Context: an optimization exercise on an open-source flow, tuned for small area, a short achievable clock period and few clock cycles. The choices shown serve that exercise and are no tape-out recipe. At most, simulation tests tie the RTL to the original design; equivalence was not proved. Not every run is shown, and edits may drop behaviour that the tests do not exercise. Only the layout flow was run in runs 2 to 5 and 13 to 15; the RTL was not checked for function there.

Run 1, routing view:
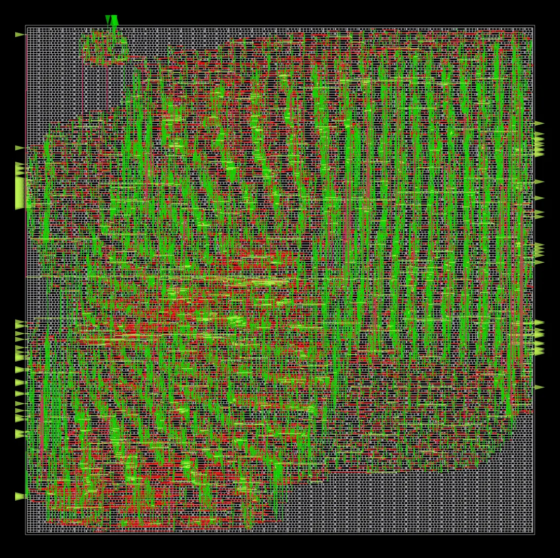
Run 1, ports around the boundary:
Scale bar: 200 um. Pins as bars across the die edge, other pins in gray.
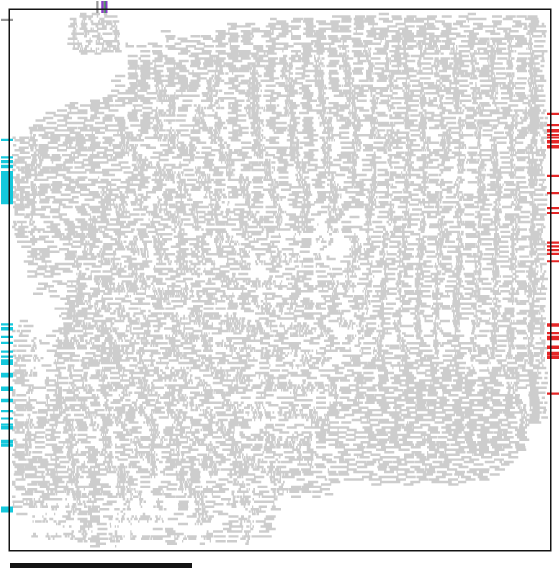
Run 1, placement by cell class:
Scale bar: 200 um.
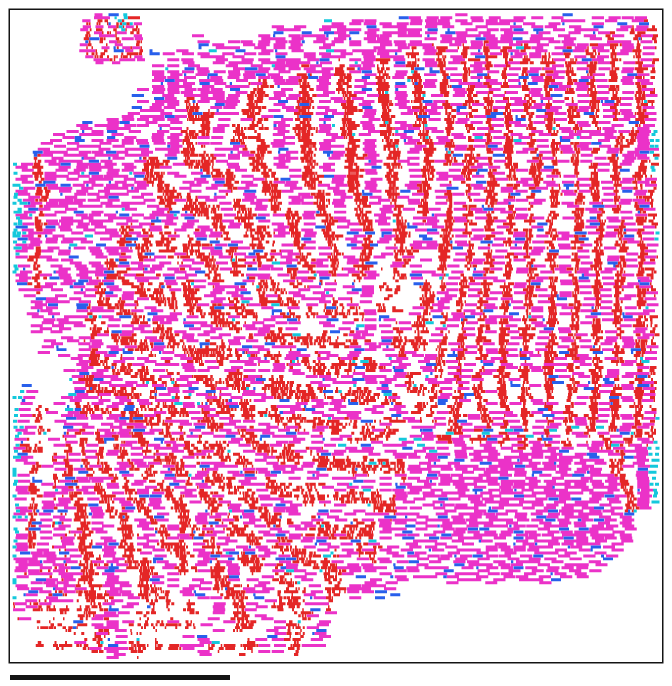
==> flow/design.v <==
module joinC #(parameter N = 5)(
	input [N - 1 : 0] valid_in,
	output reg  [N - 1 : 0] ready_in,
	output valid_out,
	input ready_out
);
	assign valid_out = &valid_in; 
	reg[N - 1 : 0] singleValid;
	integer i, j;
	always @(*)begin
		for(i = 0; i < N; i = i + 1)begin
			singleValid[i] = 1;
			for(j = 0; j < N; j = j + 1)
				if(i != j)
					singleValid[i] = singleValid[i] & valid_in[j];
		end
		for(i = 0; i < N; i = i + 1)begin
			ready_in[i] = singleValid[i] & ready_out;
		end
	end
endmodule
module OEHB #(parameter INPUTS = 1,
		parameter OUTPUTS = 1,
		parameter DATA_IN_SIZE = 32,
		parameter DATA_OUT_SIZE = 32)
	(
		input clk,
		input rst,
		input [INPUTS * (DATA_IN_SIZE)- 1 : 0]data_in_bus,
		input [INPUTS - 1 : 0]valid_in_bus,
		output [INPUTS - 1 : 0] ready_in_bus,
		output [OUTPUTS * (DATA_OUT_SIZE) - 1 : 0]data_out_bus,
		output reg [OUTPUTS - 1 : 0]valid_out_bus,
		input 	[OUTPUTS - 1 : 0] ready_out_bus
);
	wire reg_en;
	reg [DATA_IN_SIZE - 1 : 0] data_reg;
	always@(posedge clk, posedge rst)
		if(rst)
			valid_out_bus[0] <= 0;
		else
			valid_out_bus[0] <= valid_in_bus[0] | ~ready_in_bus[0];
	always@(posedge clk, posedge rst)
		if(rst)
			data_reg <= 0;
		else if(reg_en)
			data_reg <= data_in_bus[0 * DATA_IN_SIZE +: DATA_IN_SIZE];
	assign data_out_bus[0 * DATA_OUT_SIZE +: DATA_OUT_SIZE] = data_reg;
	assign ready_in_bus[0] = ~valid_out_bus[0] | ready_out_bus[0];
	assign reg_en = ready_in_bus[0] & valid_in_bus[0];
endmodule
module delay_buffer #(parameter SIZE = 32) (
	input clk, rst,
	input valid_in, ready_in,
	output valid_out
);
	reg [SIZE - 1 : 0] shift_reg;
	always @(posedge clk)begin
		if(ready_in | rst)
			shift_reg[0] <= valid_in;
	end
	always @(posedge clk)begin
		if(rst)
			shift_reg[SIZE - 1 : 1] <= 0;
		else if(ready_in)
			shift_reg[SIZE - 1 : 1] <= shift_reg[SIZE - 2 : 0];
	end
	assign valid_out = shift_reg[SIZE - 1];
endmodule
`timescale 1 ns / 1 ps
module dynamatic_units_sdiv_32ns_32ns_32_36_1_div_u
#(parameter
    in0_WIDTH = 32,
    in1_WIDTH = 32,
    out_WIDTH = 32
)
(
    input                       clk,
    input                       reset,
    input                       ce,
    input       [in0_WIDTH-1:0] dividend,
    input       [in1_WIDTH-1:0] divisor,
    input       [1:0]           sign_i,
    output wire [1:0]           sign_o,
    output wire [out_WIDTH-1:0] quot,
    output wire [out_WIDTH-1:0] remd
);
localparam cal_WIDTH = (in0_WIDTH > in1_WIDTH)? in0_WIDTH : in1_WIDTH;
reg  [in0_WIDTH-1:0] dividend_tmp[0:in0_WIDTH];
reg  [in1_WIDTH-1:0] divisor_tmp[0:in0_WIDTH];
reg  [in0_WIDTH-1:0] remd_tmp[0:in0_WIDTH];
wire [in0_WIDTH-1:0] comb_tmp[0:in0_WIDTH-1];
wire [cal_WIDTH:0]   cal_tmp[0:in0_WIDTH-1];
reg  [1:0]           sign_tmp[0:in0_WIDTH];
assign  quot    = dividend_tmp[in0_WIDTH];
assign  remd    = remd_tmp[in0_WIDTH];
assign  sign_o  = sign_tmp[in0_WIDTH];
always @(posedge clk)
begin
    if (ce) begin
        dividend_tmp[0] <= dividend;
        divisor_tmp[0]  <= divisor;
        sign_tmp[0]     <= sign_i;
        remd_tmp[0]     <= 1'b0;
    end
end
genvar i;
generate 
    for (i = 0; i < in0_WIDTH; i = i + 1)
    begin : loop
        if (in0_WIDTH == 1) assign  comb_tmp[i]     = dividend_tmp[i][0];
        else                assign  comb_tmp[i]     = {remd_tmp[i][in0_WIDTH-2:0], dividend_tmp[i][in0_WIDTH-1]};
        assign  cal_tmp[i]      = {1'b0, comb_tmp[i]} - {1'b0, divisor_tmp[i]};
        always @(posedge clk)
        begin
            if (ce) begin
                if (in0_WIDTH == 1) dividend_tmp[i+1] <= ~cal_tmp[i][cal_WIDTH];
                else                dividend_tmp[i+1] <= {dividend_tmp[i][in0_WIDTH-2:0], ~cal_tmp[i][cal_WIDTH]};
                divisor_tmp[i+1]  <= divisor_tmp[i];
                remd_tmp[i+1]     <= cal_tmp[i][cal_WIDTH]? comb_tmp[i] : cal_tmp[i][in0_WIDTH-1:0];
                sign_tmp[i+1]     <= sign_tmp[i];
            end
        end
    end
endgenerate
endmodule
module dynamatic_units_sdiv_32ns_32ns_32_36_1_div
#(parameter
        in0_WIDTH   = 32,
        in1_WIDTH   = 32,
        out_WIDTH   = 32
)
(
        input                           clk,
        input                           reset,
        input                           ce,
        input           [in0_WIDTH-1:0] dividend,
        input           [in1_WIDTH-1:0] divisor,
        output  reg     [out_WIDTH-1:0] quot,
        output  reg     [out_WIDTH-1:0] remd
);
reg     [in0_WIDTH-1:0] dividend0;
reg     [in1_WIDTH-1:0] divisor0;
wire    [in0_WIDTH-1:0] dividend_u;
wire    [in1_WIDTH-1:0] divisor_u;
wire    [out_WIDTH-1:0] quot_u;
wire    [out_WIDTH-1:0] remd_u;
wire    [1:0]   sign_i;
wire    [1:0]   sign_o;
dynamatic_units_sdiv_32ns_32ns_32_36_1_div_u #(
    .in0_WIDTH      ( in0_WIDTH ),
    .in1_WIDTH      ( in1_WIDTH ),
    .out_WIDTH      ( out_WIDTH )
) dynamatic_units_sdiv_32ns_32ns_32_36_1_div_u_0 (
    .clk      ( clk ),
    .reset    ( reset ),
    .ce       ( ce ),
    .dividend ( dividend_u ),
    .divisor  ( divisor_u ),
    .sign_i   ( sign_i ),
    .sign_o   ( sign_o ),
    .quot     ( quot_u ),
    .remd     ( remd_u )
);
assign sign_i     = {dividend0[in0_WIDTH-1] ^ divisor0[in1_WIDTH-1], dividend0[in0_WIDTH-1]};
assign dividend_u = dividend0[in0_WIDTH-1]? ~dividend0[in0_WIDTH-1:0] + 1'b1 :
                                              dividend0[in0_WIDTH-1:0];
assign divisor_u  = divisor0[in1_WIDTH-1]?  ~divisor0[in1_WIDTH-1:0] + 1'b1 :
                                              divisor0[in1_WIDTH-1:0];
always @(posedge clk)
begin
    if (ce) begin
        dividend0 <= dividend;
        divisor0  <= divisor;
    end
end
always @(posedge clk)
begin
    if (ce) begin
        if (sign_o[1])
            quot <= ~quot_u + 1'b1;
        else
            quot <= quot_u;
    end
end
always @(posedge clk)
begin
    if (ce) begin
        if (sign_o[0])
            remd <= ~remd_u + 1'b1;
        else
            remd <= remd_u;
    end
end
endmodule
`timescale 1 ns / 1 ps
module dynamatic_units_sdiv_32ns_32ns_32_36_1(
    clk,
    reset,
    ce,
    din0,
    din1,
    dout);
parameter ID = 32'd1;
parameter NUM_STAGE = 32'd1;
parameter din0_WIDTH = 32'd1;
parameter din1_WIDTH = 32'd1;
parameter dout_WIDTH = 32'd1;
input clk;
input reset;
input ce;
input[din0_WIDTH - 1:0] din0;
input[din1_WIDTH - 1:0] din1;
output[dout_WIDTH - 1:0] dout;
wire[dout_WIDTH - 1:0] sig_remd;
dynamatic_units_sdiv_32ns_32ns_32_36_1_div #(
.in0_WIDTH( din0_WIDTH ),
.in1_WIDTH( din1_WIDTH ),
.out_WIDTH( dout_WIDTH ))
dynamatic_units_sdiv_32ns_32ns_32_36_1_div_U(
    .dividend( din0 ),
    .divisor( din1 ),
    .quot( dout ),
    .remd( sig_remd ),
    .clk( clk ),
    .ce( ce ),
    .reset( reset ));
endmodule
module sdiv_op #(parameter INPUTS = 2,
		parameter OUTPUTS = 1,
		parameter DATA_IN_SIZE = 32,
		parameter DATA_OUT_SIZE = 32)
		(
		input clk,
		input rst,
		input [INPUTS * (DATA_IN_SIZE)- 1 : 0]data_in_bus,
		input [INPUTS - 1 : 0]valid_in_bus,
		output [INPUTS - 1 : 0] ready_in_bus,
		output [OUTPUTS * (DATA_OUT_SIZE) - 1 : 0]data_out_bus,
		output [OUTPUTS - 1 : 0]valid_out_bus,
		input [OUTPUTS - 1 : 0] ready_out_bus
);
	localparam LATENCY = 35;
	wire join_valid;
	wire buff_valid, oehb_valid, oehb_ready;
	wire oehb_dataOut, oehb_datain;
	joinC #(
		.N(INPUTS))
		j0 (
			.valid_in(valid_in_bus),
			.ready_in(ready_in_bus),
			.valid_out(join_valid),
			.ready_out(oehb_ready));
	dynamatic_units_sdiv_32ns_32ns_32_36_1 #(
		.ID( 1 ),
		.NUM_STAGE( LATENCY + 1 ),
		.din0_WIDTH( 32 ),
		.din1_WIDTH( 32 ),
		.dout_WIDTH( 32 ))
		dynamatic_units_sdiv_32ns_32ns_32_36_1_U40 (
			.clk(clk),
			.reset(rst),
			.din0(data_in_bus[0 * DATA_IN_SIZE +: DATA_IN_SIZE]),
			.din1(data_in_bus[1 * DATA_IN_SIZE +: DATA_IN_SIZE]),
			.ce(oehb_ready),
			.dout(data_out_bus[0 * DATA_OUT_SIZE +: DATA_OUT_SIZE])
		);
	delay_buffer #(
		.SIZE(LATENCY - 1))
		d0 (
			.clk(clk),
			.rst(rst),
			.valid_in(join_valid),
			.ready_in(oehb_ready),
			.valid_out(buff_valid));
	OEHB #(
		.INPUTS(1),
		.OUTPUTS(1),
		.DATA_IN_SIZE(1),
		.DATA_OUT_SIZE(1))
		oehb_buffer (
			.clk(clk),
			.rst(rst),
			.data_in_bus(1'b0),
			.valid_in_bus(buff_valid),
			.ready_in_bus(oehb_ready),
			.data_out_bus(oehb_dataOut),
			.valid_out_bus(valid_out_bus[0]),
			.ready_out_bus(ready_out_bus[0])
		); 
endmodule
==> flow/run.sh <==
#!/bin/bash
# synth_recipe.tcl (not shown) runs the flow's synth.tcl, then flattens the netlist and writes it again
# the make line also repeats each setting of config.mk as NAME=value (left out here)
make -C /OpenROAD-flow-scripts/flow DESIGN_CONFIG=/design/flow/config.mk WORK_HOME=/design/flow/orfs CLKGATE_MAP_FILE= SYNTH_SCRIPT=/design/flow/synth_recipe.tcl finish
==> flow/config.mk <==
export PLATFORM = sky130hd
export DESIGN_NAME = sdiv_op
export DESIGN_NICKNAME = sdiv_op
export VERILOG_FILES = /design/flow/design.v
export SDC_FILE = /design/flow/constraint.sdc
export NUM_CORES = 4
export LEC_CHECK = 0
export CAP_MARGIN = 20
export CORE_MARGIN = 2
export CORE_UTILIZATION = 45
export PLACE_DENSITY = 0.6
export SLEW_MARGIN = 20
==> flow/constraint.sdc <==
create_clock -name core_clock -period 5.0 [get_ports {clk}]
set_input_delay 1.0000 -clock core_clock [delete_from_list [all_inputs] [get_ports {clk}]]
set_output_delay 1.0000 -clock core_clock [all_outputs]
set_load 0.01 [all_outputs]
==> impl_metrics.yaml, run 1 <==
setup_path:
  worst_ep_required_time_ns: 5.68
  cp_top_family: "compound AO/OA/AOI/OAI gates"
  timing_worst_setup_path_type: "reg2reg"
  timing.critical_path.arrival_ns: 5.28
  ff2ff_setup_slack_ns: 0.40
  ff2ff_path_depth: 14
  cp-end-kind: "flip-flop"
timing:
  worst_slew_margin: 0.233
  final.setup.worst_slack_ns: 0.397
  finalCritPeriodShare: 0.921
  final.setup.tns_ns: 0
  fmaxAchievable_ghz: 0.217
  fin_worst_skew_ns: 0.0326
outcome:
  outcome: "complete, no violations"
synthesis:
  synth_simple_gate_area_share: 0.0705
  post_synthesis_cell_area_sq_um: 156000
  synth_seq_area_share: 0.614
  dominant_combinational_cell_family_by_area_after_synthesis: "compound AO/OA/AOI/OAI gates"
  muxShareOfSynthArea: 0.0309
  postSynth.asyncResetShare: 0.000312
  synth-compound-area-share: 0.118
  synth_cells: 12300
  post_synth_most_frequent_cells: "3171 x sky130_fd_sc_hd__edfxtp_1, 1238 x sky130_fd_sc_hd__inv_1, 1024 x sky130_fd_sc_hd__a21oi_1, 996 x sky130_fd_sc_hd__ha_1, 759 x sky130_fd_sc_hd__nand2_1"
  ys.warnings.count: 9
grt:
  global_route.usage.total: 0.173
  grt_start_max_net_pins: 195
  globalRouteMet2Util: 0.308
  busiest_layer: "met2"
finish:
  multi_input_cells: 7646
  filler_cell_count: 29200
  final.clkbuf_count: 433
  inverters_excl_clock: 1241
  multi_input_area_share: 0.315
  final_cell_mix: "3171 x sky130_fd_sc_hd__edfxtp_1, 1238 x sky130_fd_sc_hd__inv_1, 1023 x sky130_fd_sc_hd__a21oi_1, 996 x sky130_fd_sc_hd__ha_1, 759 x sky130_fd_sc_hd__nand2_1"
  seq-cell-share: 0.548
  final_core_utilization: 0.506
  layout.cells.most_common: "sky130_fd_sc_hd__edfxtp_1"
  final_net_count: 13800
  post_layout_cell_count: 17500
  layout.sequential_cells: 3205
floorplanning:
  fp.dieH_um: 593
  die_x_um: 593
  core_region_area_sq_um: 346000
  dieArea_sq_um: 352000
place:
  hpwl_dp_um: 223000
  placed_cell_area_sq_um: 164000
  buffer_ports.inserted: 103
routing:
  drtPass1Iterations: 6
  detail_route.iter0.violations: 6492
min_path:
  min-delay-path-class: "in2async"
cts:
  cts_repair_resize_count: 0
  cts.root.buffer_cell: "sky130_fd_sc_hd__clkbuf_16"
Testbench counts for the RTL of run 1, summed over its fixed seeds: cycles 4,640.
Notes on 'routing view' above:
Total Wirelength: 310000 um
met2 routed WL: 155000 um
total met3 wirelength after detailed routing: 11000 um

Notes on 'ports around the boundary' above:
Key: cyan = data_in_bus [pins 64, direction input, edge left]; purple = ready_in_bus [pins 2, direction output, edge top]; red = data_out_bus [pins 32, direction output, edge right]; green = valid_out_bus [pins 1, direction output, edge top]
All pins by edge: 65 left, 32 right, 7 top.

Notes on 'placement by cell class' above:
Key: red = remaining logic cells [cells 8887]; cyan = remaining buffers and delay cells [cells 218]; blue = clock drivers and dummy loads [cells 638]; magenta = registers [cells 3205]

==> inputs of run 2 (changes only) <==
==> flow/design.v (replaced) <==
module sdiv_op #(parameter INPUTS = 2,
		parameter OUTPUTS = 1,
		parameter DATA_IN_SIZE = 32,
		parameter DATA_OUT_SIZE = 32)
		(
		input clk,
		input rst,
		input [INPUTS * (DATA_IN_SIZE)- 1 : 0]data_in_bus,
		input [INPUTS - 1 : 0]valid_in_bus,
		output [INPUTS - 1 : 0] ready_in_bus,
		output [OUTPUTS * (DATA_OUT_SIZE) - 1 : 0]data_out_bus,
		output [OUTPUTS - 1 : 0]valid_out_bus,
		input [OUTPUTS - 1 : 0] ready_out_bus
);
	localparam S_ACC = 2'd0, S_PRE = 2'd1, S_SHF = 2'd2, S_DIV = 2'd3;
	reg [1:0]  state;
	reg        neg;       
	reg [1:0]  got;       
	reg        ov;        
	reg [31:0] r;         
	reg [31:0] d;         
	reg [31:0] q;         
	reg [4:0]  cnt;
	reg        sa, sb;    
	function [4:0] msb;
		input [31:0] x;
		reg [15:0] v1; reg [15:0] p1;
		reg [7:0]  v2; reg [15:0] p2;
		reg [3:0]  v3; reg [11:0] p3;
		reg [1:0]  v4; reg [7:0]  p4;
		integer i;
		begin
			for (i = 0; i < 16; i = i + 1) begin
				v1[i] = x[2*i+1] | x[2*i];
				p1[i] = x[2*i+1];
			end
			for (i = 0; i < 8; i = i + 1) begin
				v2[i] = v1[2*i+1] | v1[2*i];
				p2[2*i +: 2] = v1[2*i+1] ? {1'b1, p1[2*i+1]} : {1'b0, p1[2*i]};
			end
			for (i = 0; i < 4; i = i + 1) begin
				v3[i] = v2[2*i+1] | v2[2*i];
				p3[3*i +: 3] = v2[2*i+1] ? {1'b1, p2[2*(2*i+1) +: 2]} : {1'b0, p2[2*(2*i) +: 2]};
			end
			for (i = 0; i < 2; i = i + 1) begin
				v4[i] = v3[2*i+1] | v3[2*i];
				p4[4*i +: 4] = v3[2*i+1] ? {1'b1, p3[3*(2*i+1) +: 3]} : {1'b0, p3[3*(2*i) +: 3]};
			end
			msb = v4[1] ? {1'b1, p4[7:4]} : {1'b0, p4[3:0]};
		end
	endfunction
	wire acc = (state == S_ACC);
	assign ready_in_bus = {2{acc}} & ~got;
	wire [1:0] fire = valid_in_bus & ready_in_bus;
	wire [1:0] got_n = got | fire;
	wire qfree = ~ov | ready_out_bus[0];
	wire [31:0] ain = data_in_bus[31:0];
	wire [31:0] bin = data_in_bus[63:32];
	reg [31:0] kg, kp, kgn, kpn;
	reg [32:0] cy;
	integer i, s;
	always @* begin
		kg = r & ~d;
		kp = r | ~d;
		for (s = 1; s < 32; s = s * 2) begin
			kgn = kg; kpn = kp;
			for (i = s; i < 32; i = i + 1) begin
				kgn[i] = kg[i] | (kp[i] & kg[i-s]);
				kpn[i] = kp[i] & kp[i-s];
			end
			kg = kgn; kp = kpn;
		end
		cy[0] = 1'b1;
		for (i = 0; i < 32; i = i + 1) cy[i+1] = kg[i] | kp[i];
	end
	wire [31:0] hx = (r | ~d) & ~(r & ~d);
	wire [31:0] diff = hx ^ cy[31:0];
	wire qb = cy[32];
	assign valid_out_bus = ov;
	assign data_out_bus = q;
	always @(posedge clk, posedge rst)
		if (rst) begin
			state <= S_ACC;
			neg <= 1'b0;
			got <= 2'b00;
			ov <= 1'b0;
		end else begin
			if (ov & ready_out_bus[0]) ov <= 1'b0;
			case (state)
				S_ACC: begin
					neg <= 1'b0;
					if (neg) ov <= 1'b1;
					if (&got_n) begin
						got <= 2'b00;
						state <= S_PRE;
					end else
						got <= got_n;
				end
				S_PRE: if (qfree) begin
					if (~qb) begin
						ov <= 1'b1;
						state <= S_ACC;
					end else
						state <= S_SHF;
				end
				S_SHF: state <= S_DIV;
				default: if (cnt == 5'd0) begin
					neg <= 1'b1;
					state <= S_ACC;
				end
			endcase
		end
	always @(posedge clk) begin
		case (state)
			S_ACC: begin
				if (ready_in_bus[0]) r <= ain[31] ? -ain : ain;
				if (ready_in_bus[1]) d <= bin[31] ? -bin : bin;
				if (ready_in_bus[0]) sa <= ain[31];
				if (ready_in_bus[1]) sb <= bin[31];
				if (neg & (sa ^ sb)) q <= -q;
			end
			S_PRE: if (qfree) begin
				cnt <= msb(r) - msb(d);
				q <= 32'd0;
			end
			S_SHF: d <= d << cnt;
			default: begin
				if (qb) r <= diff;
				q <= {q[30:0], qb};
				d <= d >> 1;
				cnt <= cnt - 5'd1;
			end
		endcase
	end
endmodule
--- a/flow/config.mk
+++ b/flow/config.mk
@@ -9,4 +9,5 @@
 export CORE_MARGIN = 2
 export CORE_UTILIZATION = 45
 export PLACE_DENSITY = 0.6
+export SETUP_SLACK_MARGIN = 2.5
 export SLEW_MARGIN = 20
Run 2, gate families picked out:
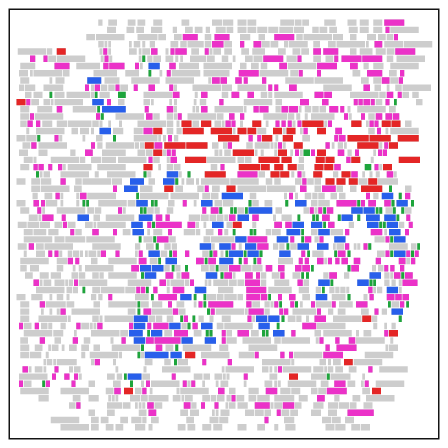
Key: blue = fa/ha/maj cells [cells 78, most used ha_1]; green = inv cells [cells 123, most used inv_1]; magenta = aoi and oai cells [cells 370, most used a21oi_1, where all over the die]; red = mux cells [cells 68, most used mux2i_1]

Run 2, placement by cell class:
Scale bar: 50 um.
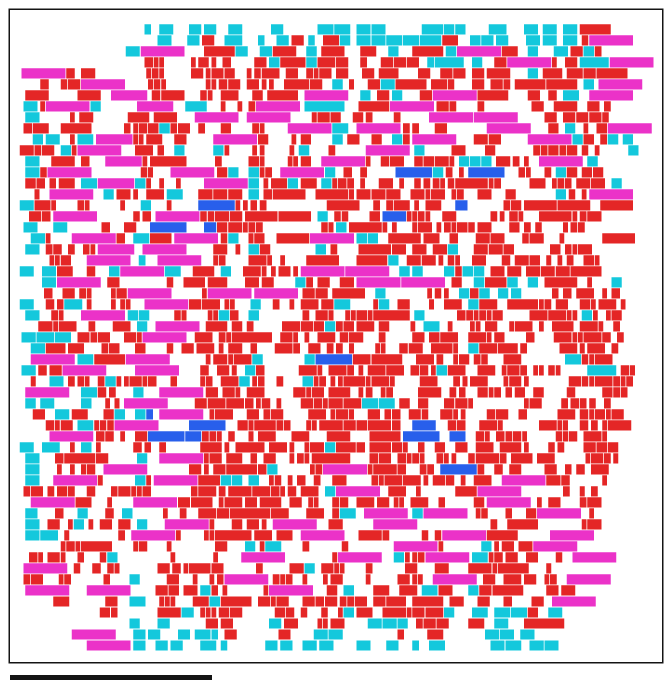
Key: magenta = registers [cells 109]; red = remaining logic cells [cells 1150]; blue = clock drivers and dummy loads [cells 16]; cyan = remaining buffers and delay cells [cells 261]

==> impl_metrics.yaml, run 2 <==
setup_path:
  worst-path-buf-inv: 2
  cp_num_cells: 9
  setup.worst_path.start_class: "primary input"
  worst_ep_required_time_ns: 5.11
  cp-end-kind: "flip-flop"
  crit_path_max_incr_delay_ns: 0.53
  ff2ff_path_depth: 15
  timing.critical_path.arrival_ns: 3.35
  timing.critical_path.from: "data_in_bus[45]"
  cp_top_family: "simple AND/OR/NAND/NOR gates"
  worstPathMaxFanout: 5
  ff2ff_setup_slack_ns: 1.84
  timing_worst_setup_path_type: "in2reg"
finish:
  final.clkbuf_count: 9
  post_layout_cell_count: 1860
  multi_input_area_share: 0.551
  inverters_excl_clock: 123
  fraction_of_layout_cells_with_a_size_suffix_above_1: 0.252
  layout.cells.most_common: "sky130_fd_sc_hd__buf_4"
  fin_area_sq_um: 15100
  biggestRegsByFlops: "d (32), q (32), r (32)"
  multi_input_cells: 1027
  final_core_utilization: 0.620
  layout.sequential_cells: 109
  largest_class: "multi-input gates"
  filler_cell_count: 2133
  seq-cell-share: 0.215
  final_net_count: 1678
  final_cell_mix: "128 x sky130_fd_sc_hd__buf_4, 119 x sky130_fd_sc_hd__inv_1, 104 x sky130_fd_sc_hd__nand2_1, 103 x sky130_fd_sc_hd__edfxtp_1, 96 x sky130_fd_sc_hd__nor2_1"
  diodes: 0
  nonClkBufAreaFrac: 0.155
  multiInputGateArea_sq_um: 8320
synthesis:
  synth-compound-area-share: 0.226
  ys_ff_latch: 109
  synth_seq_area_share: 0.292
  ys.warnings.count: 1
  dominant_combinational_cell_family_by_area_after_synthesis: "compound AO/OA/AOI/OAI gates"
  post_synthesis_cell_area_sq_um: 11100
  post_synth_most_frequent_cells: "122 x sky130_fd_sc_hd__inv_1, 118 x sky130_fd_sc_hd__o21ai_0, 109 x sky130_fd_sc_hd__nand2_1, 104 x sky130_fd_sc_hd__nor2_1, 103 x sky130_fd_sc_hd__edfxtp_1"
  muxShareOfSynthArea: 0.0812
  synth.most_common_cell: "sky130_fd_sc_hd__inv_1"
  post_synth_num_cell_types: 71
  dominantRegCellSynth: "sky130_fd_sc_hd__edfxtp_1"
  post_synth_fa_ha_maj_area_fraction: 0.0885
  synth_simple_gate_area_share: 0.163
  postSynth.asyncResetShare: 0.0550
  netlist.area_leader.share: 0.278
  postSynthAreaPerCell_sq_um: 8.41
  synth.area.top_cells: "sky130_fd_sc_hd__edfxtp_1 28%, sky130_fd_sc_hd__ha_1 8.7%, sky130_fd_sc_hd__o21ai_0 5.3%"
  yosysTopAreaCell: "sky130_fd_sc_hd__edfxtp_1"
  synth_cells: 1321
cts:
  htree_levels: 3
  cts_repair_resize_count: 219
  clock_path_buffers: 2
  hold_buffers: 0
  cts_buffers: 9
  cts.root.buffer_cell: "sky130_fd_sc_hd__clkbuf_16"
routing:
  drc_errors: 0
  drtPass1Iterations: 5
  drtAntennaViolNets: 0
  met2_wirelength_um: 18800
  detail_route.iter0.violations: 794
  wire_per_inst_um: 20.3
  totalWireLength_um: 37700
  route.detailed.vias_per_inst: 5.96
  route.top_layer_used: "met4"
  wl_met1_um: 15800
  wl_met3_um: 1900
grt:
  global_route.usage.total: 0.283
  busiest_layer: "met2"
  grt_start_max_net_pins: 85
  antenna_violations_before_repair: 0
  globalRouteMet2Util: 0.490
  grt.met1_usage: 0.361
place:
  hpwl_dp_um: 25700
  placed_cell_area_sq_um: 12800
  buffer_ports.inserted: 103
timing:
  worst_slew_margin: 0.358
  fin_worst_skew_ns: 0.0187
  fin_worst_hold_slack_ns: 0.575
  finalCritPeriodShare: 0.647
  final.setup.tns_ns: 0
  final.setup.worst_slack_ns: 1.77
  setup_viol: 0
  fin_crit_ns: 3.23
  fmaxAchievable_ghz: 0.309
  rsz0062_at_grt: "true"
  worst_max_slew_pin_slew_ns: 0.964
floorplanning:
  rows: 57
  die_x_um: 161
  core_region_area_sq_um: 24300
  fp.dieH_um: 161
  dieArea_sq_um: 26000
min_path:
  min-delay-path-class: "reg2reg"
  timing.hold.worst_endpoint: "ov"
  hold_path_depth: 2
outcome:
  outcome: "complete, no violations"
==> inputs of run 3 (changes only) <==
--- a/flow/config.mk
+++ b/flow/config.mk
@@ -9,5 +9,5 @@
 export CORE_MARGIN = 2
 export CORE_UTILIZATION = 45
 export PLACE_DENSITY = 0.6
-export SETUP_SLACK_MARGIN = 2.5
+export SETUP_SLACK_MARGIN = 3.0
 export SLEW_MARGIN = 20
Run 3, cell area per tile:
Scale bar: 50 um. 16 x 16 tiles, from dark purple (low) to yellow (high), 0 to 100% covered.
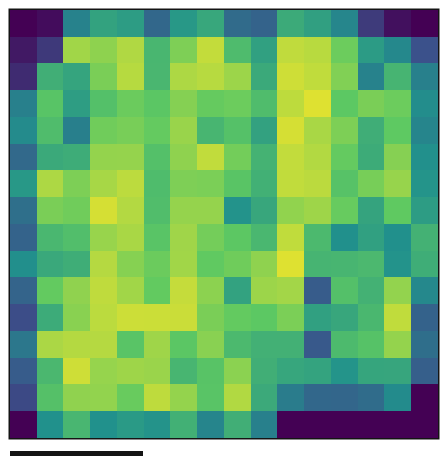
3.9% of the tiles are nearly empty. 43% of the tiles are over 75% full. The fullest tile reaches 95%. The emptiest ninth of the die: lower right. The mean over all tiles is 65%.

Run 3, gate families picked out:
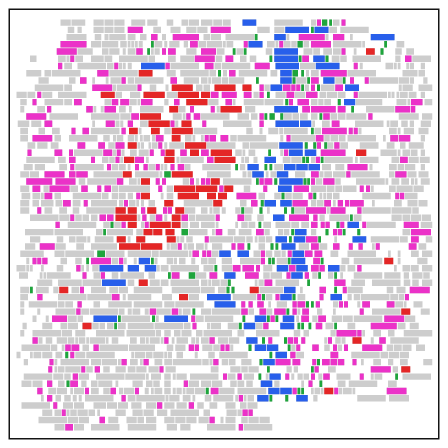
Key: magenta = aoi and oai cells [cells 370, most used a21oi_1, where all over the die]; red = mux cells [cells 68, most used mux2i_1]; green = inv cells [cells 123, most used inv_1]; blue = fa/ha/maj cells [cells 78, most used ha_1]

==> impl_metrics.yaml, run 3 <==
synthesis:
  dominantRegCellSynth: "sky130_fd_sc_hd__edfxtp_1"
  synth.most_common_cell: "sky130_fd_sc_hd__inv_1"
  netlist.area_leader.share: 0.278
  synth_seq_area_share: 0.292
  postSynthAreaPerCell_sq_um: 8.41
cts:
  cts_buffers: 9
  cts.root.buffer_cell: "sky130_fd_sc_hd__clkbuf_16"
  htree_levels: 3
  hold_buffers: 0
  cts_repair_resize_count: 566
min_path:
  min-delay-path-class: "reg2reg"
setup_path:
  ff2ff_path_depth: 15
  timing_worst_setup_path_type: "reg2reg"
  cp_top_family: "compound AO/OA/AOI/OAI gates"
  worstPathMaxFanout: 4
  timing.critical_path.arrival_ns: 3.48
  setup.worst_path.start_class: "flip-flop"
finish:
  final_cell_mix: "185 x sky130_fd_sc_hd__buf_4, 118 x sky130_fd_sc_hd__buf_6, 103 x sky130_fd_sc_hd__edfxtp_1, 101 x sky130_fd_sc_hd__inv_1, 98 x sky130_fd_sc_hd__nand2_1"
  nonClkBufAreaFrac: 0.222
  multi_input_area_share: 0.521
  seq-cell-share: 0.188
  inverters_excl_clock: 123
  final.clkbuf_count: 9
  largest_class: "multi-input gates"
  biggestRegsByFlops: "d (32), q (32), r (32)"
  diodes: 0
  layout.cells.most_common: "sky130_fd_sc_hd__buf_4"
  filler_cell_count: 1840
place:
  placed_cell_area_sq_um: 13000
  hpwl_dp_um: 25600
timing:
  finalCritPeriodShare: 0.671
  rsz0062_at_grt: "true"
  worst_max_slew_pin_slew_ns: 0.786
outcome:
  outcome: "complete, no violations"
routing:
  detail_route.iter0.violations: 1327
  met2_wirelength_um: 19900
  route.top_layer_used: "met4"
  wl_met1_um: 18200
grt:
  busiest_layer: "met2"
  global_route.usage.total: 0.310
  globalRouteMet2Util: 0.488
  antenna_violations_before_repair: 1
  grt.met1_usage: 0.442
floorplanning:
  fp.dieH_um: 161
  core_region_area_sq_um: 24300
--- run 4 (changed files replaced; the others as in run 3) ---
==> flow/design.v <==
module sdiv_op #(parameter INPUTS = 2,
		parameter OUTPUTS = 1,
		parameter DATA_IN_SIZE = 32,
		parameter DATA_OUT_SIZE = 32)
		(
		input clk,
		input rst,
		input [INPUTS * (DATA_IN_SIZE)- 1 : 0]data_in_bus,
		input [INPUTS - 1 : 0]valid_in_bus,
		output [INPUTS - 1 : 0] ready_in_bus,
		output [OUTPUTS * (DATA_OUT_SIZE) - 1 : 0]data_out_bus,
		output [OUTPUTS - 1 : 0]valid_out_bus,
		input [OUTPUTS - 1 : 0] ready_out_bus
);
	localparam S_ACC = 2'd0, S_PRE = 2'd1, S_SHF = 2'd2, S_DIV = 2'd3;
	reg [1:0]  state;
	reg        rdy;       
	reg [1:0]  rin;       
	reg [1:0]  got;       
	reg        ov;        
	reg [31:0] r;         
	reg [31:0] d;         
	reg [31:0] q;         
	reg [4:0]  cnt;       
	reg        sa, sb;    
	function [4:0] msb;
		input [31:0] x;
		reg [15:0] v1; reg [15:0] p1;
		reg [7:0]  v2; reg [15:0] p2;
		reg [3:0]  v3; reg [11:0] p3;
		reg [1:0]  v4; reg [7:0]  p4;
		integer i;
		begin
			for (i = 0; i < 16; i = i + 1) begin
				v1[i] = x[2*i+1] | x[2*i];
				p1[i] = x[2*i+1];
			end
			for (i = 0; i < 8; i = i + 1) begin
				v2[i] = v1[2*i+1] | v1[2*i];
				p2[2*i +: 2] = v1[2*i+1] ? {1'b1, p1[2*i+1]} : {1'b0, p1[2*i]};
			end
			for (i = 0; i < 4; i = i + 1) begin
				v3[i] = v2[2*i+1] | v2[2*i];
				p3[3*i +: 3] = v2[2*i+1] ? {1'b1, p2[2*(2*i+1) +: 2]} : {1'b0, p2[2*(2*i) +: 2]};
			end
			for (i = 0; i < 2; i = i + 1) begin
				v4[i] = v3[2*i+1] | v3[2*i];
				p4[4*i +: 4] = v3[2*i+1] ? {1'b1, p3[3*(2*i+1) +: 3]} : {1'b0, p3[3*(2*i) +: 3]};
			end
			msb = v4[1] ? {1'b1, p4[7:4]} : {1'b0, p4[3:0]};
		end
	endfunction
	wire [1:0] rdy2 = {2{rdy}} & ~got;    
	assign ready_in_bus = rin;
	wire [1:0] fire = valid_in_bus & rdy2;
	wire [1:0] got_n = got | fire;
	wire qfree = ~ov | ready_out_bus[0];
	wire sq = sa ^ sb;
	wire [31:0] ain = data_in_bus[31:0];
	wire [31:0] bin = data_in_bus[63:32];
	wire [31:0] aabs;
	sdiv_abs u_abs (.a(ain), .y(aabs));
	wire [31:0] diff;
	wire qb;
	sdiv_sub u_sub (.r(r), .d(d), .cin(~sb), .diff(diff), .ge(qb));
	wire take = rdy & (&got_n);
	assign valid_out_bus = ov;
	assign data_out_bus = q;
	reg [1:0] state_n;
	reg       rdy_n, ov_n;
	reg [1:0] got_nx;
	always @* begin
		state_n = state;
		rdy_n = rdy;
		ov_n = ov & ~ready_out_bus[0];
		got_nx = got;
		if (rdy) got_nx = take ? 2'b00 : got_n;
		case (state)
			S_ACC: if (take) begin
				state_n = S_PRE;
				rdy_n = 1'b0;
			end
			S_PRE: if (qfree) begin
				if (~qb) begin
					ov_n = 1'b1;
					state_n = S_ACC;
					rdy_n = 1'b1;
				end else
					state_n = S_SHF;
			end
			S_SHF: begin
				state_n = S_DIV;
				rdy_n = (cnt == 5'd0);
			end
			default: begin
				rdy_n = (cnt == 5'd1);
				if (cnt == 5'd0) begin
					ov_n = 1'b1;
					if (take) state_n = S_PRE;
					else begin
						state_n = S_ACC;
						rdy_n = 1'b1;
					end
				end
			end
		endcase
	end
	always @(posedge clk, posedge rst)
		if (rst) begin
			state <= S_ACC;
			rdy <= 1'b1;
			rin <= 2'b11;
			got <= 2'b00;
			ov <= 1'b0;
		end else begin
			state <= state_n;
			rdy <= rdy_n;
			rin <= {2{rdy_n}} & ~got_nx;
			got <= got_nx;
			ov <= ov_n;
		end
	wire [4:0] cnt_n = msb(r) - msb(d);
	always @(posedge clk) begin
		case (state)
			S_PRE: if (qfree) begin
				cnt <= cnt_n;
				q <= {32{sq & qb}};
				if (sq) r <= diff;
			end
			S_SHF: d <= (d << cnt) | ({32{sb}} >> (6'd32 - {1'b0, cnt}));
			S_DIV: begin
				if (qb) r <= diff;
				q <= {q[30:0], qb ^ sq};
				d <= d >> 1;
				cnt <= cnt - 5'd1;
			end
			default: ;
		endcase
		if (rdy2[0]) begin
			r <= aabs;
			sa <= ain[31];
		end
		if (rdy2[1]) begin
			d <= bin ^ {32{bin[31]}};
			sb <= bin[31];
		end
	end
endmodule
module sdiv_sub (
	input  [31:0] r,
	input  [31:0] d,
	input         cin,
	output [31:0] diff,
	output        ge
);
	reg [31:0] kg, kp, kgn, kpn;
	reg [32:0] cy;
	integer i, s;
	always @* begin
		kg = r & ~d;
		kp = r | ~d;
		for (s = 1; s < 32; s = s * 2) begin
			kgn = kg; kpn = kp;
			for (i = s; i < 32; i = i + 1) begin
				kgn[i] = kg[i] | (kp[i] & kg[i-s]);
				kpn[i] = kp[i] & kp[i-s];
			end
			kg = kgn; kp = kpn;
		end
		cy[0] = cin;
		for (i = 0; i < 32; i = i + 1) cy[i+1] = kg[i] | (kp[i] & cin);
	end
	assign diff = r ^ ~d ^ cy[31:0];
	assign ge = cy[32];
endmodule
module sdiv_abs (
	input  [31:0] a,
	output [31:0] y
);
	reg [31:0] po, pon;
	integer m, t;
	always @* begin
		po = {a[30:0], 1'b0};
		for (t = 1; t < 32; t = t * 2) begin
			pon = po;
			for (m = t; m < 32; m = m + 1) pon[m] = po[m] | po[m-t];
			po = pon;
		end
	end
	assign y = a ^ ({32{a[31]}} & po);
endmodule
==> flow/config.mk <==
export PLATFORM = sky130hd
export DESIGN_NAME = sdiv_op
export DESIGN_NICKNAME = sdiv_op
export VERILOG_FILES = /design/flow/design.v
export SDC_FILE = /design/flow/constraint.sdc
export NUM_CORES = 4
export LEC_CHECK = 0
export CAP_MARGIN = 20
export CORE_MARGIN = 2
export CORE_UTILIZATION = 45
export PLACE_DENSITY = 0.6
export SETUP_SLACK_MARGIN = 2.4
export SLEW_MARGIN = 20
export SYNTH_HIERARCHICAL = 1
Run 4, gate families picked out:
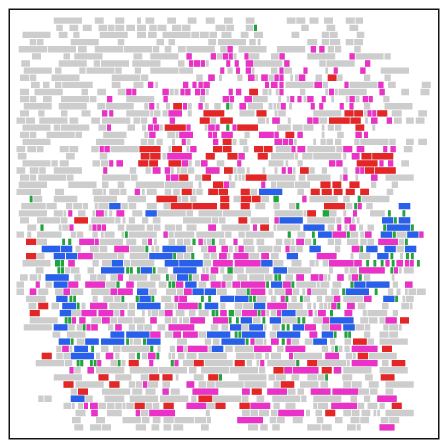
Key: red = mux cells [cells 100, most used mux2_2]; green = inv cells [cells 116, most used inv_1]; blue = fa/ha/maj cells [cells 78, most used ha_1]; magenta = aoi and oai cells [cells 303, most used a21oi_1, where all over the die]

Run 4, placement by cell class:
Scale bar: 50 um.
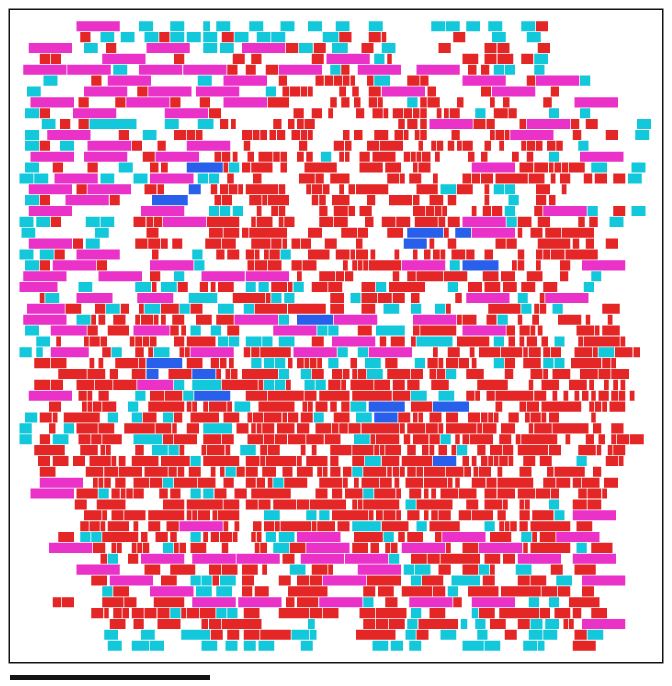
Key: red = remaining logic cells [cells 1079]; cyan = remaining buffers and delay cells [cells 285]; blue = clock drivers and dummy loads [cells 16]; magenta = registers [cells 111]

==> impl_metrics.yaml, run 4 <==
outcome:
  outcome: "complete, no violations"
finish:
  filler_cell_count: 2075
  multiInputGateArea_sq_um: 8840
  layout.sequential_cells: 111
  nonClkBufAreaFrac: 0.166
  final_core_utilization: 0.638
  final.clkbuf_count: 9
  inverters_excl_clock: 116
  layout.cells.most_common: "sky130_fd_sc_hd__buf_4"
  biggestRegsByFlops: "d (32), q (32), r (32)"
  seq-cell-share: 0.206
  largest_class: "multi-input gates"
  diodes: 0
  clockNetworkAreaShare: 0.0200
  final_cell_mix: "134 x sky130_fd_sc_hd__buf_4, 103 x sky130_fd_sc_hd__edfxtp_1, 98 x sky130_fd_sc_hd__inv_1, 76 x sky130_fd_sc_hd__clkdlybuf4s50_1, 67 x sky130_fd_sc_hd__nor2_1"
  multi_input_cells: 963
  final_net_count: 1633
  multi_input_area_share: 0.554
synthesis:
  post_synth_num_cell_types: 95
  postSynthAreaPerCell_sq_um: 9.12
  synth_xor_area_frac: 0.0760
  synth_seq_area_share: 0.289
  ys_ff_latch: 111
  synth_enable_flop_cells: 103
  dominantRegCellSynth: "sky130_fd_sc_hd__edfxtp_1"
  synth.area.top_cells: "sky130_fd_sc_hd__edfxtp_1 27%, sky130_fd_sc_hd__ha_1 8.3%, sky130_fd_sc_hd__mux2_2 4.9%"
  synth_simple_gate_area_share: 0.139
  dominant_combinational_cell_family_by_area_after_synthesis: "compound AO/OA/AOI/OAI gates"
  ys.warnings.count: 9
  postSynth.asyncResetShare: 0.0721
  netlist.area_leader.share: 0.271
  synth.most_common_cell: "sky130_fd_sc_hd__inv_1"
grt:
  busiest_layer: "met2"
  grt.met1_usage: 0.404
  globalRouteMet2Util: 0.474
  globalRoute.totalOverflow: 0
  grt_pass1_wl_um: 60700
  global_route.usage.total: 0.297
  grt_util_met3: 0.0482
  antenna_violations_before_repair: 0
  grt_start_max_net_pins: 51
cts:
  cts.root.buffer_cell: "sky130_fd_sc_hd__clkbuf_16"
  cts_repair_resize_count: 199
  cts_setup_buffers: 110
  tritoncts: "done"
  clkLatencyLatePin_ns: 0.38
  htree_levels: 3
  hold_buffers: 0
  cts_buffers: 9
  clock_path_buffers: 2
setup_path:
  cp_num_cells: 13
  regToRegStartpoint: "r[20]"
  worst_ep_required_time_ns: 5.12
  setup.worst_path.start_class: "flip-flop"
  r2r_end: "cnt[4]"
  timing.critical_path.arrival_ns: 3.35
  timing_worst_setup_path_type: "reg2reg"
  critical_path.most_common_cell: "sky130_fd_sc_hd__xnor2_1"
  cp_slowest_cell: "sky130_fd_sc_hd__or4_4"
  worst-path-buf-inv: 1
  ff2ff_setup_slack_ns: 1.77
  timing.critical_path.from: "r[20]"
  cp_top_family: "simple AND/OR/NAND/NOR gates"
  ff2ff_path_depth: 13
  cp-end-kind: "flip-flop"
  worstPathMaxFanout: 3
run:
  max-cap-violations: 0
min_path:
  min-delay-path-class: "reg2reg"
  timing.hold.worst_endpoint: "q[31]"
  hp-start: "q[30]"
timing:
  finalCritPeriodShare: 0.646
  final.setup.worst_slack_ns: 1.77
  worst_max_slew_pin_slew_ns: 1.13
  fmaxAchievable_ghz: 0.310
  rsz0062_at_grt: "true"
  timing.final.max_slew_violations: 0
  setup_viol: 0
routing:
  route.top_layer_used: "met4"
  drtAntennaViolNets: 0
  wire_per_inst_um: 22.7
  wl_met1_um: 17400
  met2_wirelength_um: 19200
  totalWireLength_um: 41300
  drc_errors: 0
  drtPass1Iterations: 6
  detail_route.iter0.violations: 863
floorplanning:
  fp.dieH_um: 163
  nWellTaps: 330
  rows: 58
  initial_core_util: 0.456
  core_region_area_sq_um: 25000
place:
  placed_cell_area_sq_um: 12900
  buffer_ports.inserted: 103
  hpwl_dp_um: 26100
==> inputs of run 5 (changes only) <==
--- a/flow/config.mk
+++ b/flow/config.mk
@@ -11,4 +11,3 @@
 export PLACE_DENSITY = 0.6
 export SETUP_SLACK_MARGIN = 2.4
 export SLEW_MARGIN = 20
-export SYNTH_HIERARCHICAL = 1
Run 5, routing view:
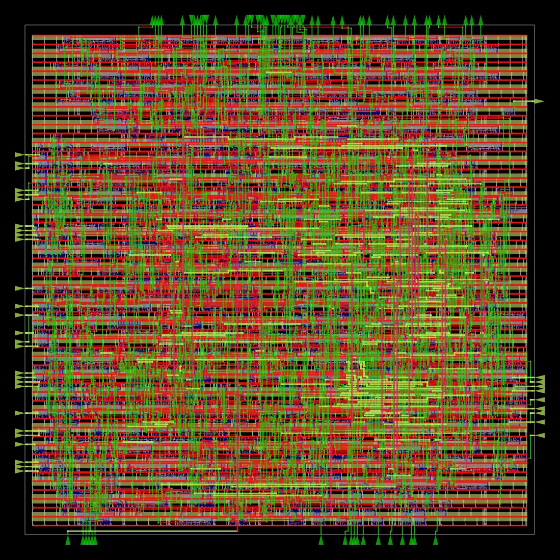
Post-Route M1 WL: 15900 um
number of vias after detailed routing: 9981
GRT Util Overall: 0.286
total met3 wirelength after detailed routing: 2270 um

Run 5, gate families picked out:
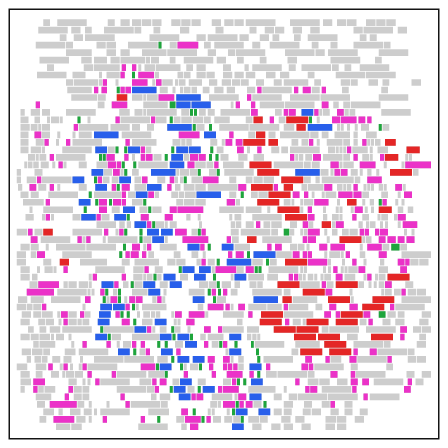
Key: blue = fa/ha/maj cells [cells 74, most used ha_1]; red = mux cells [cells 49, most used mux4_2]; green = inv cells [cells 100, most used inv_1]; magenta = aoi and oai cells [cells 292, most used a21oi_1, where all over the die]

==> impl_metrics.yaml, run 5 <==
outcome:
  outcome: "complete, no violations"
setup_path:
  timing.critical_path.arrival_ns: 3.49
  timing_worst_setup_path_type: "in2reg"
  regToRegStartpoint: "d[1]"
  critical_path.most_common_cell: "sky130_fd_sc_hd__or4_4"
  ff2ff_setup_slack_ns: 1.68
  r2r_end: "r[14]"
  ff2ff_path_depth: 14
  timing.critical_path.from: "data_in_bus[18]"
  cp_num_cells: 10
  worst-path-buf-inv: 2
  setup.worst_path.start_class: "primary input"
  worstPathMaxFanout: 3
  cp-end-kind: "flip-flop"
  cp_top_family: "simple AND/OR/NAND/NOR gates"
  worst_ep_required_time_ns: 5.10
  cp_slowest_cell: "sky130_fd_sc_hd__or4_4"
routing:
  drc_errors: 0
  wire_per_inst_um: 21.3
  met2_wirelength_um: 16100
  totalWireLength_um: 35200
  drtPass1Iterations: 6
  drtAntennaViolNets: 0
  route.top_layer_used: "met4"
grt:
  busiest_layer: "met2"
  grt_util_met3: 0.0431
  globalRouteMet2Util: 0.443
  grt_pass1_wl_um: 53800
  grt.met1_usage: 0.414
  antenna_violations_before_repair: 0
  globalRoute.totalOverflow: 0
  grt_start_max_net_pins: 61
timing:
  fmaxAchievable_ghz: 0.295
  final.setup.worst_slack_ns: 1.62
  setup_viol: 0
  worst_max_slew_pin_slew_ns: 0.926
  timing.final.max_slew_violations: 0
  finalCritPeriodShare: 0.677
  rsz0062_at_grt: "true"
finish:
  inverters_excl_clock: 100
  diodes: 0
  multi_input_area_share: 0.524
  multi_input_cells: 890
  multiInputGateArea_sq_um: 7440
  largest_class: "multi-input gates"
  area_growth_syn_to_layout_pct: 37.3
  final_net_count: 1507
  final_core_utilization: 0.629
  layout.sequential_cells: 111
  biggestRegsByFlops: "d (32), q (32), r (32)"
  layout.cells.most_common: "sky130_fd_sc_hd__edfxtp_1"
  filler_cell_count: 1954
  clockNetworkAreaShare: 0.0212
  nonClkBufAreaFrac: 0.170
cts:
  cts_repair_resize_count: 212
  clock_path_buffers: 2
  cts_setup_buffers: 88
  tritoncts: "done"
  hold_buffers: 0
  htree_levels: 3
  cts_buffers: 9
  cts.root.buffer_cell: "sky130_fd_sc_hd__clkbuf_16"
  clkLatencyLatePin_ns: 0.37
floorplanning:
  initial_core_util: 0.458
  nWellTaps: 285
  core_region_area_sq_um: 22600
  fp.dieH_um: 156
run:
  max-cap-violations: 0
synthesis:
  postSynth.asyncResetShare: 0.0721
  synth_xor_area_frac: 0.0839
  postSynthAreaPerCell_sq_um: 8.89
  synth_enable_flop_cells: 103
  ys_ff_latch: 111
  post_synth_num_cell_types: 70
  netlist.area_leader.share: 0.299
  dominantRegCellSynth: "sky130_fd_sc_hd__edfxtp_1"
  synth.most_common_cell: "sky130_fd_sc_hd__nand2_1"
  synth_simple_gate_area_share: 0.138
  synth_seq_area_share: 0.319
  synth.area.top_cells: "sky130_fd_sc_hd__edfxtp_1 30%, sky130_fd_sc_hd__ha_1 8.7%, sky130_fd_sc_hd__mux4_2 7.0%"
  ys.warnings.count: 3
  dominant_combinational_cell_family_by_area_after_synthesis: "compound AO/OA/AOI/OAI gates"
place:
  placed_cell_area_sq_um: 11700
  dp_slack_ns: 0.885
  hpwl_dp_um: 23600
min_path:
  min-delay-path-class: "reg2reg"
  hp-start: "q[3]"
  timing.hold.worst_endpoint: "q[4]"
--- run 6: outline of the changes from run 5 ---
flow/design.v: 191 -> 640 lines; modules unchanged: 0
  sdiv_op: edited, 148 -> 139 lines
  sdiv_sub: edited, 27 -> 210 lines
  sdiv_sub5: new, 36 lines
  sdiv_pg0c: new, 4 lines
  sdiv_pg0: new, 4 lines
  sdiv_oai: new, 4 lines
  sdiv_aoi: new, 4 lines
  sdiv_inv2: new, 4 lines
  sdiv_abs: edited, 16 -> 173 lines
  sdiv_nor2: new, 3 lines
  sdiv_nand2: new, 3 lines
  sdiv_inv1: new, 3 lines
  sdiv_shl: new, 12 lines
  sdiv_msb: new, 29 lines
  sdiv_dnext: new, 12 lines
==> module sdiv_pg0 as of run 6 <==
module sdiv_pg0 (input a, input b, output gn, output pn);
	assign gn = ~(a & ~b);
	assign pn = ~(a | ~b);
endmodule
==> module sdiv_abs as of run 6 <==
module sdiv_abs (
	input  [31:0] a,
	output [31:0] y
);
	wire [31:0] o0;
	wire [31:0] o1;
	wire [31:0] o2;
	wire [31:0] o3;
	wire [31:0] o4;
	wire [31:0] o5;
	assign o0 = {a[30:0], 1'b0};    
	sdiv_inv1 v1_0 (.a(o0[0]), .y(o1[0]));
	sdiv_nor2 v1_1 (.a(o0[1]), .b(o0[0]), .y(o1[1]));
	sdiv_nor2 v1_2 (.a(o0[2]), .b(o0[1]), .y(o1[2]));
	sdiv_nor2 v1_3 (.a(o0[3]), .b(o0[2]), .y(o1[3]));
	sdiv_nor2 v1_4 (.a(o0[4]), .b(o0[3]), .y(o1[4]));
	sdiv_nor2 v1_5 (.a(o0[5]), .b(o0[4]), .y(o1[5]));
	sdiv_nor2 v1_6 (.a(o0[6]), .b(o0[5]), .y(o1[6]));
	sdiv_nor2 v1_7 (.a(o0[7]), .b(o0[6]), .y(o1[7]));
	sdiv_nor2 v1_8 (.a(o0[8]), .b(o0[7]), .y(o1[8]));
	sdiv_nor2 v1_9 (.a(o0[9]), .b(o0[8]), .y(o1[9]));
	sdiv_nor2 v1_10 (.a(o0[10]), .b(o0[9]), .y(o1[10]));
	sdiv_nor2 v1_11 (.a(o0[11]), .b(o0[10]), .y(o1[11]));
	sdiv_nor2 v1_12 (.a(o0[12]), .b(o0[11]), .y(o1[12]));
	sdiv_nor2 v1_13 (.a(o0[13]), .b(o0[12]), .y(o1[13]));
	sdiv_nor2 v1_14 (.a(o0[14]), .b(o0[13]), .y(o1[14]));
	sdiv_nor2 v1_15 (.a(o0[15]), .b(o0[14]), .y(o1[15]));
	sdiv_nor2 v1_16 (.a(o0[16]), .b(o0[15]), .y(o1[16]));
	sdiv_nor2 v1_17 (.a(o0[17]), .b(o0[16]), .y(o1[17]));
	sdiv_nor2 v1_18 (.a(o0[18]), .b(o0[17]), .y(o1[18]));
	sdiv_nor2 v1_19 (.a(o0[19]), .b(o0[18]), .y(o1[19]));
	sdiv_nor2 v1_20 (.a(o0[20]), .b(o0[19]), .y(o1[20]));
	sdiv_nor2 v1_21 (.a(o0[21]), .b(o0[20]), .y(o1[21]));
	sdiv_nor2 v1_22 (.a(o0[22]), .b(o0[21]), .y(o1[22]));
	sdiv_nor2 v1_23 (.a(o0[23]), .b(o0[22]), .y(o1[23]));
	sdiv_nor2 v1_24 (.a(o0[24]), .b(o0[23]), .y(o1[24]));
	sdiv_nor2 v1_25 (.a(o0[25]), .b(o0[24]), .y(o1[25]));
	sdiv_nor2 v1_26 (.a(o0[26]), .b(o0[25]), .y(o1[26]));
	sdiv_nor2 v1_27 (.a(o0[27]), .b(o0[26]), .y(o1[27]));
	sdiv_nor2 v1_28 (.a(o0[28]), .b(o0[27]), .y(o1[28]));
	sdiv_nor2 v1_29 (.a(o0[29]), .b(o0[28]), .y(o1[29]));
	sdiv_nor2 v1_30 (.a(o0[30]), .b(o0[29]), .y(o1[30]));
	sdiv_nor2 v1_31 (.a(o0[31]), .b(o0[30]), .y(o1[31]));
	sdiv_inv1 v2_0 (.a(o1[0]), .y(o2[0]));
	sdiv_inv1 v2_1 (.a(o1[1]), .y(o2[1]));
	sdiv_nand2 v2_2 (.a(o1[2]), .b(o1[0]), .y(o2[2]));
	sdiv_nand2 v2_3 (.a(o1[3]), .b(o1[1]), .y(o2[3]));
	sdiv_nand2 v2_4 (.a(o1[4]), .b(o1[2]), .y(o2[4]));
	sdiv_nand2 v2_5 (.a(o1[5]), .b(o1[3]), .y(o2[5]));
	sdiv_nand2 v2_6 (.a(o1[6]), .b(o1[4]), .y(o2[6]));
	sdiv_nand2 v2_7 (.a(o1[7]), .b(o1[5]), .y(o2[7]));
	sdiv_nand2 v2_8 (.a(o1[8]), .b(o1[6]), .y(o2[8]));
	sdiv_nand2 v2_9 (.a(o1[9]), .b(o1[7]), .y(o2[9]));
	sdiv_nand2 v2_10 (.a(o1[10]), .b(o1[8]), .y(o2[10]));
	sdiv_nand2 v2_11 (.a(o1[11]), .b(o1[9]), .y(o2[11]));
	sdiv_nand2 v2_12 (.a(o1[12]), .b(o1[10]), .y(o2[12]));
	sdiv_nand2 v2_13 (.a(o1[13]), .b(o1[11]), .y(o2[13]));
	sdiv_nand2 v2_14 (.a(o1[14]), .b(o1[12]), .y(o2[14]));
	sdiv_nand2 v2_15 (.a(o1[15]), .b(o1[13]), .y(o2[15]));
	sdiv_nand2 v2_16 (.a(o1[16]), .b(o1[14]), .y(o2[16]));
	sdiv_nand2 v2_17 (.a(o1[17]), .b(o1[15]), .y(o2[17]));
	sdiv_nand2 v2_18 (.a(o1[18]), .b(o1[16]), .y(o2[18]));
	sdiv_nand2 v2_19 (.a(o1[19]), .b(o1[17]), .y(o2[19]));
	sdiv_nand2 v2_20 (.a(o1[20]), .b(o1[18]), .y(o2[20]));
	sdiv_nand2 v2_21 (.a(o1[21]), .b(o1[19]), .y(o2[21]));
	sdiv_nand2 v2_22 (.a(o1[22]), .b(o1[20]), .y(o2[22]));
	sdiv_nand2 v2_23 (.a(o1[23]), .b(o1[21]), .y(o2[23]));
	sdiv_nand2 v2_24 (.a(o1[24]), .b(o1[22]), .y(o2[24]));
	sdiv_nand2 v2_25 (.a(o1[25]), .b(o1[23]), .y(o2[25]));
	sdiv_nand2 v2_26 (.a(o1[26]), .b(o1[24]), .y(o2[26]));
	sdiv_nand2 v2_27 (.a(o1[27]), .b(o1[25]), .y(o2[27]));
	sdiv_nand2 v2_28 (.a(o1[28]), .b(o1[26]), .y(o2[28]));
	sdiv_nand2 v2_29 (.a(o1[29]), .b(o1[27]), .y(o2[29]));
	sdiv_nand2 v2_30 (.a(o1[30]), .b(o1[28]), .y(o2[30]));
	sdiv_nand2 v2_31 (.a(o1[31]), .b(o1[29]), .y(o2[31]));
	sdiv_inv1 v3_0 (.a(o2[0]), .y(o3[0]));
	sdiv_inv1 v3_1 (.a(o2[1]), .y(o3[1]));
	sdiv_inv1 v3_2 (.a(o2[2]), .y(o3[2]));
	sdiv_inv1 v3_3 (.a(o2[3]), .y(o3[3]));
	sdiv_nor2 v3_4 (.a(o2[4]), .b(o2[0]), .y(o3[4]));
	sdiv_nor2 v3_5 (.a(o2[5]), .b(o2[1]), .y(o3[5]));
	sdiv_nor2 v3_6 (.a(o2[6]), .b(o2[2]), .y(o3[6]));
	sdiv_nor2 v3_7 (.a(o2[7]), .b(o2[3]), .y(o3[7]));
	sdiv_nor2 v3_8 (.a(o2[8]), .b(o2[4]), .y(o3[8]));
	sdiv_nor2 v3_9 (.a(o2[9]), .b(o2[5]), .y(o3[9]));
	sdiv_nor2 v3_10 (.a(o2[10]), .b(o2[6]), .y(o3[10]));
	sdiv_nor2 v3_11 (.a(o2[11]), .b(o2[7]), .y(o3[11]));
	sdiv_nor2 v3_12 (.a(o2[12]), .b(o2[8]), .y(o3[12]));
	sdiv_nor2 v3_13 (.a(o2[13]), .b(o2[9]), .y(o3[13]));
	sdiv_nor2 v3_14 (.a(o2[14]), .b(o2[10]), .y(o3[14]));
	sdiv_nor2 v3_15 (.a(o2[15]), .b(o2[11]), .y(o3[15]));
	sdiv_nor2 v3_16 (.a(o2[16]), .b(o2[12]), .y(o3[16]));
	sdiv_nor2 v3_17 (.a(o2[17]), .b(o2[13]), .y(o3[17]));
	sdiv_nor2 v3_18 (.a(o2[18]), .b(o2[14]), .y(o3[18]));
	sdiv_nor2 v3_19 (.a(o2[19]), .b(o2[15]), .y(o3[19]));
	sdiv_nor2 v3_20 (.a(o2[20]), .b(o2[16]), .y(o3[20]));
	sdiv_nor2 v3_21 (.a(o2[21]), .b(o2[17]), .y(o3[21]));
	sdiv_nor2 v3_22 (.a(o2[22]), .b(o2[18]), .y(o3[22]));
	sdiv_nor2 v3_23 (.a(o2[23]), .b(o2[19]), .y(o3[23]));
	sdiv_nor2 v3_24 (.a(o2[24]), .b(o2[20]), .y(o3[24]));
	sdiv_nor2 v3_25 (.a(o2[25]), .b(o2[21]), .y(o3[25]));
	sdiv_nor2 v3_26 (.a(o2[26]), .b(o2[22]), .y(o3[26]));
	sdiv_nor2 v3_27 (.a(o2[27]), .b(o2[23]), .y(o3[27]));
	sdiv_nor2 v3_28 (.a(o2[28]), .b(o2[24]), .y(o3[28]));
	sdiv_nor2 v3_29 (.a(o2[29]), .b(o2[25]), .y(o3[29]));
	sdiv_nor2 v3_30 (.a(o2[30]), .b(o2[26]), .y(o3[30]));
	sdiv_nor2 v3_31 (.a(o2[31]), .b(o2[27]), .y(o3[31]));
	sdiv_inv1 v4_0 (.a(o3[0]), .y(o4[0]));
	sdiv_inv1 v4_1 (.a(o3[1]), .y(o4[1]));
	sdiv_inv1 v4_2 (.a(o3[2]), .y(o4[2]));
	sdiv_inv1 v4_3 (.a(o3[3]), .y(o4[3]));
	sdiv_inv1 v4_4 (.a(o3[4]), .y(o4[4]));
	sdiv_inv1 v4_5 (.a(o3[5]), .y(o4[5]));
	sdiv_inv1 v4_6 (.a(o3[6]), .y(o4[6]));
	sdiv_inv1 v4_7 (.a(o3[7]), .y(o4[7]));
	sdiv_nand2 v4_8 (.a(o3[8]), .b(o3[0]), .y(o4[8]));
	sdiv_nand2 v4_9 (.a(o3[9]), .b(o3[1]), .y(o4[9]));
	sdiv_nand2 v4_10 (.a(o3[10]), .b(o3[2]), .y(o4[10]));
	sdiv_nand2 v4_11 (.a(o3[11]), .b(o3[3]), .y(o4[11]));
	sdiv_nand2 v4_12 (.a(o3[12]), .b(o3[4]), .y(o4[12]));
	sdiv_nand2 v4_13 (.a(o3[13]), .b(o3[5]), .y(o4[13]));
	sdiv_nand2 v4_14 (.a(o3[14]), .b(o3[6]), .y(o4[14]));
	sdiv_nand2 v4_15 (.a(o3[15]), .b(o3[7]), .y(o4[15]));
	sdiv_nand2 v4_16 (.a(o3[16]), .b(o3[8]), .y(o4[16]));
	sdiv_nand2 v4_17 (.a(o3[17]), .b(o3[9]), .y(o4[17]));
	sdiv_nand2 v4_18 (.a(o3[18]), .b(o3[10]), .y(o4[18]));
	sdiv_nand2 v4_19 (.a(o3[19]), .b(o3[11]), .y(o4[19]));
	sdiv_nand2 v4_20 (.a(o3[20]), .b(o3[12]), .y(o4[20]));
	sdiv_nand2 v4_21 (.a(o3[21]), .b(o3[13]), .y(o4[21]));
	sdiv_nand2 v4_22 (.a(o3[22]), .b(o3[14]), .y(o4[22]));
	sdiv_nand2 v4_23 (.a(o3[23]), .b(o3[15]), .y(o4[23]));
	sdiv_nand2 v4_24 (.a(o3[24]), .b(o3[16]), .y(o4[24]));
	sdiv_nand2 v4_25 (.a(o3[25]), .b(o3[17]), .y(o4[25]));
	sdiv_nand2 v4_26 (.a(o3[26]), .b(o3[18]), .y(o4[26]));
	sdiv_nand2 v4_27 (.a(o3[27]), .b(o3[19]), .y(o4[27]));
	sdiv_nand2 v4_28 (.a(o3[28]), .b(o3[20]), .y(o4[28]));
	sdiv_nand2 v4_29 (.a(o3[29]), .b(o3[21]), .y(o4[29]));
	sdiv_nand2 v4_30 (.a(o3[30]), .b(o3[22]), .y(o4[30]));
	sdiv_nand2 v4_31 (.a(o3[31]), .b(o3[23]), .y(o4[31]));
	sdiv_inv1 v5_0 (.a(o4[0]), .y(o5[0]));
	sdiv_inv1 v5_1 (.a(o4[1]), .y(o5[1]));
	sdiv_inv1 v5_2 (.a(o4[2]), .y(o5[2]));
	sdiv_inv1 v5_3 (.a(o4[3]), .y(o5[3]));
	sdiv_inv1 v5_4 (.a(o4[4]), .y(o5[4]));
	sdiv_inv1 v5_5 (.a(o4[5]), .y(o5[5]));
	sdiv_inv1 v5_6 (.a(o4[6]), .y(o5[6]));
	sdiv_inv1 v5_7 (.a(o4[7]), .y(o5[7]));
	sdiv_inv1 v5_8 (.a(o4[8]), .y(o5[8]));
	sdiv_inv1 v5_9 (.a(o4[9]), .y(o5[9]));
	sdiv_inv1 v5_10 (.a(o4[10]), .y(o5[10]));
	sdiv_inv1 v5_11 (.a(o4[11]), .y(o5[11]));
	sdiv_inv1 v5_12 (.a(o4[12]), .y(o5[12]));
	sdiv_inv1 v5_13 (.a(o4[13]), .y(o5[13]));
	sdiv_inv1 v5_14 (.a(o4[14]), .y(o5[14]));
	sdiv_inv1 v5_15 (.a(o4[15]), .y(o5[15]));
	sdiv_nor2 v5_16 (.a(o4[16]), .b(o4[0]), .y(o5[16]));
	sdiv_nor2 v5_17 (.a(o4[17]), .b(o4[1]), .y(o5[17]));
	sdiv_nor2 v5_18 (.a(o4[18]), .b(o4[2]), .y(o5[18]));
	sdiv_nor2 v5_19 (.a(o4[19]), .b(o4[3]), .y(o5[19]));
	sdiv_nor2 v5_20 (.a(o4[20]), .b(o4[4]), .y(o5[20]));
	sdiv_nor2 v5_21 (.a(o4[21]), .b(o4[5]), .y(o5[21]));
	sdiv_nor2 v5_22 (.a(o4[22]), .b(o4[6]), .y(o5[22]));
	sdiv_nor2 v5_23 (.a(o4[23]), .b(o4[7]), .y(o5[23]));
	sdiv_nor2 v5_24 (.a(o4[24]), .b(o4[8]), .y(o5[24]));
	sdiv_nor2 v5_25 (.a(o4[25]), .b(o4[9]), .y(o5[25]));
	sdiv_nor2 v5_26 (.a(o4[26]), .b(o4[10]), .y(o5[26]));
	sdiv_nor2 v5_27 (.a(o4[27]), .b(o4[11]), .y(o5[27]));
	sdiv_nor2 v5_28 (.a(o4[28]), .b(o4[12]), .y(o5[28]));
	sdiv_nor2 v5_29 (.a(o4[29]), .b(o4[13]), .y(o5[29]));
	sdiv_nor2 v5_30 (.a(o4[30]), .b(o4[14]), .y(o5[30]));
	sdiv_nor2 v5_31 (.a(o4[31]), .b(o4[15]), .y(o5[31]));
	assign y = a ^ ({32{a[31]}} & ~o5);
endmodule
==> module sdiv_shl as of run 6 <==
module sdiv_shl (
	input  [31:0] x,
	input         fill,
	input  [4:0]  s,
	output [31:0] y
);
	wire [31:0] y0 = s[0] ? {x[30:0],  {1{fill}}}  : x;
	wire [31:0] y1 = s[1] ? {y0[29:0], {2{fill}}}  : y0;
	wire [31:0] y2 = s[2] ? {y1[27:0], {4{fill}}}  : y1;
	wire [31:0] y3 = s[3] ? {y2[23:0], {8{fill}}}  : y2;
	assign y       = s[4] ? {y3[15:0], {16{fill}}} : y3;
endmodule
==> module sdiv_dnext as of run 6 <==
module sdiv_dnext (
	input         ld,
	input  [31:0] ldv,
	input         shf,
	input  [31:0] dsh,
	input         div,
	input  [31:0] d,
	output [31:0] y
);
	wire [31:0] base = div ? {1'b0, d[31:1]} : d;
	assign y = ld ? ldv : (shf ? dsh : base);
endmodule
==> module sdiv_inv1 as of run 6 <==
module sdiv_inv1 (input a, output y);
	assign y = ~a;
endmodule
==> module sdiv_oai as of run 6 <==
module sdiv_oai (input gh, input ph, input gl, input pl, output go, output po);
	assign go = ~(gh & (ph | gl));
	assign po = ~(ph | pl);
endmodule
==> module sdiv_inv2 as of run 6 <==
module sdiv_inv2 (input g, input p, output go, output po);
	assign go = ~g;
	assign po = ~p;
endmodule
==> module sdiv_msb as of run 6 <==
module sdiv_msb (
input  [31:0] x,
output reg [4:0] m
);
	reg [15:0] v1; reg [15:0] p1;
	reg [7:0]  v2; reg [15:0] p2;
	reg [3:0]  v3; reg [11:0] p3;
	reg [1:0]  v4; reg [7:0]  p4;
	integer i;
	always @* begin
		for (i = 0; i < 16; i = i + 1) begin
			v1[i] = x[2*i+1] | x[2*i];
			p1[i] = x[2*i+1];
		end
		for (i = 0; i < 8; i = i + 1) begin
			v2[i] = v1[2*i+1] | v1[2*i];
			p2[2*i +: 2] = v1[2*i+1] ? {1'b1, p1[2*i+1]} : {1'b0, p1[2*i]};
		end
		for (i = 0; i < 4; i = i + 1) begin
			v3[i] = v2[2*i+1] | v2[2*i];
			p3[3*i +: 3] = v2[2*i+1] ? {1'b1, p2[2*(2*i+1) +: 2]} : {1'b0, p2[2*(2*i) +: 2]};
		end
		for (i = 0; i < 2; i = i + 1) begin
			v4[i] = v3[2*i+1] | v3[2*i];
			p4[4*i +: 4] = v3[2*i+1] ? {1'b1, p3[3*(2*i+1) +: 3]} : {1'b0, p3[3*(2*i) +: 3]};
		end
		m = v4[1] ? {1'b1, p4[7:4]} : {1'b0, p4[3:0]};
	end
endmodule
==> module sdiv_nand2 as of run 6 <==
module sdiv_nand2 (input a, input b, output y);
	assign y = ~(a & b);
endmodule
==> module sdiv_aoi as of run 6 <==
module sdiv_aoi (input gh, input ph, input gl, input pl, output go, output po);
	assign go = ~(gh | (ph & gl));
	assign po = ~(ph & pl);
endmodule
==> module sdiv_pg0c as of run 6 <==
module sdiv_pg0c (input a, input b, input c, output gn, output pn);
	assign gn = ~((a & ~b) | ((a | ~b) & c));
	assign pn = ~(a | ~b);
endmodule
==> module sdiv_nor2 as of run 6 <==
module sdiv_nor2 (input a, input b, output y);
	assign y = ~(a | b);
endmodule
--- a/flow/config.mk
+++ b/flow/config.mk
@@ -10,4 +10,5 @@
 export CORE_UTILIZATION = 45
 export PLACE_DENSITY = 0.6
-export SETUP_SLACK_MARGIN = 2.4
+export SETUP_SLACK_MARGIN = 2.7
 export SLEW_MARGIN = 20
+export SYNTH_HIERARCHICAL = 1
Run 6, cell area per tile:
Scale bar: 50 um. 17 x 17 tiles, from dark purple (low) to yellow (high), 0 to 100% covered.
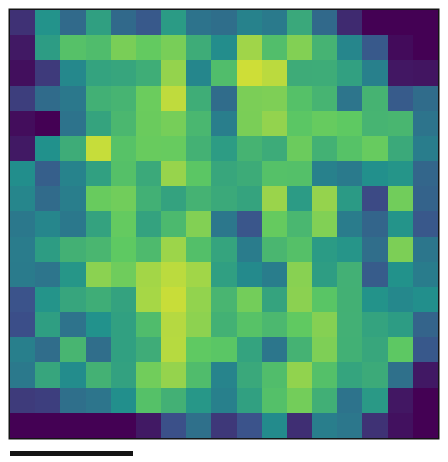
4.2% of the tiles are nearly empty. The fullest tile reaches 93%. 19% of the tiles are over 75% full.

Run 6, routing view:
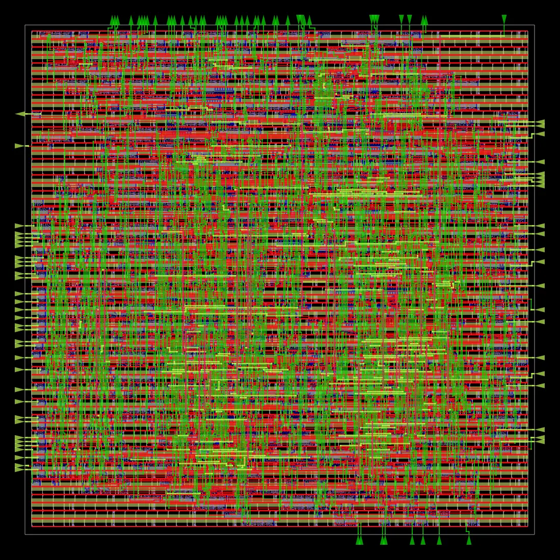
highest routing layer actually used: met4
Total Wirelength: 40600 um
Post-Route M1 WL: 17200 um
number of vias after detailed routing: 11500

==> impl_metrics.yaml, run 6 <==
outcome:
  outcome: "complete, no violations"
floorplanning:
  core_region_area_sq_um: 28500
  ios: 104
  initial_core_util: 0.454
  fp.dieH_um: 173
  nWellTaps: 384
  rows: 62
cts:
  clock_path_buffers: 2
  hold_buffers: 0
  cts_setup_buffers: 80
  cts_repair_resize_count: 191
  htree_levels: 4
  tritoncts: "done"
  cts_sinks: 118
  clkLatencyLatePin_ns: 0.44
  cts.root.buffer_cell: "sky130_fd_sc_hd__clkbuf_16"
  cts_buffers: 17
setup_path:
  cp_num_cells: 11
  timing.critical_path.arrival_ns: 2.61
  setup.worst_path.start_class: "flip-flop"
  worst_ep_required_time_ns: 5.15
  regToRegStartpoint: "r[9]"
  timing_worst_setup_path_type: "reg2reg"
  worstPathMaxFanout: 8
  cp_slowest_cell: "sky130_fd_sc_hd__edfxtp_1"
  crit_path_max_incr_delay_ns: 0.55
  ff2ff_setup_slack_ns: 2.53
  worst-path-buf-inv: 3
  timing.critical_path.from: "r[9]"
  cp-end-kind: "flip-flop"
  cp_top_family: "compound AO/OA/AOI/OAI gates"
  ff2ff_path_depth: 11
  r2r_end: "r[12]"
finish:
  regArea_sq_um: 3230
  final_cell_mix: "168 x sky130_fd_sc_hd__nand2_1, 106 x sky130_fd_sc_hd__nor2_1, 97 x sky130_fd_sc_hd__buf_4, 85 x sky130_fd_sc_hd__inv_1, 75 x sky130_fd_sc_hd__o21ai_2"
  multi_input_cells: 1148
  largest_class: "multi-input gates"
  final.clkbuf_count: 17
  n_all_buffers: 218
  multi_input_area_share: 0.596
  layout.cells.most_common: "sky130_fd_sc_hd__nand2_1"
  clockNetworkAreaShare: 0.0354
  final_core_utilization: 0.579
  area_growth_syn_to_layout_pct: 27.7
  nonClkBufAreaFrac: 0.122
  inverters_excl_clock: 94
  biggestRegsByFlops: "d (32), q (32), r (32)"
  diodes: 0
  multiInputGateArea_sq_um: 9830
  filler_cell_count: 2553
  final_net_count: 1673
  fraction_of_layout_cells_with_a_size_suffix_above_1: 0.386
  layout.sequential_cells: 118
timing:
  finalCritPeriodShare: 0.493
  final_hold_viol_count: 0
  rsz0062_at_grt: "true"
  fin_worst_skew_ns: 0.0138
  worst_slew_margin: 0.239
  setup_viol: 0
  fin_crit_ns: 2.47
  final.setup.worst_slack_ns: 2.53
  timing.final.max_slew_violations: 0
  fmaxAchievable_ghz: 0.405
  fin_worst_hold_slack_ns: 0.547
  worst_max_slew_pin_slew_ns: 1.14
routing:
  route.detailed.vias_per_inst: 5.75
  met2_wirelength_um: 20400
  drc_errors: 0
  wl_met3_um: 1980
  drtPass1Iterations: 5
  drtAntennaViolNets: 0
  wire_per_inst_um: 20.4
min_path:
  timing.hold.worst_endpoint: "q[24]"
  min-delay-path-class: "reg2reg"
  hp-start: "q[23]"
place:
  place_inst: 1856
  placed_cell_area_sq_um: 14300
  hpwl_dp_um: 28300
  buffer_ports.inserted: 103
  dp_slack_ns: 1.86
  place_congestion: 0.930
grt:
  grt_start_max_net_pins: 70
  grt_pass1_wl_um: 62400
  global_route.usage.total: 0.265
  globalRoute.totalOverflow: 0
  grt.met1_usage: 0.343
  busiest_layer: "met2"
  first_global_vias: 11200
  globalRouteMet2Util: 0.462
  antenna_violations_before_repair: 0
  grt_util_met3: 0.0338
synthesis:
  ys.warnings.count: 8
  postSynthAreaPerCell_sq_um: 9.11
  post_synthesis_cell_area_sq_um: 12900
run:
  max-cap-violations: 0
Testbench counts for the RTL of run 6, summed over its fixed seeds: cycles 16,327.
==> inputs of run 7 (changes only) <==
--- a/flow/config.mk
+++ b/flow/config.mk
@@ -9,6 +9,6 @@
 export CORE_MARGIN = 2
 export CORE_UTILIZATION = 45
 export PLACE_DENSITY = 0.6
-export SETUP_SLACK_MARGIN = 2.7
+export SETUP_SLACK_MARGIN = 2.4
 export SLEW_MARGIN = 20
 export SYNTH_HIERARCHICAL = 1
Run 7, gate families picked out:
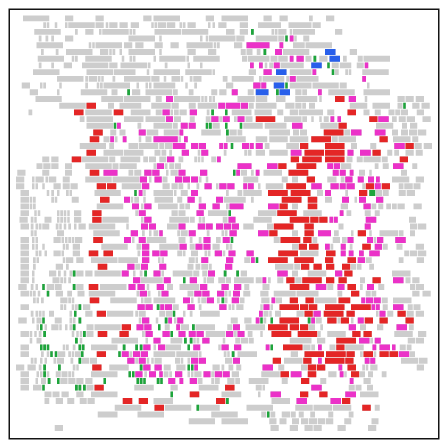
Key: magenta = aoi and oai cells [cells 282, most used o21ai_2]; blue = fa/ha/maj cells [cells 7, most used ha_1]; red = mux cells [cells 146, most used mux2i_1]; green = inv cells [cells 94, most used inv_1]

Run 7, placement by cell class:
Scale bar: 50 um.
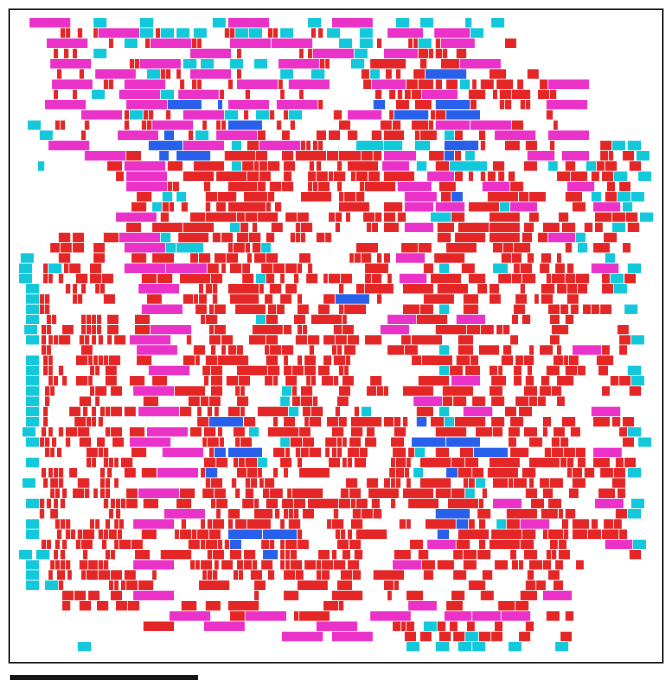
Key: magenta = registers [cells 118]; red = remaining logic cells [cells 1241]; cyan = remaining buffers and delay cells [cells 152]; blue = clock drivers and dummy loads [cells 32]

==> impl_metrics.yaml, run 7 <==
outcome:
  outcome: "complete, no violations"
timing:
  final.setup.worst_slack_ns: 2.47
  fin_crit_ns: 2.53
  fmaxAchievable_ghz: 0.395
  worst_slew_margin: 0.353
  timing.final.max_slew_violations: 0
finish:
  largest_class: "multi-input gates"
  n_all_buffers: 152
  final_cell_mix: "182 x sky130_fd_sc_hd__nand2_1, 153 x sky130_fd_sc_hd__nor2_1, 101 x sky130_fd_sc_hd__clkdlybuf4s50_1, 92 x sky130_fd_sc_hd__inv_1, 77 x sky130_fd_sc_hd__o21ai_2"
  layout.sequential_cells: 118
  final_net_count: 1606
  final_core_utilization: 0.537
  filler_cell_count: 2637
  fraction_of_layout_cells_with_a_size_suffix_above_1: 0.285
  inverters_excl_clock: 94
  biggestRegsByFlops: "d (32), q (32), r (32)"
  layout.cells.most_common: "sky130_fd_sc_hd__nand2_1"
setup_path:
  cp_num_cells: 9
  ff2ff_setup_slack_ns: 2.48
  crit_path_max_incr_delay_ns: 0.49
  timing.critical_path.arrival_ns: 2.70
  timing_worst_setup_path_type: "in2reg"
  cp_top_family: "simple AND/OR/NAND/NOR gates"
  cp_slowest_cell: "sky130_fd_sc_hd__clkdlybuf4s50_1"
  cp-end-kind: "flip-flop"
floorplanning:
  rows: 62
  fp.dieH_um: 173
cts:
  clkLatencyLatePin_ns: 0.43
  cts_buffers: 17
  hold_buffers: 0
  tritoncts: "done"
  cts_sinks: 118
grt:
  grt_pass1_wl_um: 60500
  first_global_vias: 10800
  busiest_layer: "met2"
  grt_start_max_net_pins: 70
  grt.met1_usage: 0.345
place:
  placed_cell_area_sq_um: 14200
  hpwl_dp_um: 28700
  buffer_ports.inserted: 103
routing:
  drtPass1Iterations: 6
  totalWireLength_um: 38600
  route.top_layer_used: "met4"
min_path:
  timing.hold.worst_endpoint: "q[22]"
synthesis:
  post_synthesis_cell_area_sq_um: 12900
run:
  max-cap-violations: 0
==> inputs of run 8 (changes only) <==
==> flow/flow/run.sh (new file) <==
#!/bin/bash
# The standard layout, with small plain buffers on the ports instead of the
# delay cells buffer_ports picks by default. Every port still gets a buffer.
set -euo pipefail
export BUFFER_PORTS_ARGS="-buffer_cell sky130_fd_sc_hd__buf_2"
bash standard.sh > standard.log 2>&1
==> flow/standard.sh (new file) <==
#!/bin/bash
# synth_recipe.tcl (not shown) runs the flow's synth.tcl, then flattens the netlist and writes it again
# the make line also repeats each setting of config.mk as NAME=value (left out here)
make -C /OpenROAD-flow-scripts/flow DESIGN_CONFIG=/design/flow/config.mk WORK_HOME=/design/flow/orfs CLKGATE_MAP_FILE= SYNTH_SCRIPT=/design/flow/synth_recipe.tcl "${@:-finish}"
--- a/flow/config.mk
+++ b/flow/config.mk
@@ -9,6 +9,6 @@
 export CORE_MARGIN = 2
 export CORE_UTILIZATION = 45
 export PLACE_DENSITY = 0.6
-export SETUP_SLACK_MARGIN = 2.4
+export SETUP_SLACK_MARGIN = 2.0
 export SLEW_MARGIN = 20
 export SYNTH_HIERARCHICAL = 1
removed: flow/run.sh
Run 8, placement by cell class:
Scale bar: 50 um.
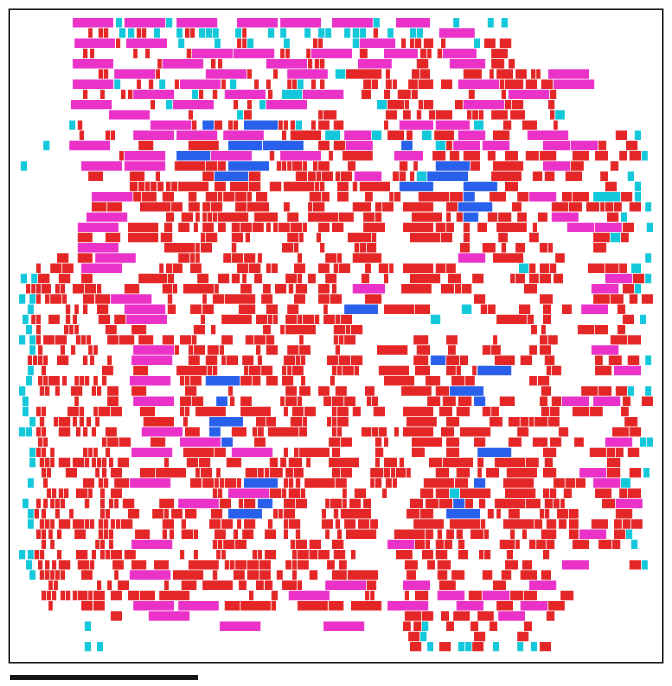
Key: magenta = registers [cells 118]; blue = clock drivers and dummy loads [cells 32]; red = remaining logic cells [cells 1240]; cyan = remaining buffers and delay cells [cells 121]

Run 8, routing view:
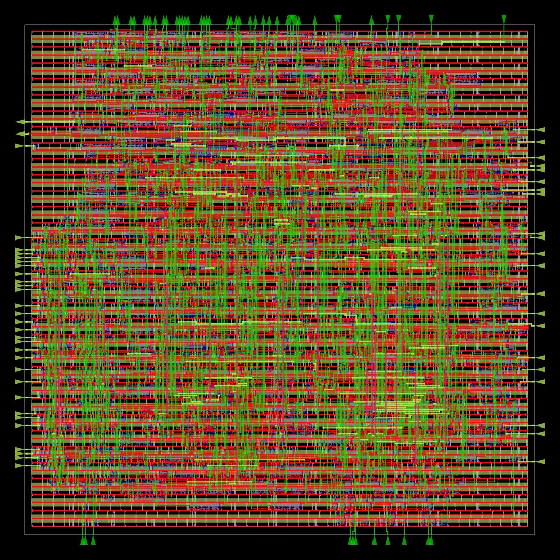
number of vias after detailed routing: 10800
Post-Route M1 WL: 16600 um

==> impl_metrics.yaml, run 8 <==
outcome:
  outcome: "complete, no violations"
timing:
  fin_worst_skew_ns: 0.0131
  fin_worst_hold_slack_ns: 0.518
  finalCritPeriodShare: 0.558
  final.setup.tns_ns: 0
  worst_slew_margin: 0.317
  timing.final.max_slew_violations: 0
  fmaxAchievable_ghz: 0.358
  final.setup.worst_slack_ns: 2.21
  fin_crit_ns: 2.79
  rsz0062_at_grt: "false"
finish:
  biggestRegsByFlops: "d (32), q (32), r (32)"
  multiInputGateArea_sq_um: 9100
  multi_input_cells: 1146
  fraction_of_layout_cells_with_a_size_suffix_above_1: 0.303
  multi_input_area_share: 0.633
  layout.cells.most_common: "sky130_fd_sc_hd__nand2_1"
  final_core_utilization: 0.505
  filler_cell_count: 2817
  layout.sequential_cells: 118
  diodes: 0
  inverters_excl_clock: 94
  final.clkbuf_count: 17
  largest_class: "multi-input gates"
  final_cell_mix: "183 x sky130_fd_sc_hd__nand2_1, 171 x sky130_fd_sc_hd__nor2_1, 103 x sky130_fd_sc_hd__buf_2, 93 x sky130_fd_sc_hd__inv_1, 79 x sky130_fd_sc_hd__o21ai_2"
  final_net_count: 1574
  clockNetworkAreaShare: 0.0437
  n_all_buffers: 121
grt:
  busiest_layer: "met2"
  grt.met1_usage: 0.328
  globalRouteMet2Util: 0.424
  antenna_violations_before_repair: 1
  grt_pass1_wl_um: 58900
  first_global_vias: 10700
  grt_start_max_net_pins: 68
  global_route.usage.total: 0.250
cts:
  htree_levels: 4
  cts.root.buffer_cell: "sky130_fd_sc_hd__clkbuf_16"
  cts_setup_buffers: 0
  cts_buffers: 17
  hold_buffers: 0
  cts_sinks: 118
  cts.clk_slew.worst_paths_ns: 0.07
  clock_path_buffers: 2
  tritoncts: "done"
  clkLatencyLatePin_ns: 0.44
run:
  max-cap-violations: 0
routing:
  wl_met3_um: 1470
  totalWireLength_um: 37500
  met2_wirelength_um: 18300
  drtAntennaViolNets: 0
  route.detailed.vias_per_inst: 5.67
  route.top_layer_used: "met4"
  drtPass1Iterations: 5
setup_path:
  setup.worst_path.start_class: "flip-flop"
  timing.critical_path.from: "d[17]"
  crit_path_max_incr_delay_ns: 0.49
  regToRegStartpoint: "d[17]"
  ff2ff_setup_slack_ns: 2.21
  worst_ep_required_time_ns: 5.10
  worst-path-buf-inv: 1
  timing.critical_path.arrival_ns: 2.89
  endpoint: "r[6]"
  cp-end-kind: "flip-flop"
  cp_slowest_cell: "sky130_fd_sc_hd__dfxtp_1"
  cp_top_family: "simple AND/OR/NAND/NOR gates"
  cp_num_cells: 9
  timing_worst_setup_path_type: "reg2reg"
  worstPathMaxFanout: 32
place:
  hpwl_dp_um: 28300
  buffer_ports.inserted: 103
  place_inst: 1861
  dp_slack_ns: 2.04
  placed_cell_area_sq_um: 13700
synthesis:
  post_synthesis_cell_area_sq_um: 12900
  ys.warnings.count: 8
floorplanning:
  fp.dieH_um: 173
  dieArea_sq_um: 30100
  core_region_area_sq_um: 28500
  ios: 104
  initial_core_util: 0.454
  nWellTaps: 384
  die_x_um: 173
  rows: 62
min_path:
  min-delay-path-class: "in2async"
==> inputs of run 9 (changes only) <==
--- a/flow/config.mk
+++ b/flow/config.mk
@@ -5,10 +5,11 @@
 export SDC_FILE = /design/flow/constraint.sdc
 export NUM_CORES = 4
 export LEC_CHECK = 0
+export ABC_AREA = 1
 export CAP_MARGIN = 20
 export CORE_MARGIN = 2
 export CORE_UTILIZATION = 45
 export PLACE_DENSITY = 0.6
-export SETUP_SLACK_MARGIN = 2.0
+export SETUP_SLACK_MARGIN = 2.4
 export SLEW_MARGIN = 20
 export SYNTH_HIERARCHICAL = 1
Run 9, routing view:
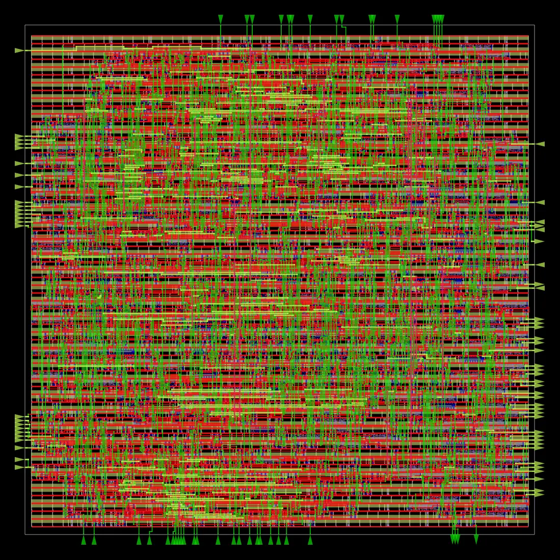
number of vias after detailed routing: 14500
Total Wirelength: 43300 um
total met3 wirelength after detailed routing: 3110 um

Run 9, gate families picked out:
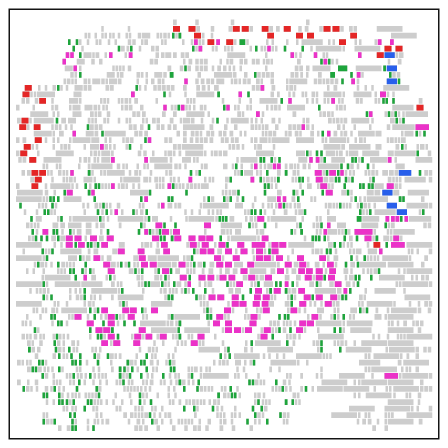
Key: green = inv cells [cells 405, most used inv_1, where all over the die]; red = xor and xnor cells [cells 35, most used xor2_1]; magenta = aoi and oai cells [cells 211, most used o21ai_2]; blue = fa/ha/maj cells [cells 7, most used ha_1]

==> impl_metrics.yaml, run 9 <==
place:
  hpwl_dp_um: 33200
  buffer_ports.inserted: 103
  placed_cell_area_sq_um: 14300
  dp_slack_ns: 2.29
routing:
  route.detailed.vias_per_inst: 5.09
  drtPass1Iterations: 9
  met2_wirelength_um: 19200
synthesis:
  ys.warnings.count: 8
floorplanning:
  core_region_area_sq_um: 29700
  ios: 104
  rows: 63
  nWellTaps: 390
  dieArea_sq_um: 31600
finish:
  multi_input_area_share: 0.566
  diodes: 0
  clockNetworkAreaShare: 0.0394
  layout.sequential_cells: 118
  final_core_utilization: 0.509
  layout.cells.most_common: "sky130_fd_sc_hd__nand2_1"
  multiInputGateArea_sq_um: 8560
  fraction_of_layout_cells_with_a_size_suffix_above_1: 0.186
  biggestRegsByFlops: "d (32), q (32), r (32)"
  n_all_buffers: 127
  final_cell_mix: "964 x sky130_fd_sc_hd__nand2_1, 389 x sky130_fd_sc_hd__inv_1, 293 x sky130_fd_sc_hd__nand3_1, 147 x sky130_fd_sc_hd__nor2_1, 103 x sky130_fd_sc_hd__buf_2"
cts:
  cts.clk_slew.worst_paths_ns: 0.07
  cts.root.buffer_cell: "sky130_fd_sc_hd__clkbuf_16"
  cts_buffers: 17
  clkLatencyLatePin_ns: 0.45
  htree_levels: 4
grt:
  antenna_violations_before_repair: 0
  grt_start_max_net_pins: 65
timing:
  fin_worst_skew_ns: 0.0104
  timing.final.max_slew_violations: 0
  worst_slew_margin: 0.262
  rsz0062_at_grt: "true"
outcome:
  outcome: "complete, no violations"
min_path:
  min-delay-path-class: "in2async"
setup_path:
  endpoint: "r[18]"
  crit_path_max_incr_delay_ns: 0.39
  timing.critical_path.from: "d[10]"
==> inputs of run 10 (changes only) <==
--- a/flow/config.mk
+++ b/flow/config.mk
@@ -5,7 +5,6 @@
 export SDC_FILE = /design/flow/constraint.sdc
 export NUM_CORES = 4
 export LEC_CHECK = 0
-export ABC_AREA = 1
 export CAP_MARGIN = 20
 export CORE_MARGIN = 2
 export CORE_UTILIZATION = 45
@@ -13,3 +12,4 @@
 export SETUP_SLACK_MARGIN = 2.4
 export SLEW_MARGIN = 20
 export SYNTH_HIERARCHICAL = 1
+export TNS_END_PERCENT = 10
Run 10, ports around the boundary:
Scale bar: 50 um. Pins as bars across the die edge, other pins in gray.
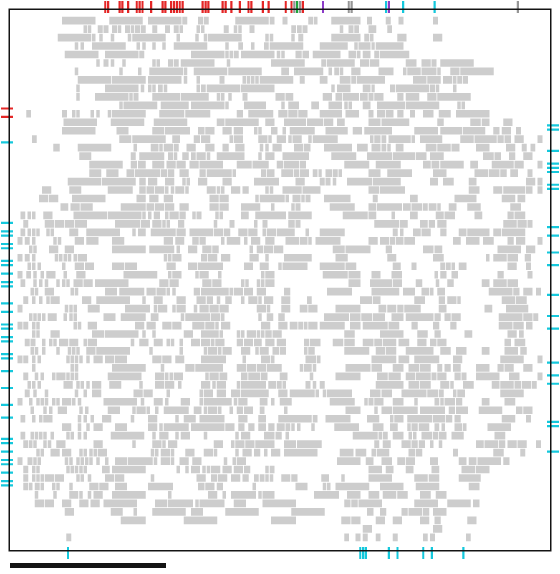
Key: green = valid_out_bus [pins 1, direction output, edge top]; purple = ready_in_bus [pins 2, direction output, edge top]; cyan = data_in_bus [pins 64, direction input, edge 31 left, 21 right, 9 bottom, 3 top]; red = data_out_bus [pins 32, direction output, edge 30 top, 2 left]
All pins by edge: 41 top, 33 left, 21 right, 9 bottom.

Run 10, routing view:
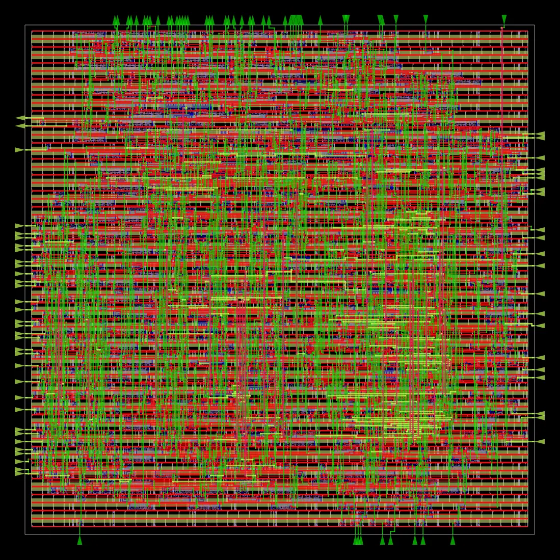
wire per inst: 19.7 um
GRT Util Overall: 0.249
met2 routed WL: 18000 um
Total Wirelength: 37500 um

==> impl_metrics.yaml, run 10 <==
outcome:
  outcome: "complete, no violations"
cts:
  cts_buffers: 17
  cts.clk_slew.worst_paths_ns: 0.07
  hold_buffers: 0
  clkLatencyLatePin_ns: 0.43
  cts.root.buffer_cell: "sky130_fd_sc_hd__clkbuf_16"
  clock_path_buffers: 2
  cts_sinks: 118
  htree_levels: 4
  cts_setup_buffers: 1
finish:
  biggestRegsByFlops: "d (32), q (32), r (32)"
  clockNetworkAreaShare: 0.0397
  diodes: 0
  layout.cells.most_common: "sky130_fd_sc_hd__nand2_1"
  multiInputGateArea_sq_um: 9190
  final_cell_mix: "183 x sky130_fd_sc_hd__nand2_1, 160 x sky130_fd_sc_hd__nor2_1, 103 x sky130_fd_sc_hd__buf_2, 93 x sky130_fd_sc_hd__inv_1, 78 x sky130_fd_sc_hd__o21ai_2"
  inverters_excl_clock: 94
  layout.sequential_cells: 118
  final_core_utilization: 0.511
  area_growth_syn_to_layout_pct: 12.6
  multi_input_area_share: 0.632
  fraction_of_layout_cells_with_a_size_suffix_above_1: 0.334
  n_all_buffers: 133
floorplanning:
  dieArea_sq_um: 30100
  ios: 104
  initial_core_util: 0.454
  fp.dieH_um: 173
  core_region_area_sq_um: 28500
  nWellTaps: 384
  rows: 62
place:
  hpwl_dp_um: 28300
  placed_cell_area_sq_um: 13700
  dp_slack_ns: 2.07
  place_inst: 1861
  buffer_ports.inserted: 103
setup_path:
  ff2ff_setup_slack_ns: 2.43
  r2r_end: "shr[3]"
  ff2ff_path_depth: 9
  cp_top_family: "simple AND/OR/NAND/NOR gates"
  crit_path_max_incr_delay_ns: 0.62
  timing.critical_path.from: "r[15]"
  endpoint: "shr[3]"
  timing_worst_setup_path_type: "reg2reg"
  setup.worst_path.start_class: "flip-flop"
routing:
  number_of_vias_after_detailed_routing: 10700
  route.detailed.vias_per_inst: 5.63
  wl_met1_um: 16600
  wl_met3_um: 1680
  drtPass1Iterations: 7
  drc_errors: 0
synthesis:
  ys.warnings.count: 8
  post_synthesis_cell_area_sq_um: 12900
grt:
  grt_start_max_net_pins: 68
  antenna_violations_before_repair: 0
timing:
  fin_worst_skew_ns: 0.0124
  rsz0062_at_grt: "true"
  final.setup.worst_slack_ns: 2.43
  timing.final.max_slew_violations: 0
  worst_slew_margin: 0.335
  final.setup.tns_ns: 0
min_path:
  min-delay-path-class: "in2async"
run:
  max-cap-violations: 0
==> inputs of run 11 (changes only) <==
--- a/flow/config.mk
+++ b/flow/config.mk
@@ -12,4 +12,3 @@
 export SETUP_SLACK_MARGIN = 2.4
 export SLEW_MARGIN = 20
 export SYNTH_HIERARCHICAL = 1
-export TNS_END_PERCENT = 10
Run 11, placement by cell class:
Scale bar: 50 um.
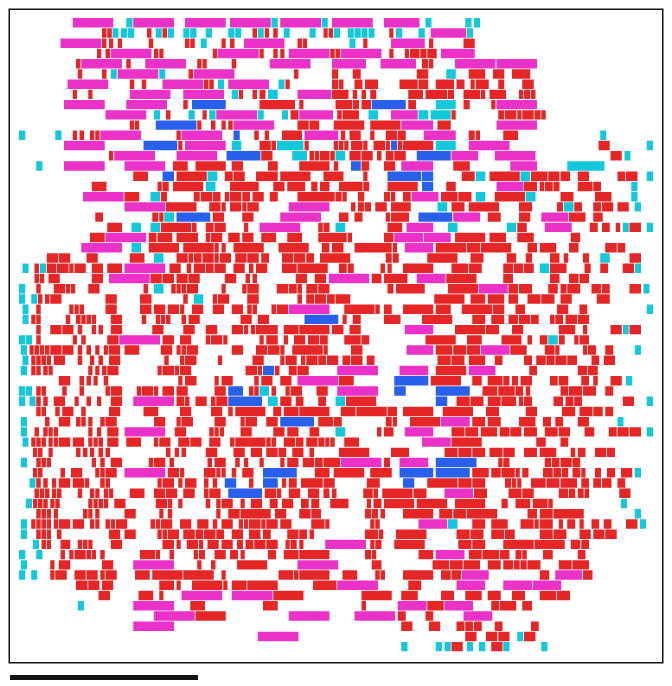
Key: cyan = remaining buffers and delay cells [cells 142]; blue = clock drivers and dummy loads [cells 32]; red = remaining logic cells [cells 1241]; magenta = registers [cells 118]

Run 11, cell area per tile:
Scale bar: 50 um. 17 x 17 tiles, from dark purple (low) to yellow (high), 0 to 100% covered.
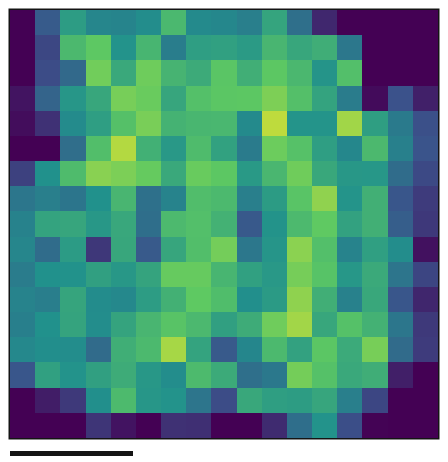
The emptiest ninth of the die: upper right. The mean over all tiles is 48%. The fullest tile reaches 90%.

==> impl_metrics.yaml, run 11 <==
outcome:
  outcome: "complete, no violations"
setup_path:
  crit_path_max_incr_delay_ns: 0.56
  endpoint: "shr[4]"
  setup.worst_path.start_class: "flip-flop"
  cp_top_family: "simple AND/OR/NAND/NOR gates"
  r2r_end: "shr[4]"
  ff2ff_path_depth: 9
  cp-end-kind: "flip-flop"
  ff2ff_setup_slack_ns: 2.50
  timing_worst_setup_path_type: "reg2reg"
  timing.critical_path.from: "r[12]"
floorplanning:
  core_region_area_sq_um: 28500
  dieArea_sq_um: 30100
  rows: 62
  initial_core_util: 0.454
  ios: 104
finish:
  inverters_excl_clock: 94
  layout.cells.most_common: "sky130_fd_sc_hd__nand2_1"
  clockNetworkAreaShare: 0.0404
  biggestRegsByFlops: "d (32), q (32), r (32)"
  diodes: 0
  final_core_utilization: 0.518
  multiInputGateArea_sq_um: 9280
  layout.sequential_cells: 118
  final_cell_mix: "183 x sky130_fd_sc_hd__nand2_1, 163 x sky130_fd_sc_hd__nor2_1, 103 x sky130_fd_sc_hd__buf_2, 92 x sky130_fd_sc_hd__inv_1, 77 x sky130_fd_sc_hd__o21ai_2"
  seq-cell-share: 0.215
  area_growth_syn_to_layout_pct: 14.2
  fraction_of_layout_cells_with_a_size_suffix_above_1: 0.342
  multi_input_area_share: 0.629
  n_all_buffers: 142
routing:
  met2_wirelength_um: 17900
  wire_per_inst_um: 20.1
  wl_met1_um: 17400
  drc_errors: 0
  totalWireLength_um: 38600
  wl_met3_um: 1790
  number_of_vias_after_detailed_routing: 10900
  route.detailed.vias_per_inst: 5.70
  drtPass1Iterations: 8
timing:
  final.setup.tns_ns: 0
  final.setup.worst_slack_ns: 2.50
  worst_slew_margin: 0.323
  rsz0062_at_grt: "false"
  timing.final.max_slew_violations: 0
  fin_worst_skew_ns: 0.0104
grt:
  antenna_violations_before_repair: 2
  global_route.usage.total: 0.256
  grt_start_max_net_pins: 70
place:
  place_inst: 1863
  placed_cell_area_sq_um: 13700
  buffer_ports.inserted: 103
  dp_slack_ns: 1.78
min_path:
  min-delay-path-class: "in2async"
cts:
  hold_buffers: 0
  clock_path_buffers: 2
  htree_levels: 4
  cts.clk_slew.worst_paths_ns: 0.06
  clkLatencyLatePin_ns: 0.42
  cts.root.buffer_cell: "sky130_fd_sc_hd__clkbuf_16"
  cts_sinks: 118
  cts_buffers: 17
  cts_setup_buffers: 9
synthesis:
  post_synthesis_cell_area_sq_um: 12900
  ys.warnings.count: 8
  postSynthAreaPerCell_sq_um: 9.11
run:
  max-cap-violations: 0
==> inputs of run 12 (changes only) <==
==> flow/flow/run.sh (replaced) <==
#!/bin/bash
# The standard layout, with two changes to how it is made:
#  - small plain buffers on the ports instead of the delay cells buffer_ports
#    picks by default (every port still gets a buffer);
#  - the resizer may swap a cell for one with a different footprint
#    (MATCH_CELL_FOOTPRINT=0), so timing repair can upsize weak cells.
set -euo pipefail
export BUFFER_PORTS_ARGS="-buffer_cell sky130_fd_sc_hd__buf_2"
bash standard.sh MATCH_CELL_FOOTPRINT=0 finish > standard.log 2>&1
Run 12, ports around the boundary:
Scale bar: 50 um. Pins as bars across the die edge, other pins in gray.
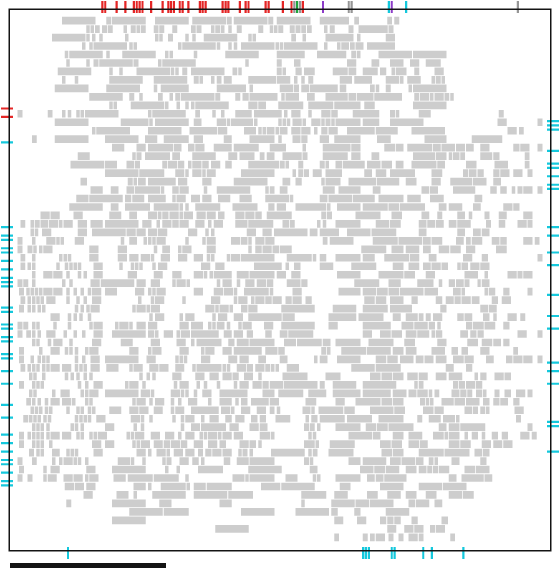
Key: purple = ready_in_bus [pins 2, direction output, edge top]; red = data_out_bus [pins 32, direction output, edge 30 top, 2 left]; green = valid_out_bus [pins 1, direction output, edge top]; cyan = data_in_bus [pins 64, direction input, edge 31 left, 22 right, 9 bottom, 2 top]

Run 12, gate families picked out:
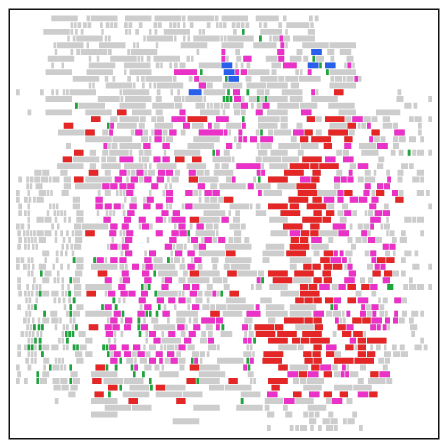
Key: green = inv cells [cells 94, most used inv_1]; red = mux cells [cells 146, most used mux2i_1]; blue = fa/ha/maj cells [cells 7, most used ha_1, where top center]; magenta = aoi and oai cells [cells 282, most used o21ai_2]

==> impl_metrics.yaml, run 12 <==
outcome:
  outcome: "complete, no violations"
cts:
  cts_buffers: 17
  clock_path_buffers: 2
  htree_levels: 4
  cts.clk_slew.worst_paths_ns: 0.06
  cts.root.buffer_cell: "sky130_fd_sc_hd__clkbuf_16"
  hold_buffers: 0
  cts_setup_buffers: 9
floorplanning:
  dieArea_sq_um: 30100
  initial_core_util: 0.454
  core_region_area_sq_um: 28500
  ios: 104
  rows: 62
setup_path:
  ff2ff_path_depth: 9
  endpoint: "shr[4]"
  setup.worst_path.start_class: "flip-flop"
  crit_path_max_incr_delay_ns: 0.56
  cp-end-kind: "flip-flop"
finish:
  clockNetworkAreaShare: 0.0403
  multi_input_area_share: 0.629
  area_growth_syn_to_layout_pct: 14.3
  seq-cell-share: 0.215
  biggestRegsByFlops: "d (32), q (32), r (32)"
  multiInputGateArea_sq_um: 9280
  diodes: 0
  final_core_utilization: 0.519
  layout.cells.most_common: "sky130_fd_sc_hd__nand2_1"
  fraction_of_layout_cells_with_a_size_suffix_above_1: 0.342
  final_cell_mix: "183 x sky130_fd_sc_hd__nand2_1, 163 x sky130_fd_sc_hd__nor2_1, 103 x sky130_fd_sc_hd__buf_2, 92 x sky130_fd_sc_hd__inv_1, 77 x sky130_fd_sc_hd__o21ai_2"
routing:
  drc_errors: 0
  drtPass1Iterations: 6
  met2_wirelength_um: 18000
  totalWireLength_um: 38600
  wl_met1_um: 17200
timing:
  timing.final.max_slew_violations: 0
  final.setup.tns_ns: 0
  fin_worst_skew_ns: 0.0112
  worst_slew_margin: 0.318
  final.setup.worst_slack_ns: 2.48
place:
  dp_slack_ns: 1.78
  place_inst: 1863
grt:
  global_route.usage.total: 0.256
synthesis:
  post_synthesis_cell_area_sq_um: 12900
==> inputs of run 13 (changes only) <==
--- a/flow/design.v
+++ b/flow/design.v
@@ -150,7 +150,39 @@
 	wire [31:0] g3, p3;
 	wire [31:0] g4, p4;
 	wire [31:0] g5, p5;
-	wire [31:0] t = r ^ ~d;
+	wire [31:0] t;
+	sdiv_xnor ut_0 (.a(r[0]), .b(d[0]), .y(t[0]));
+	sdiv_xnor ut_1 (.a(r[1]), .b(d[1]), .y(t[1]));
+	sdiv_xnor ut_2 (.a(r[2]), .b(d[2]), .y(t[2]));
+	sdiv_xnor ut_3 (.a(r[3]), .b(d[3]), .y(t[3]));
+	sdiv_xnor ut_4 (.a(r[4]), .b(d[4]), .y(t[4]));
+	sdiv_xnor ut_5 (.a(r[5]), .b(d[5]), .y(t[5]));
+	sdiv_xnor ut_6 (.a(r[6]), .b(d[6]), .y(t[6]));
+	sdiv_xnor ut_7 (.a(r[7]), .b(d[7]), .y(t[7]));
+	sdiv_xnor ut_8 (.a(r[8]), .b(d[8]), .y(t[8]));
+	sdiv_xnor ut_9 (.a(r[9]), .b(d[9]), .y(t[9]));
+	sdiv_xnor ut_10 (.a(r[10]), .b(d[10]), .y(t[10]));
+	sdiv_xnor ut_11 (.a(r[11]), .b(d[11]), .y(t[11]));
+	sdiv_xnor ut_12 (.a(r[12]), .b(d[12]), .y(t[12]));
+	sdiv_xnor ut_13 (.a(r[13]), .b(d[13]), .y(t[13]));
+	sdiv_xnor ut_14 (.a(r[14]), .b(d[14]), .y(t[14]));
+	sdiv_xnor ut_15 (.a(r[15]), .b(d[15]), .y(t[15]));
+	sdiv_xnor ut_16 (.a(r[16]), .b(d[16]), .y(t[16]));
+	sdiv_xnor ut_17 (.a(r[17]), .b(d[17]), .y(t[17]));
+	sdiv_xnor ut_18 (.a(r[18]), .b(d[18]), .y(t[18]));
+	sdiv_xnor ut_19 (.a(r[19]), .b(d[19]), .y(t[19]));
+	sdiv_xnor ut_20 (.a(r[20]), .b(d[20]), .y(t[20]));
+	sdiv_xnor ut_21 (.a(r[21]), .b(d[21]), .y(t[21]));
+	sdiv_xnor ut_22 (.a(r[22]), .b(d[22]), .y(t[22]));
+	sdiv_xnor ut_23 (.a(r[23]), .b(d[23]), .y(t[23]));
+	sdiv_xnor ut_24 (.a(r[24]), .b(d[24]), .y(t[24]));
+	sdiv_xnor ut_25 (.a(r[25]), .b(d[25]), .y(t[25]));
+	sdiv_xnor ut_26 (.a(r[26]), .b(d[26]), .y(t[26]));
+	sdiv_xnor ut_27 (.a(r[27]), .b(d[27]), .y(t[27]));
+	sdiv_xnor ut_28 (.a(r[28]), .b(d[28]), .y(t[28]));
+	sdiv_xnor ut_29 (.a(r[29]), .b(d[29]), .y(t[29]));
+	sdiv_xnor ut_30 (.a(r[30]), .b(d[30]), .y(t[30]));
+	sdiv_xnor ut_31 (.a(r[31]), .b(d[31]), .y(t[31]));
 	sdiv_pg0c u0_0 (.a(r[0]), .b(d[0]), .c(cin), .gn(g0[0]), .pn(p0[0]));
 	sdiv_pg0 u0_1 (.a(r[1]), .b(d[1]), .gn(g0[1]), .pn(p0[1]));
 	sdiv_pg0 u0_2 (.a(r[2]), .b(d[2]), .gn(g0[2]), .pn(p0[2]));
@@ -358,7 +390,12 @@
 	wire [4:0] g1, p1;
 	wire [4:0] g2, p2;
 	wire [4:0] g3, p3;
-	wire [4:0] t = r ^ ~d;
+	wire [4:0] t;
+	sdiv_xnor ut_0 (.a(r[0]), .b(d[0]), .y(t[0]));
+	sdiv_xnor ut_1 (.a(r[1]), .b(d[1]), .y(t[1]));
+	sdiv_xnor ut_2 (.a(r[2]), .b(d[2]), .y(t[2]));
+	sdiv_xnor ut_3 (.a(r[3]), .b(d[3]), .y(t[3]));
+	sdiv_xnor ut_4 (.a(r[4]), .b(d[4]), .y(t[4]));
 	sdiv_pg0c u0_0 (.a(r[0]), .b(d[0]), .c(cin), .gn(g0[0]), .pn(p0[0]));
 	sdiv_pg0 u0_1 (.a(r[1]), .b(d[1]), .gn(g0[1]), .pn(p0[1]));
 	sdiv_pg0 u0_2 (.a(r[2]), .b(d[2]), .gn(g0[2]), .pn(p0[2]));
@@ -391,6 +428,9 @@
 	assign gn = ~(a & ~b);
 	assign pn = ~(a | ~b);
 endmodule
+module sdiv_xnor (input a, input b, output y);
+	assign y = a ^ ~b;
+endmodule
 module sdiv_oai (input gh, input ph, input gl, input pl, output go, output po);
 	assign go = ~(gh & (ph | gl));
 	assign po = ~(ph | pl);
@@ -635,6 +675,6 @@
 	input  [31:0] d,
 	output [31:0] y
 );
-	wire [31:0] base = div ? {1'b0, d[31:1]} : d;
-	assign y = ld ? ldv : (shf ? dsh : base);
+	wire [31:0] base = ld ? ldv : (div ? {1'b0, d[31:1]} : d);
+	assign y = shf ? dsh : base;
 endmodule
==> flow/flow/run.sh (replaced) <==
#!/bin/bash
# The standard layout, with small plain buffers on the ports instead of the
# delay cells buffer_ports picks by default. Every port still gets a buffer.
set -euo pipefail
export BUFFER_PORTS_ARGS="-buffer_cell sky130_fd_sc_hd__buf_2"
bash standard.sh > standard.log 2>&1
Run 13, ports around the boundary:
Scale bar: 50 um. Pins as bars across the die edge, other pins in gray.
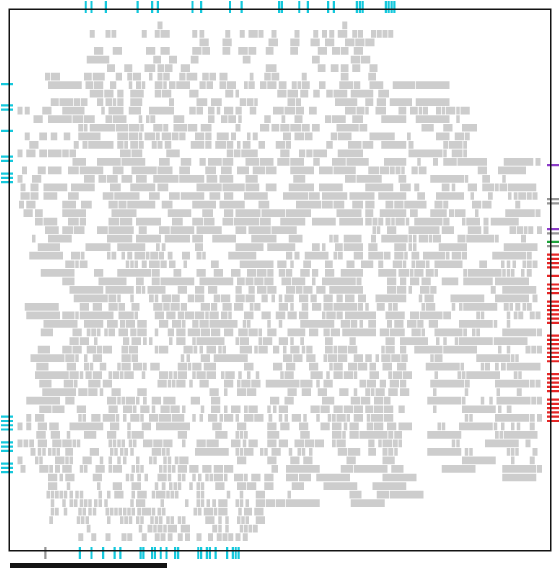
Key: red = data_out_bus [pins 32, direction output, edge right]; cyan = data_in_bus [pins 64, direction input, edge 23 top, 22 bottom, 19 left]; green = valid_out_bus [pins 1, direction output, edge right]; purple = ready_in_bus [pins 2, direction output, edge right]
All pins by edge: 39 right, 23 bottom, 23 top, 19 left.

Run 13, placement by cell class:
Scale bar: 50 um.
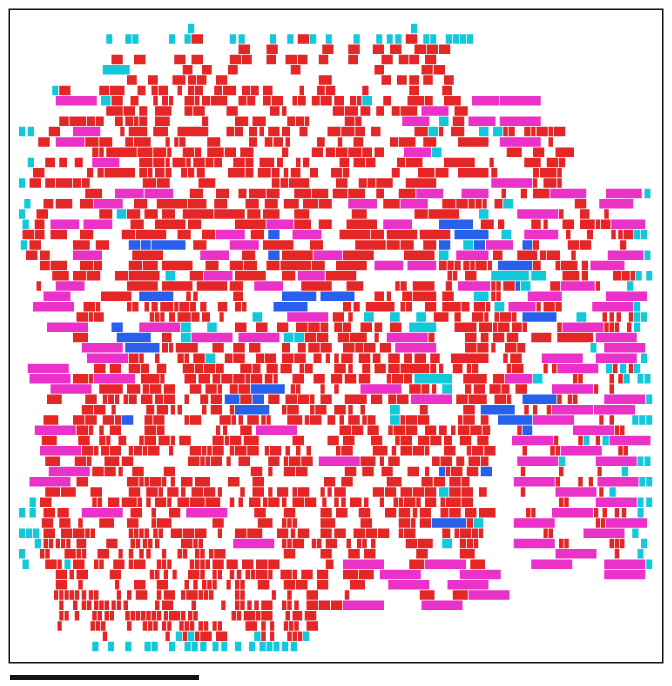
Key: magenta = registers [cells 118]; blue = clock drivers and dummy loads [cells 32]; cyan = remaining buffers and delay cells [cells 143]; red = remaining logic cells [cells 1277]

==> impl_metrics.yaml, run 13 <==
routing:
  drc_errors: 0
  met2_wirelength_um: 16800
  wl_met1_um: 17200
  totalWireLength_um: 36900
  drtPass1Iterations: 5
finish:
  final.clkbuf_count: 18
  final_core_utilization: 0.520
  fraction_of_layout_cells_with_a_size_suffix_above_1: 0.331
  layout.cells.most_common: "sky130_fd_sc_hd__nand2_1"
  multi_input_area_share: 0.624
  final_cell_mix: "183 x sky130_fd_sc_hd__nand2_1, 158 x sky130_fd_sc_hd__nor2_1, 103 x sky130_fd_sc_hd__buf_2, 93 x sky130_fd_sc_hd__inv_1, 77 x sky130_fd_sc_hd__o21ai_2"
  multiInputGateArea_sq_um: 9010
  diodes: 0
  biggestRegsByFlops: "d (32), q (32), r (32)"
  clockNetworkAreaShare: 0.0379
  regArea_sq_um: 3160
  filler_cell_count: 2725
  area_growth_syn_to_layout_pct: 13.4
  seq-cell-share: 0.219
synthesis:
  synth_cells: 1455
  ys.warnings.count: 8
  post_synthesis_cell_area_sq_um: 12700
  postSynthAreaPerCell_sq_um: 8.75
timing:
  timing.final.max_slew_violations: 0
  finalCritPeriodShare: 0.515
  fin_crit_ns: 2.58
  final.setup.worst_slack_ns: 2.42
  final.setup.tns_ns: 0
  worst_slew_margin: 0.293
  fin_worst_skew_ns: 0.0137
floorplanning:
  ios: 104
  rows: 61
  dieArea_sq_um: 29600
  initial_core_util: 0.458
  core_region_area_sq_um: 27800
setup_path:
  ff2ff_path_depth: 9
  endpoint: "shr[4]"
  crit_path_max_incr_delay_ns: 0.63
  cp_slowest_cell: "sky130_fd_sc_hd__or4_1"
  timing.critical_path.from: "r[14]"
  cp-end-kind: "flip-flop"
  r2r_end: "shr[4]"
  timing.critical_path.arrival_ns: 2.87
  setup.worst_path.start_class: "flip-flop"
place:
  place_inst: 1895
  dp_slack_ns: 1.98
outcome:
  outcome: "complete, no violations"
cts:
  cts.clk_slew.worst_paths_ns: 0.06
  cts_buffers: 17
  htree_levels: 4
  hold_buffers: 0
  cts_sinks: 118
  clock_path_buffers: 2
  cts_setup_buffers: 5
  tritoncts: "done"
  cts.root.buffer_cell: "sky130_fd_sc_hd__clkbuf_16"
grt:
  global_route.usage.total: 0.249
min_path:
  min-delay-path-class: "in2async"
==> inputs of run 14 (changes only) <==
==> flow/flow/run.sh (replaced) <==
#!/bin/bash
# The standard layout, with small plain buffers on the ports instead of the
# delay cells buffer_ports picks by default. Every port still gets a buffer.
set -euo pipefail
export BUFFER_PORTS_ARGS="-buffer_cell sky130_fd_sc_hd__buf_1"
bash standard.sh > standard.log 2>&1
--- a/flow/config.mk
+++ b/flow/config.mk
@@ -7,8 +7,9 @@
 export LEC_CHECK = 0
 export CAP_MARGIN = 20
 export CORE_MARGIN = 2
-export CORE_UTILIZATION = 45
-export PLACE_DENSITY = 0.6
+export CORE_UTILIZATION = 55
+export CTS_BUF_LIST = sky130_fd_sc_hd__clkbuf_4 sky130_fd_sc_hd__clkbuf_8
+export PLACE_DENSITY = 0.65
 export SETUP_SLACK_MARGIN = 2.4
 export SLEW_MARGIN = 20
 export SYNTH_HIERARCHICAL = 1
Run 14, routing view:
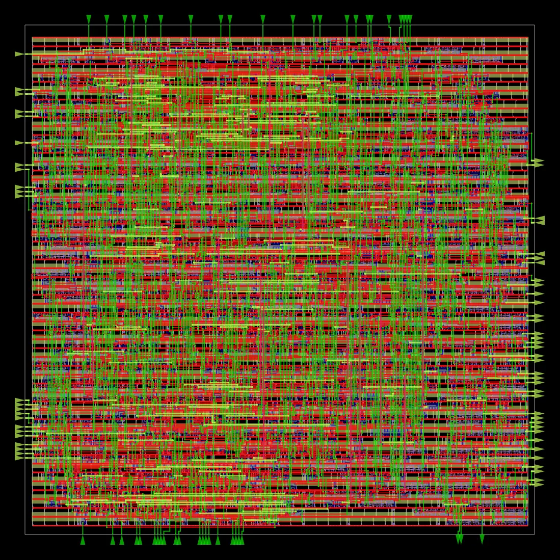
Total Wirelength: 36800 um
met2 routed WL: 16900 um
wire per inst: 19.9 um
GRT Util Overall: 0.299
total met3 wirelength after detailed routing: 2380 um

Run 14, gate families picked out:
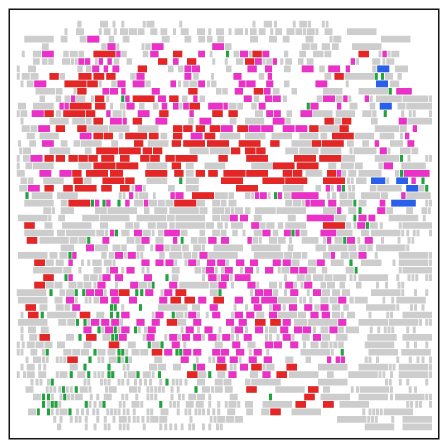
Key: magenta = aoi and oai cells [cells 282, most used o21ai_2]; green = inv cells [cells 94, most used inv_1]; blue = fa/ha/maj cells [cells 7, most used ha_1]; red = mux cells [cells 146, most used mux2i_1]

==> impl_metrics.yaml, run 14 <==
timing:
  fin_crit_ns: 2.59
  final.setup.tns_ns: 0
  timing.final.max_slew_violations: 0
  finalCritPeriodShare: 0.519
  fin_worst_skew_ns: 0.0228
min_path:
  min-delay-path-class: "in2async"
floorplanning:
  dieArea_sq_um: 24400
  ios: 104
  core_region_area_sq_um: 22700
routing:
  drtPass1Iterations: 6
  wl_met1_um: 16800
synthesis:
  synth_cells: 1455
  post_synthesis_cell_area_sq_um: 12700
  postSynthAreaPerCell_sq_um: 8.75
cts:
  htree_levels: 4
  tritoncts: "done"
  cts_buffers: 17
  clock_path_buffers: 2
  cts.clk_slew.worst_paths_ns: 0.09
  cts_sinks: 118
  cts.root.buffer_cell: "sky130_fd_sc_hd__clkbuf_8"
  hold_buffers: 0
finish:
  multi_input_area_share: 0.648
  biggestRegsByFlops: "d (32), q (32), r (32)"
  layout.cells.most_common: "sky130_fd_sc_hd__nand2_1"
  filler_cell_count: 2069
  diodes: 0
setup_path:
  timing.critical_path.arrival_ns: 2.93
  timing.critical_path.from: "r[12]"
  ff2ff_path_depth: 9
  cp_slowest_cell: "sky130_fd_sc_hd__or4_4"
  crit_path_max_incr_delay_ns: 0.56
  endpoint: "shr[4]"
  cp-end-kind: "flip-flop"
outcome:
  outcome: "complete, no violations"
place:
  place_inst: 1800
## Run 15: large edit since run 14, in outline
flow/design.v: 680 -> 687 lines; modules unchanged: 12
  sdiv_op: edited, 139 -> 157 lines
  sdiv_sub: edited, 242 -> 245 lines
  sdiv_oai_en: new, 3 lines
  sdiv_shl: edited, 12 -> 14 lines
  sdiv_rnext: new, 11 lines
  sdiv_shamt: new, 11 lines
  removed: sdiv_sub5
==> module sdiv_shamt as of run 15 <==
module sdiv_shamt (
	input  [4:0] ma,
	input  [4:0] mb,
	input        pa,
	output [4:0] sh,
	output       sp
);
	wire [5:0] df = {1'b0, ma} - {1'b0, mb};
	assign sh = df[5] ? 5'd0 : df[4:0];
	assign sp = pa & ~df[5];
endmodule
==> module sdiv_oai_en as of run 15 <==
module sdiv_oai_en (input gh, input ph, input gl, input en, output y);
	assign y = ~(gh & (ph | gl)) & en;
endmodule
==> module sdiv_rnext as of run 15 <==
module sdiv_rnext (
	input         ld,
	input  [31:0] ldv,
	input         sel,
	input  [31:0] diff,
	input  [31:0] r,
	output [31:0] y
);
	wire [31:0] base = ld ? ldv : r;
	assign y = sel ? diff : base;
endmodule
==> module sdiv_shl as of run 15 <==
module sdiv_shl (
	input  [31:0] x,
	input         fill,
	input         s0,
	input  [4:0]  s,
	output [31:0] y
);
	wire [31:0] y0 = s[0] ? {x[30:0],  {1{fill}}}  : x;
	wire [31:0] y1 = s[1] ? {y0[29:0], {2{fill}}}  : y0;
	wire [31:0] y2 = s[2] ? {y1[27:0], {4{fill}}}  : y1;
	wire [31:0] y3 = s[3] ? {y2[23:0], {8{fill}}}  : y2;
	wire [31:0] y4 = s[4] ? {y3[15:0], {16{fill}}} : y3;
	assign y       = s0   ? {y4[30:0], {1{fill}}}  : y4;
endmodule
==> flow/run.sh (new file) <==
#!/bin/bash
# synth_recipe.tcl (not shown) runs the flow's synth.tcl, then flattens the netlist and writes it again
# the make line also repeats each setting of config.mk as NAME=value (left out here)
make -C /OpenROAD-flow-scripts/flow DESIGN_CONFIG=/design/flow/config.mk WORK_HOME=/design/flow/orfs CLKGATE_MAP_FILE= SYNTH_SCRIPT=/design/flow/synth_recipe.tcl finish
--- a/flow/config.mk
+++ b/flow/config.mk
@@ -8,7 +8,6 @@
 export CAP_MARGIN = 20
 export CORE_MARGIN = 2
-export CORE_UTILIZATION = 55
-export CTS_BUF_LIST = sky130_fd_sc_hd__clkbuf_4 sky130_fd_sc_hd__clkbuf_8
-export PLACE_DENSITY = 0.65
+export CORE_UTILIZATION = 45
+export PLACE_DENSITY = 0.6
 export SETUP_SLACK_MARGIN = 2.4
 export SLEW_MARGIN = 20
removed: flow/flow/run.sh
removed: flow/standard.sh
Run 15, routing view:
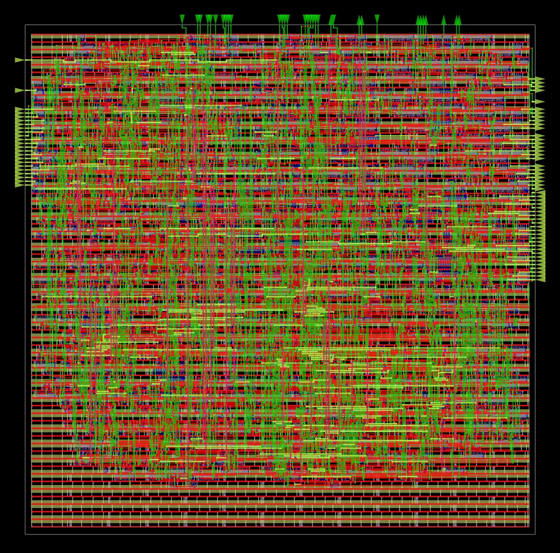
wire per inst: 20.5 um
met2 routed WL: 20800 um
Post-Route M1 WL: 20400 um
number of vias after detailed routing: 12900
total met3 wirelength after detailed routing: 2660 um

Run 15, ports around the boundary:
Scale bar: 50 um. Pins as bars across the die edge, other pins in gray.
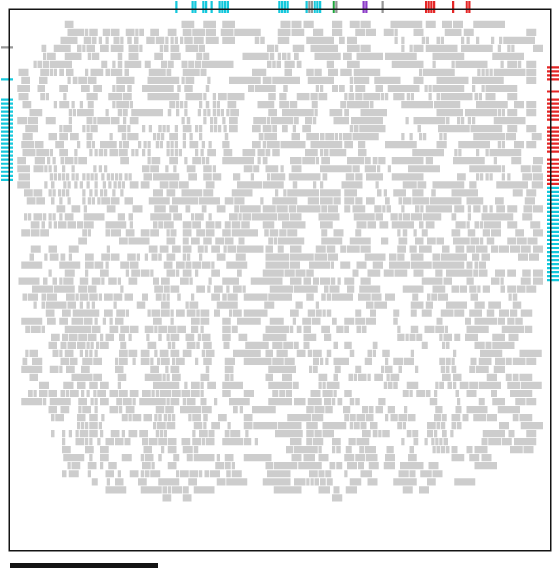
Key: green = valid_out_bus [pins 1, direction output, edge top]; red = data_out_bus [pins 32, direction output, edge 25 right, 7 top]; purple = ready_in_bus [pins 2, direction output, edge top]; cyan = data_in_bus [pins 64, direction input, edge 24 right, 22 left, 18 top]
All pins by edge: 49 right, 32 top, 23 left.

==> impl_metrics.yaml, run 15 <==
synthesis:
  synth_cells: 1731
  ys.warnings.count: 8
  postSynthAreaPerCell_sq_um: 8.33
  post_synthesis_cell_area_sq_um: 14400
timing:
  worst_max_slew_pin_slew_ns: 0.876
  worst_slew_margin: 0.411
  rsz0062_at_grt: "true"
  fmaxAchievable_ghz: 0.391
  final_hold_viol_count: 0
  final.setup.tns_ns: 0
  timing.final.max_slew_violations: 0
  fin_worst_skew_ns: 0.0145
  final.setup.worst_slack_ns: 2.44
  finalCritPeriodShare: 0.511
  fin_crit_ns: 2.56
  fin_worst_hold_slack_ns: 0.467
floorplanning:
  fp.dieH_um: 183
  dieArea_sq_um: 33500
  die_x_um: 183
  rows: 65
  core_region_area_sq_um: 31600
  ios: 104
finish:
  multi_input_area_share: 0.635
  seq-cell-share: 0.193
  fin_area_sq_um: 16700
  clockNetworkAreaShare: 0.0366
  final_cell_mix: "239 x sky130_fd_sc_hd__nand2_1, 184 x sky130_fd_sc_hd__nor2_1, 103 x sky130_fd_sc_hd__inv_1, 102 x sky130_fd_sc_hd__mux2i_1, 86 x sky130_fd_sc_hd__xor2_1"
  nonClkBufAreaFrac: 0.0823
  post_layout_cell_count: 2233
  filler_cell_count: 3019
  final_net_count: 1901
  layout.cells.most_common: "sky130_fd_sc_hd__nand2_1"
  multi_input_cells: 1425
  biggestRegsByFlops: "d (32), q (32), r (32)"
  largest_class: "multi-input gates"
  diodes: 0
  multiInputGateArea_sq_um: 10600
place:
  dp_slack_ns: 1.66
  buffer_ports.inserted: 103
  place_inst: 2179
  place_congestion: 1.00
  placed_cell_area_sq_um: 15700
min_path:
  hp-start: "pa"
  hold_path_depth: 1
  min-delay-path-class: "reg2reg"
grt:
  busiest_layer: "met2"
  grt.met1_usage: 0.366
  antenna_violations_before_repair: 3
  globalRoute.totalOverflow: 0
  grt_util_met3: 0.0401
  first_global_vias: 12400
  global_route.usage.total: 0.271
  grt_start_max_net_pins: 82
  grt_pass1_wl_um: 70100
  globalRouteMet2Util: 0.432
setup_path:
  timing.critical_path.arrival_ns: 2.92
  setup.worst_path.start_class: "primary input"
  cp_slowest_cell: "sky130_fd_sc_hd__clkdlybuf4s50_1"
  timing.critical_path.from: "data_in_bus[3]"
  worst_ep_required_time_ns: 5.36
  endpoint: "r[5]"
  cp_top_family: "buffers and inverters"
  ff2ff_setup_slack_ns: 2.46
  cp_num_cells: 10
  crit_path_max_incr_delay_ns: 0.66
  r2r_end: "d[19]"
  critical_path.most_common_cell: "sky130_fd_sc_hd__inv_1"
  worstPathMaxFanout: 6
  cp_cell_sequence: "clkdlybuf4s50_1 > nor2_2 > nand2_1 > nor2_1 > inv_1 > inv_1 > nand2b_2 > xnor2_1 > mux2i_1 > o21ai_1"
  ff2ff_path_depth: 8
  cp-end-kind: "flip-flop"
  worst-path-buf-inv: 3
run:
  max-cap-violations: 0
routing:
  drtPass1Iterations: 5
  totalWireLength_um: 45800
  drc_errors: 0
  drtAntennaViolNets: 0
cts:
  cts_sinks: 131
  cts.root.buffer_cell: "sky130_fd_sc_hd__clkbuf_16"
  cts_buffers: 17
  clkLatencyLatePin_ns: 0.44
  tritoncts: "done"
  cts.clk_slew.worst_paths_ns: 0.07
  htree_levels: 4
  hold_buffers: 0
  clock_path_buffers: 2
  cts_setup_buffers: 7
  cts_repair_resize_count: 21
outcome:
  outcome: "complete, no violations"

==> what the ideal ports hide <==
Ports are ideal in the flow. The routed layouts listed here were re-timed in OpenROAD.
Step 1: set_driving_cell puts a clkbuf_16 on clk and a buf_2 on each other input, an assumption about the parent block.
Step 2, shift: input delay + t, output delay - t, t = (earliest + latest rising clock arrival at the registers) / 2. This alone moves slack from input paths to output paths.
Slacks: ideal / step 1 / step 2; pairs: ideal / step 1.
run | t (ns) | setup WS [ns] | hold WS [ns] | clock arrival spread, ns
run 1 | 1.012 | 0.397 / 0.397 / 0.397 | 0.202 / 0.122 / 0.401 | 0.046 / 0.046
run 2 | 0.415 | 1.767 / 1.784 / 1.369 | 0.575 / 0.575 / 0.575 | 0.020 / 0.021
run 3 | 0.419 | 1.646 / 1.646 / 1.310 | 0.553 / 0.553 / 0.553 | 0.020 / 0.020
run 4 | 0.418 | 1.771 / 1.771 / 1.771 | 0.550 / 0.550 / 0.550 | 0.014 / 0.013
run 5 | 0.414 | 1.615 / 1.618 / 1.203 | 0.557 / 0.557 / 0.557 | 0.011 / 0.011
run 6 | 0.481 | 2.533 / 2.533 / 2.162 | 0.547 / 0.547 / 0.547 | 0.014 / 0.015
run 7 | 0.472 | 2.468 / 2.478 / 2.025 | 0.547 / 0.547 / 0.547 | 0.010 / 0.011
run 8 | 0.480 | 2.208 / 2.208 / 2.208 | 0.518 / 0.487 / 0.549 | 0.013 / 0.013
run 9 | 0.496 | 2.459 / 2.459 / 2.330 | 0.497 / 0.464 / 0.545 | 0.011 / 0.011
run 10 | 0.477 | 2.433 / 2.433 / 2.343 | 0.516 / 0.486 / 0.544 | 0.013 / 0.013
run 11 | 0.472 | 2.497 / 2.497 / 2.309 | 0.524 / 0.494 / 0.543 | 0.017 / 0.016
run 12 | 0.473 | 2.482 / 2.482 / 2.310 | 0.523 / 0.493 / 0.540 | 0.017 / 0.017
run 13 | 0.464 | 2.424 / 2.424 / 2.282 | 0.535 / 0.504 / 0.547 | 0.013 / 0.014
run 14 | 0.484 | 2.405 / 2.405 / 2.194 | 0.470 / 0.449 / 0.554 | 0.023 / 0.023
run 15 | 0.481 | 2.443 / 2.463 / 1.987 | 0.467 / 0.467 / 0.467 | 0.016 / 0.016
After both steps setup and hold are still met in every run listed. The setup slack of run 15, which loses most, moves by +0.020 ns with the drivers and by -0.456 ns with both steps.
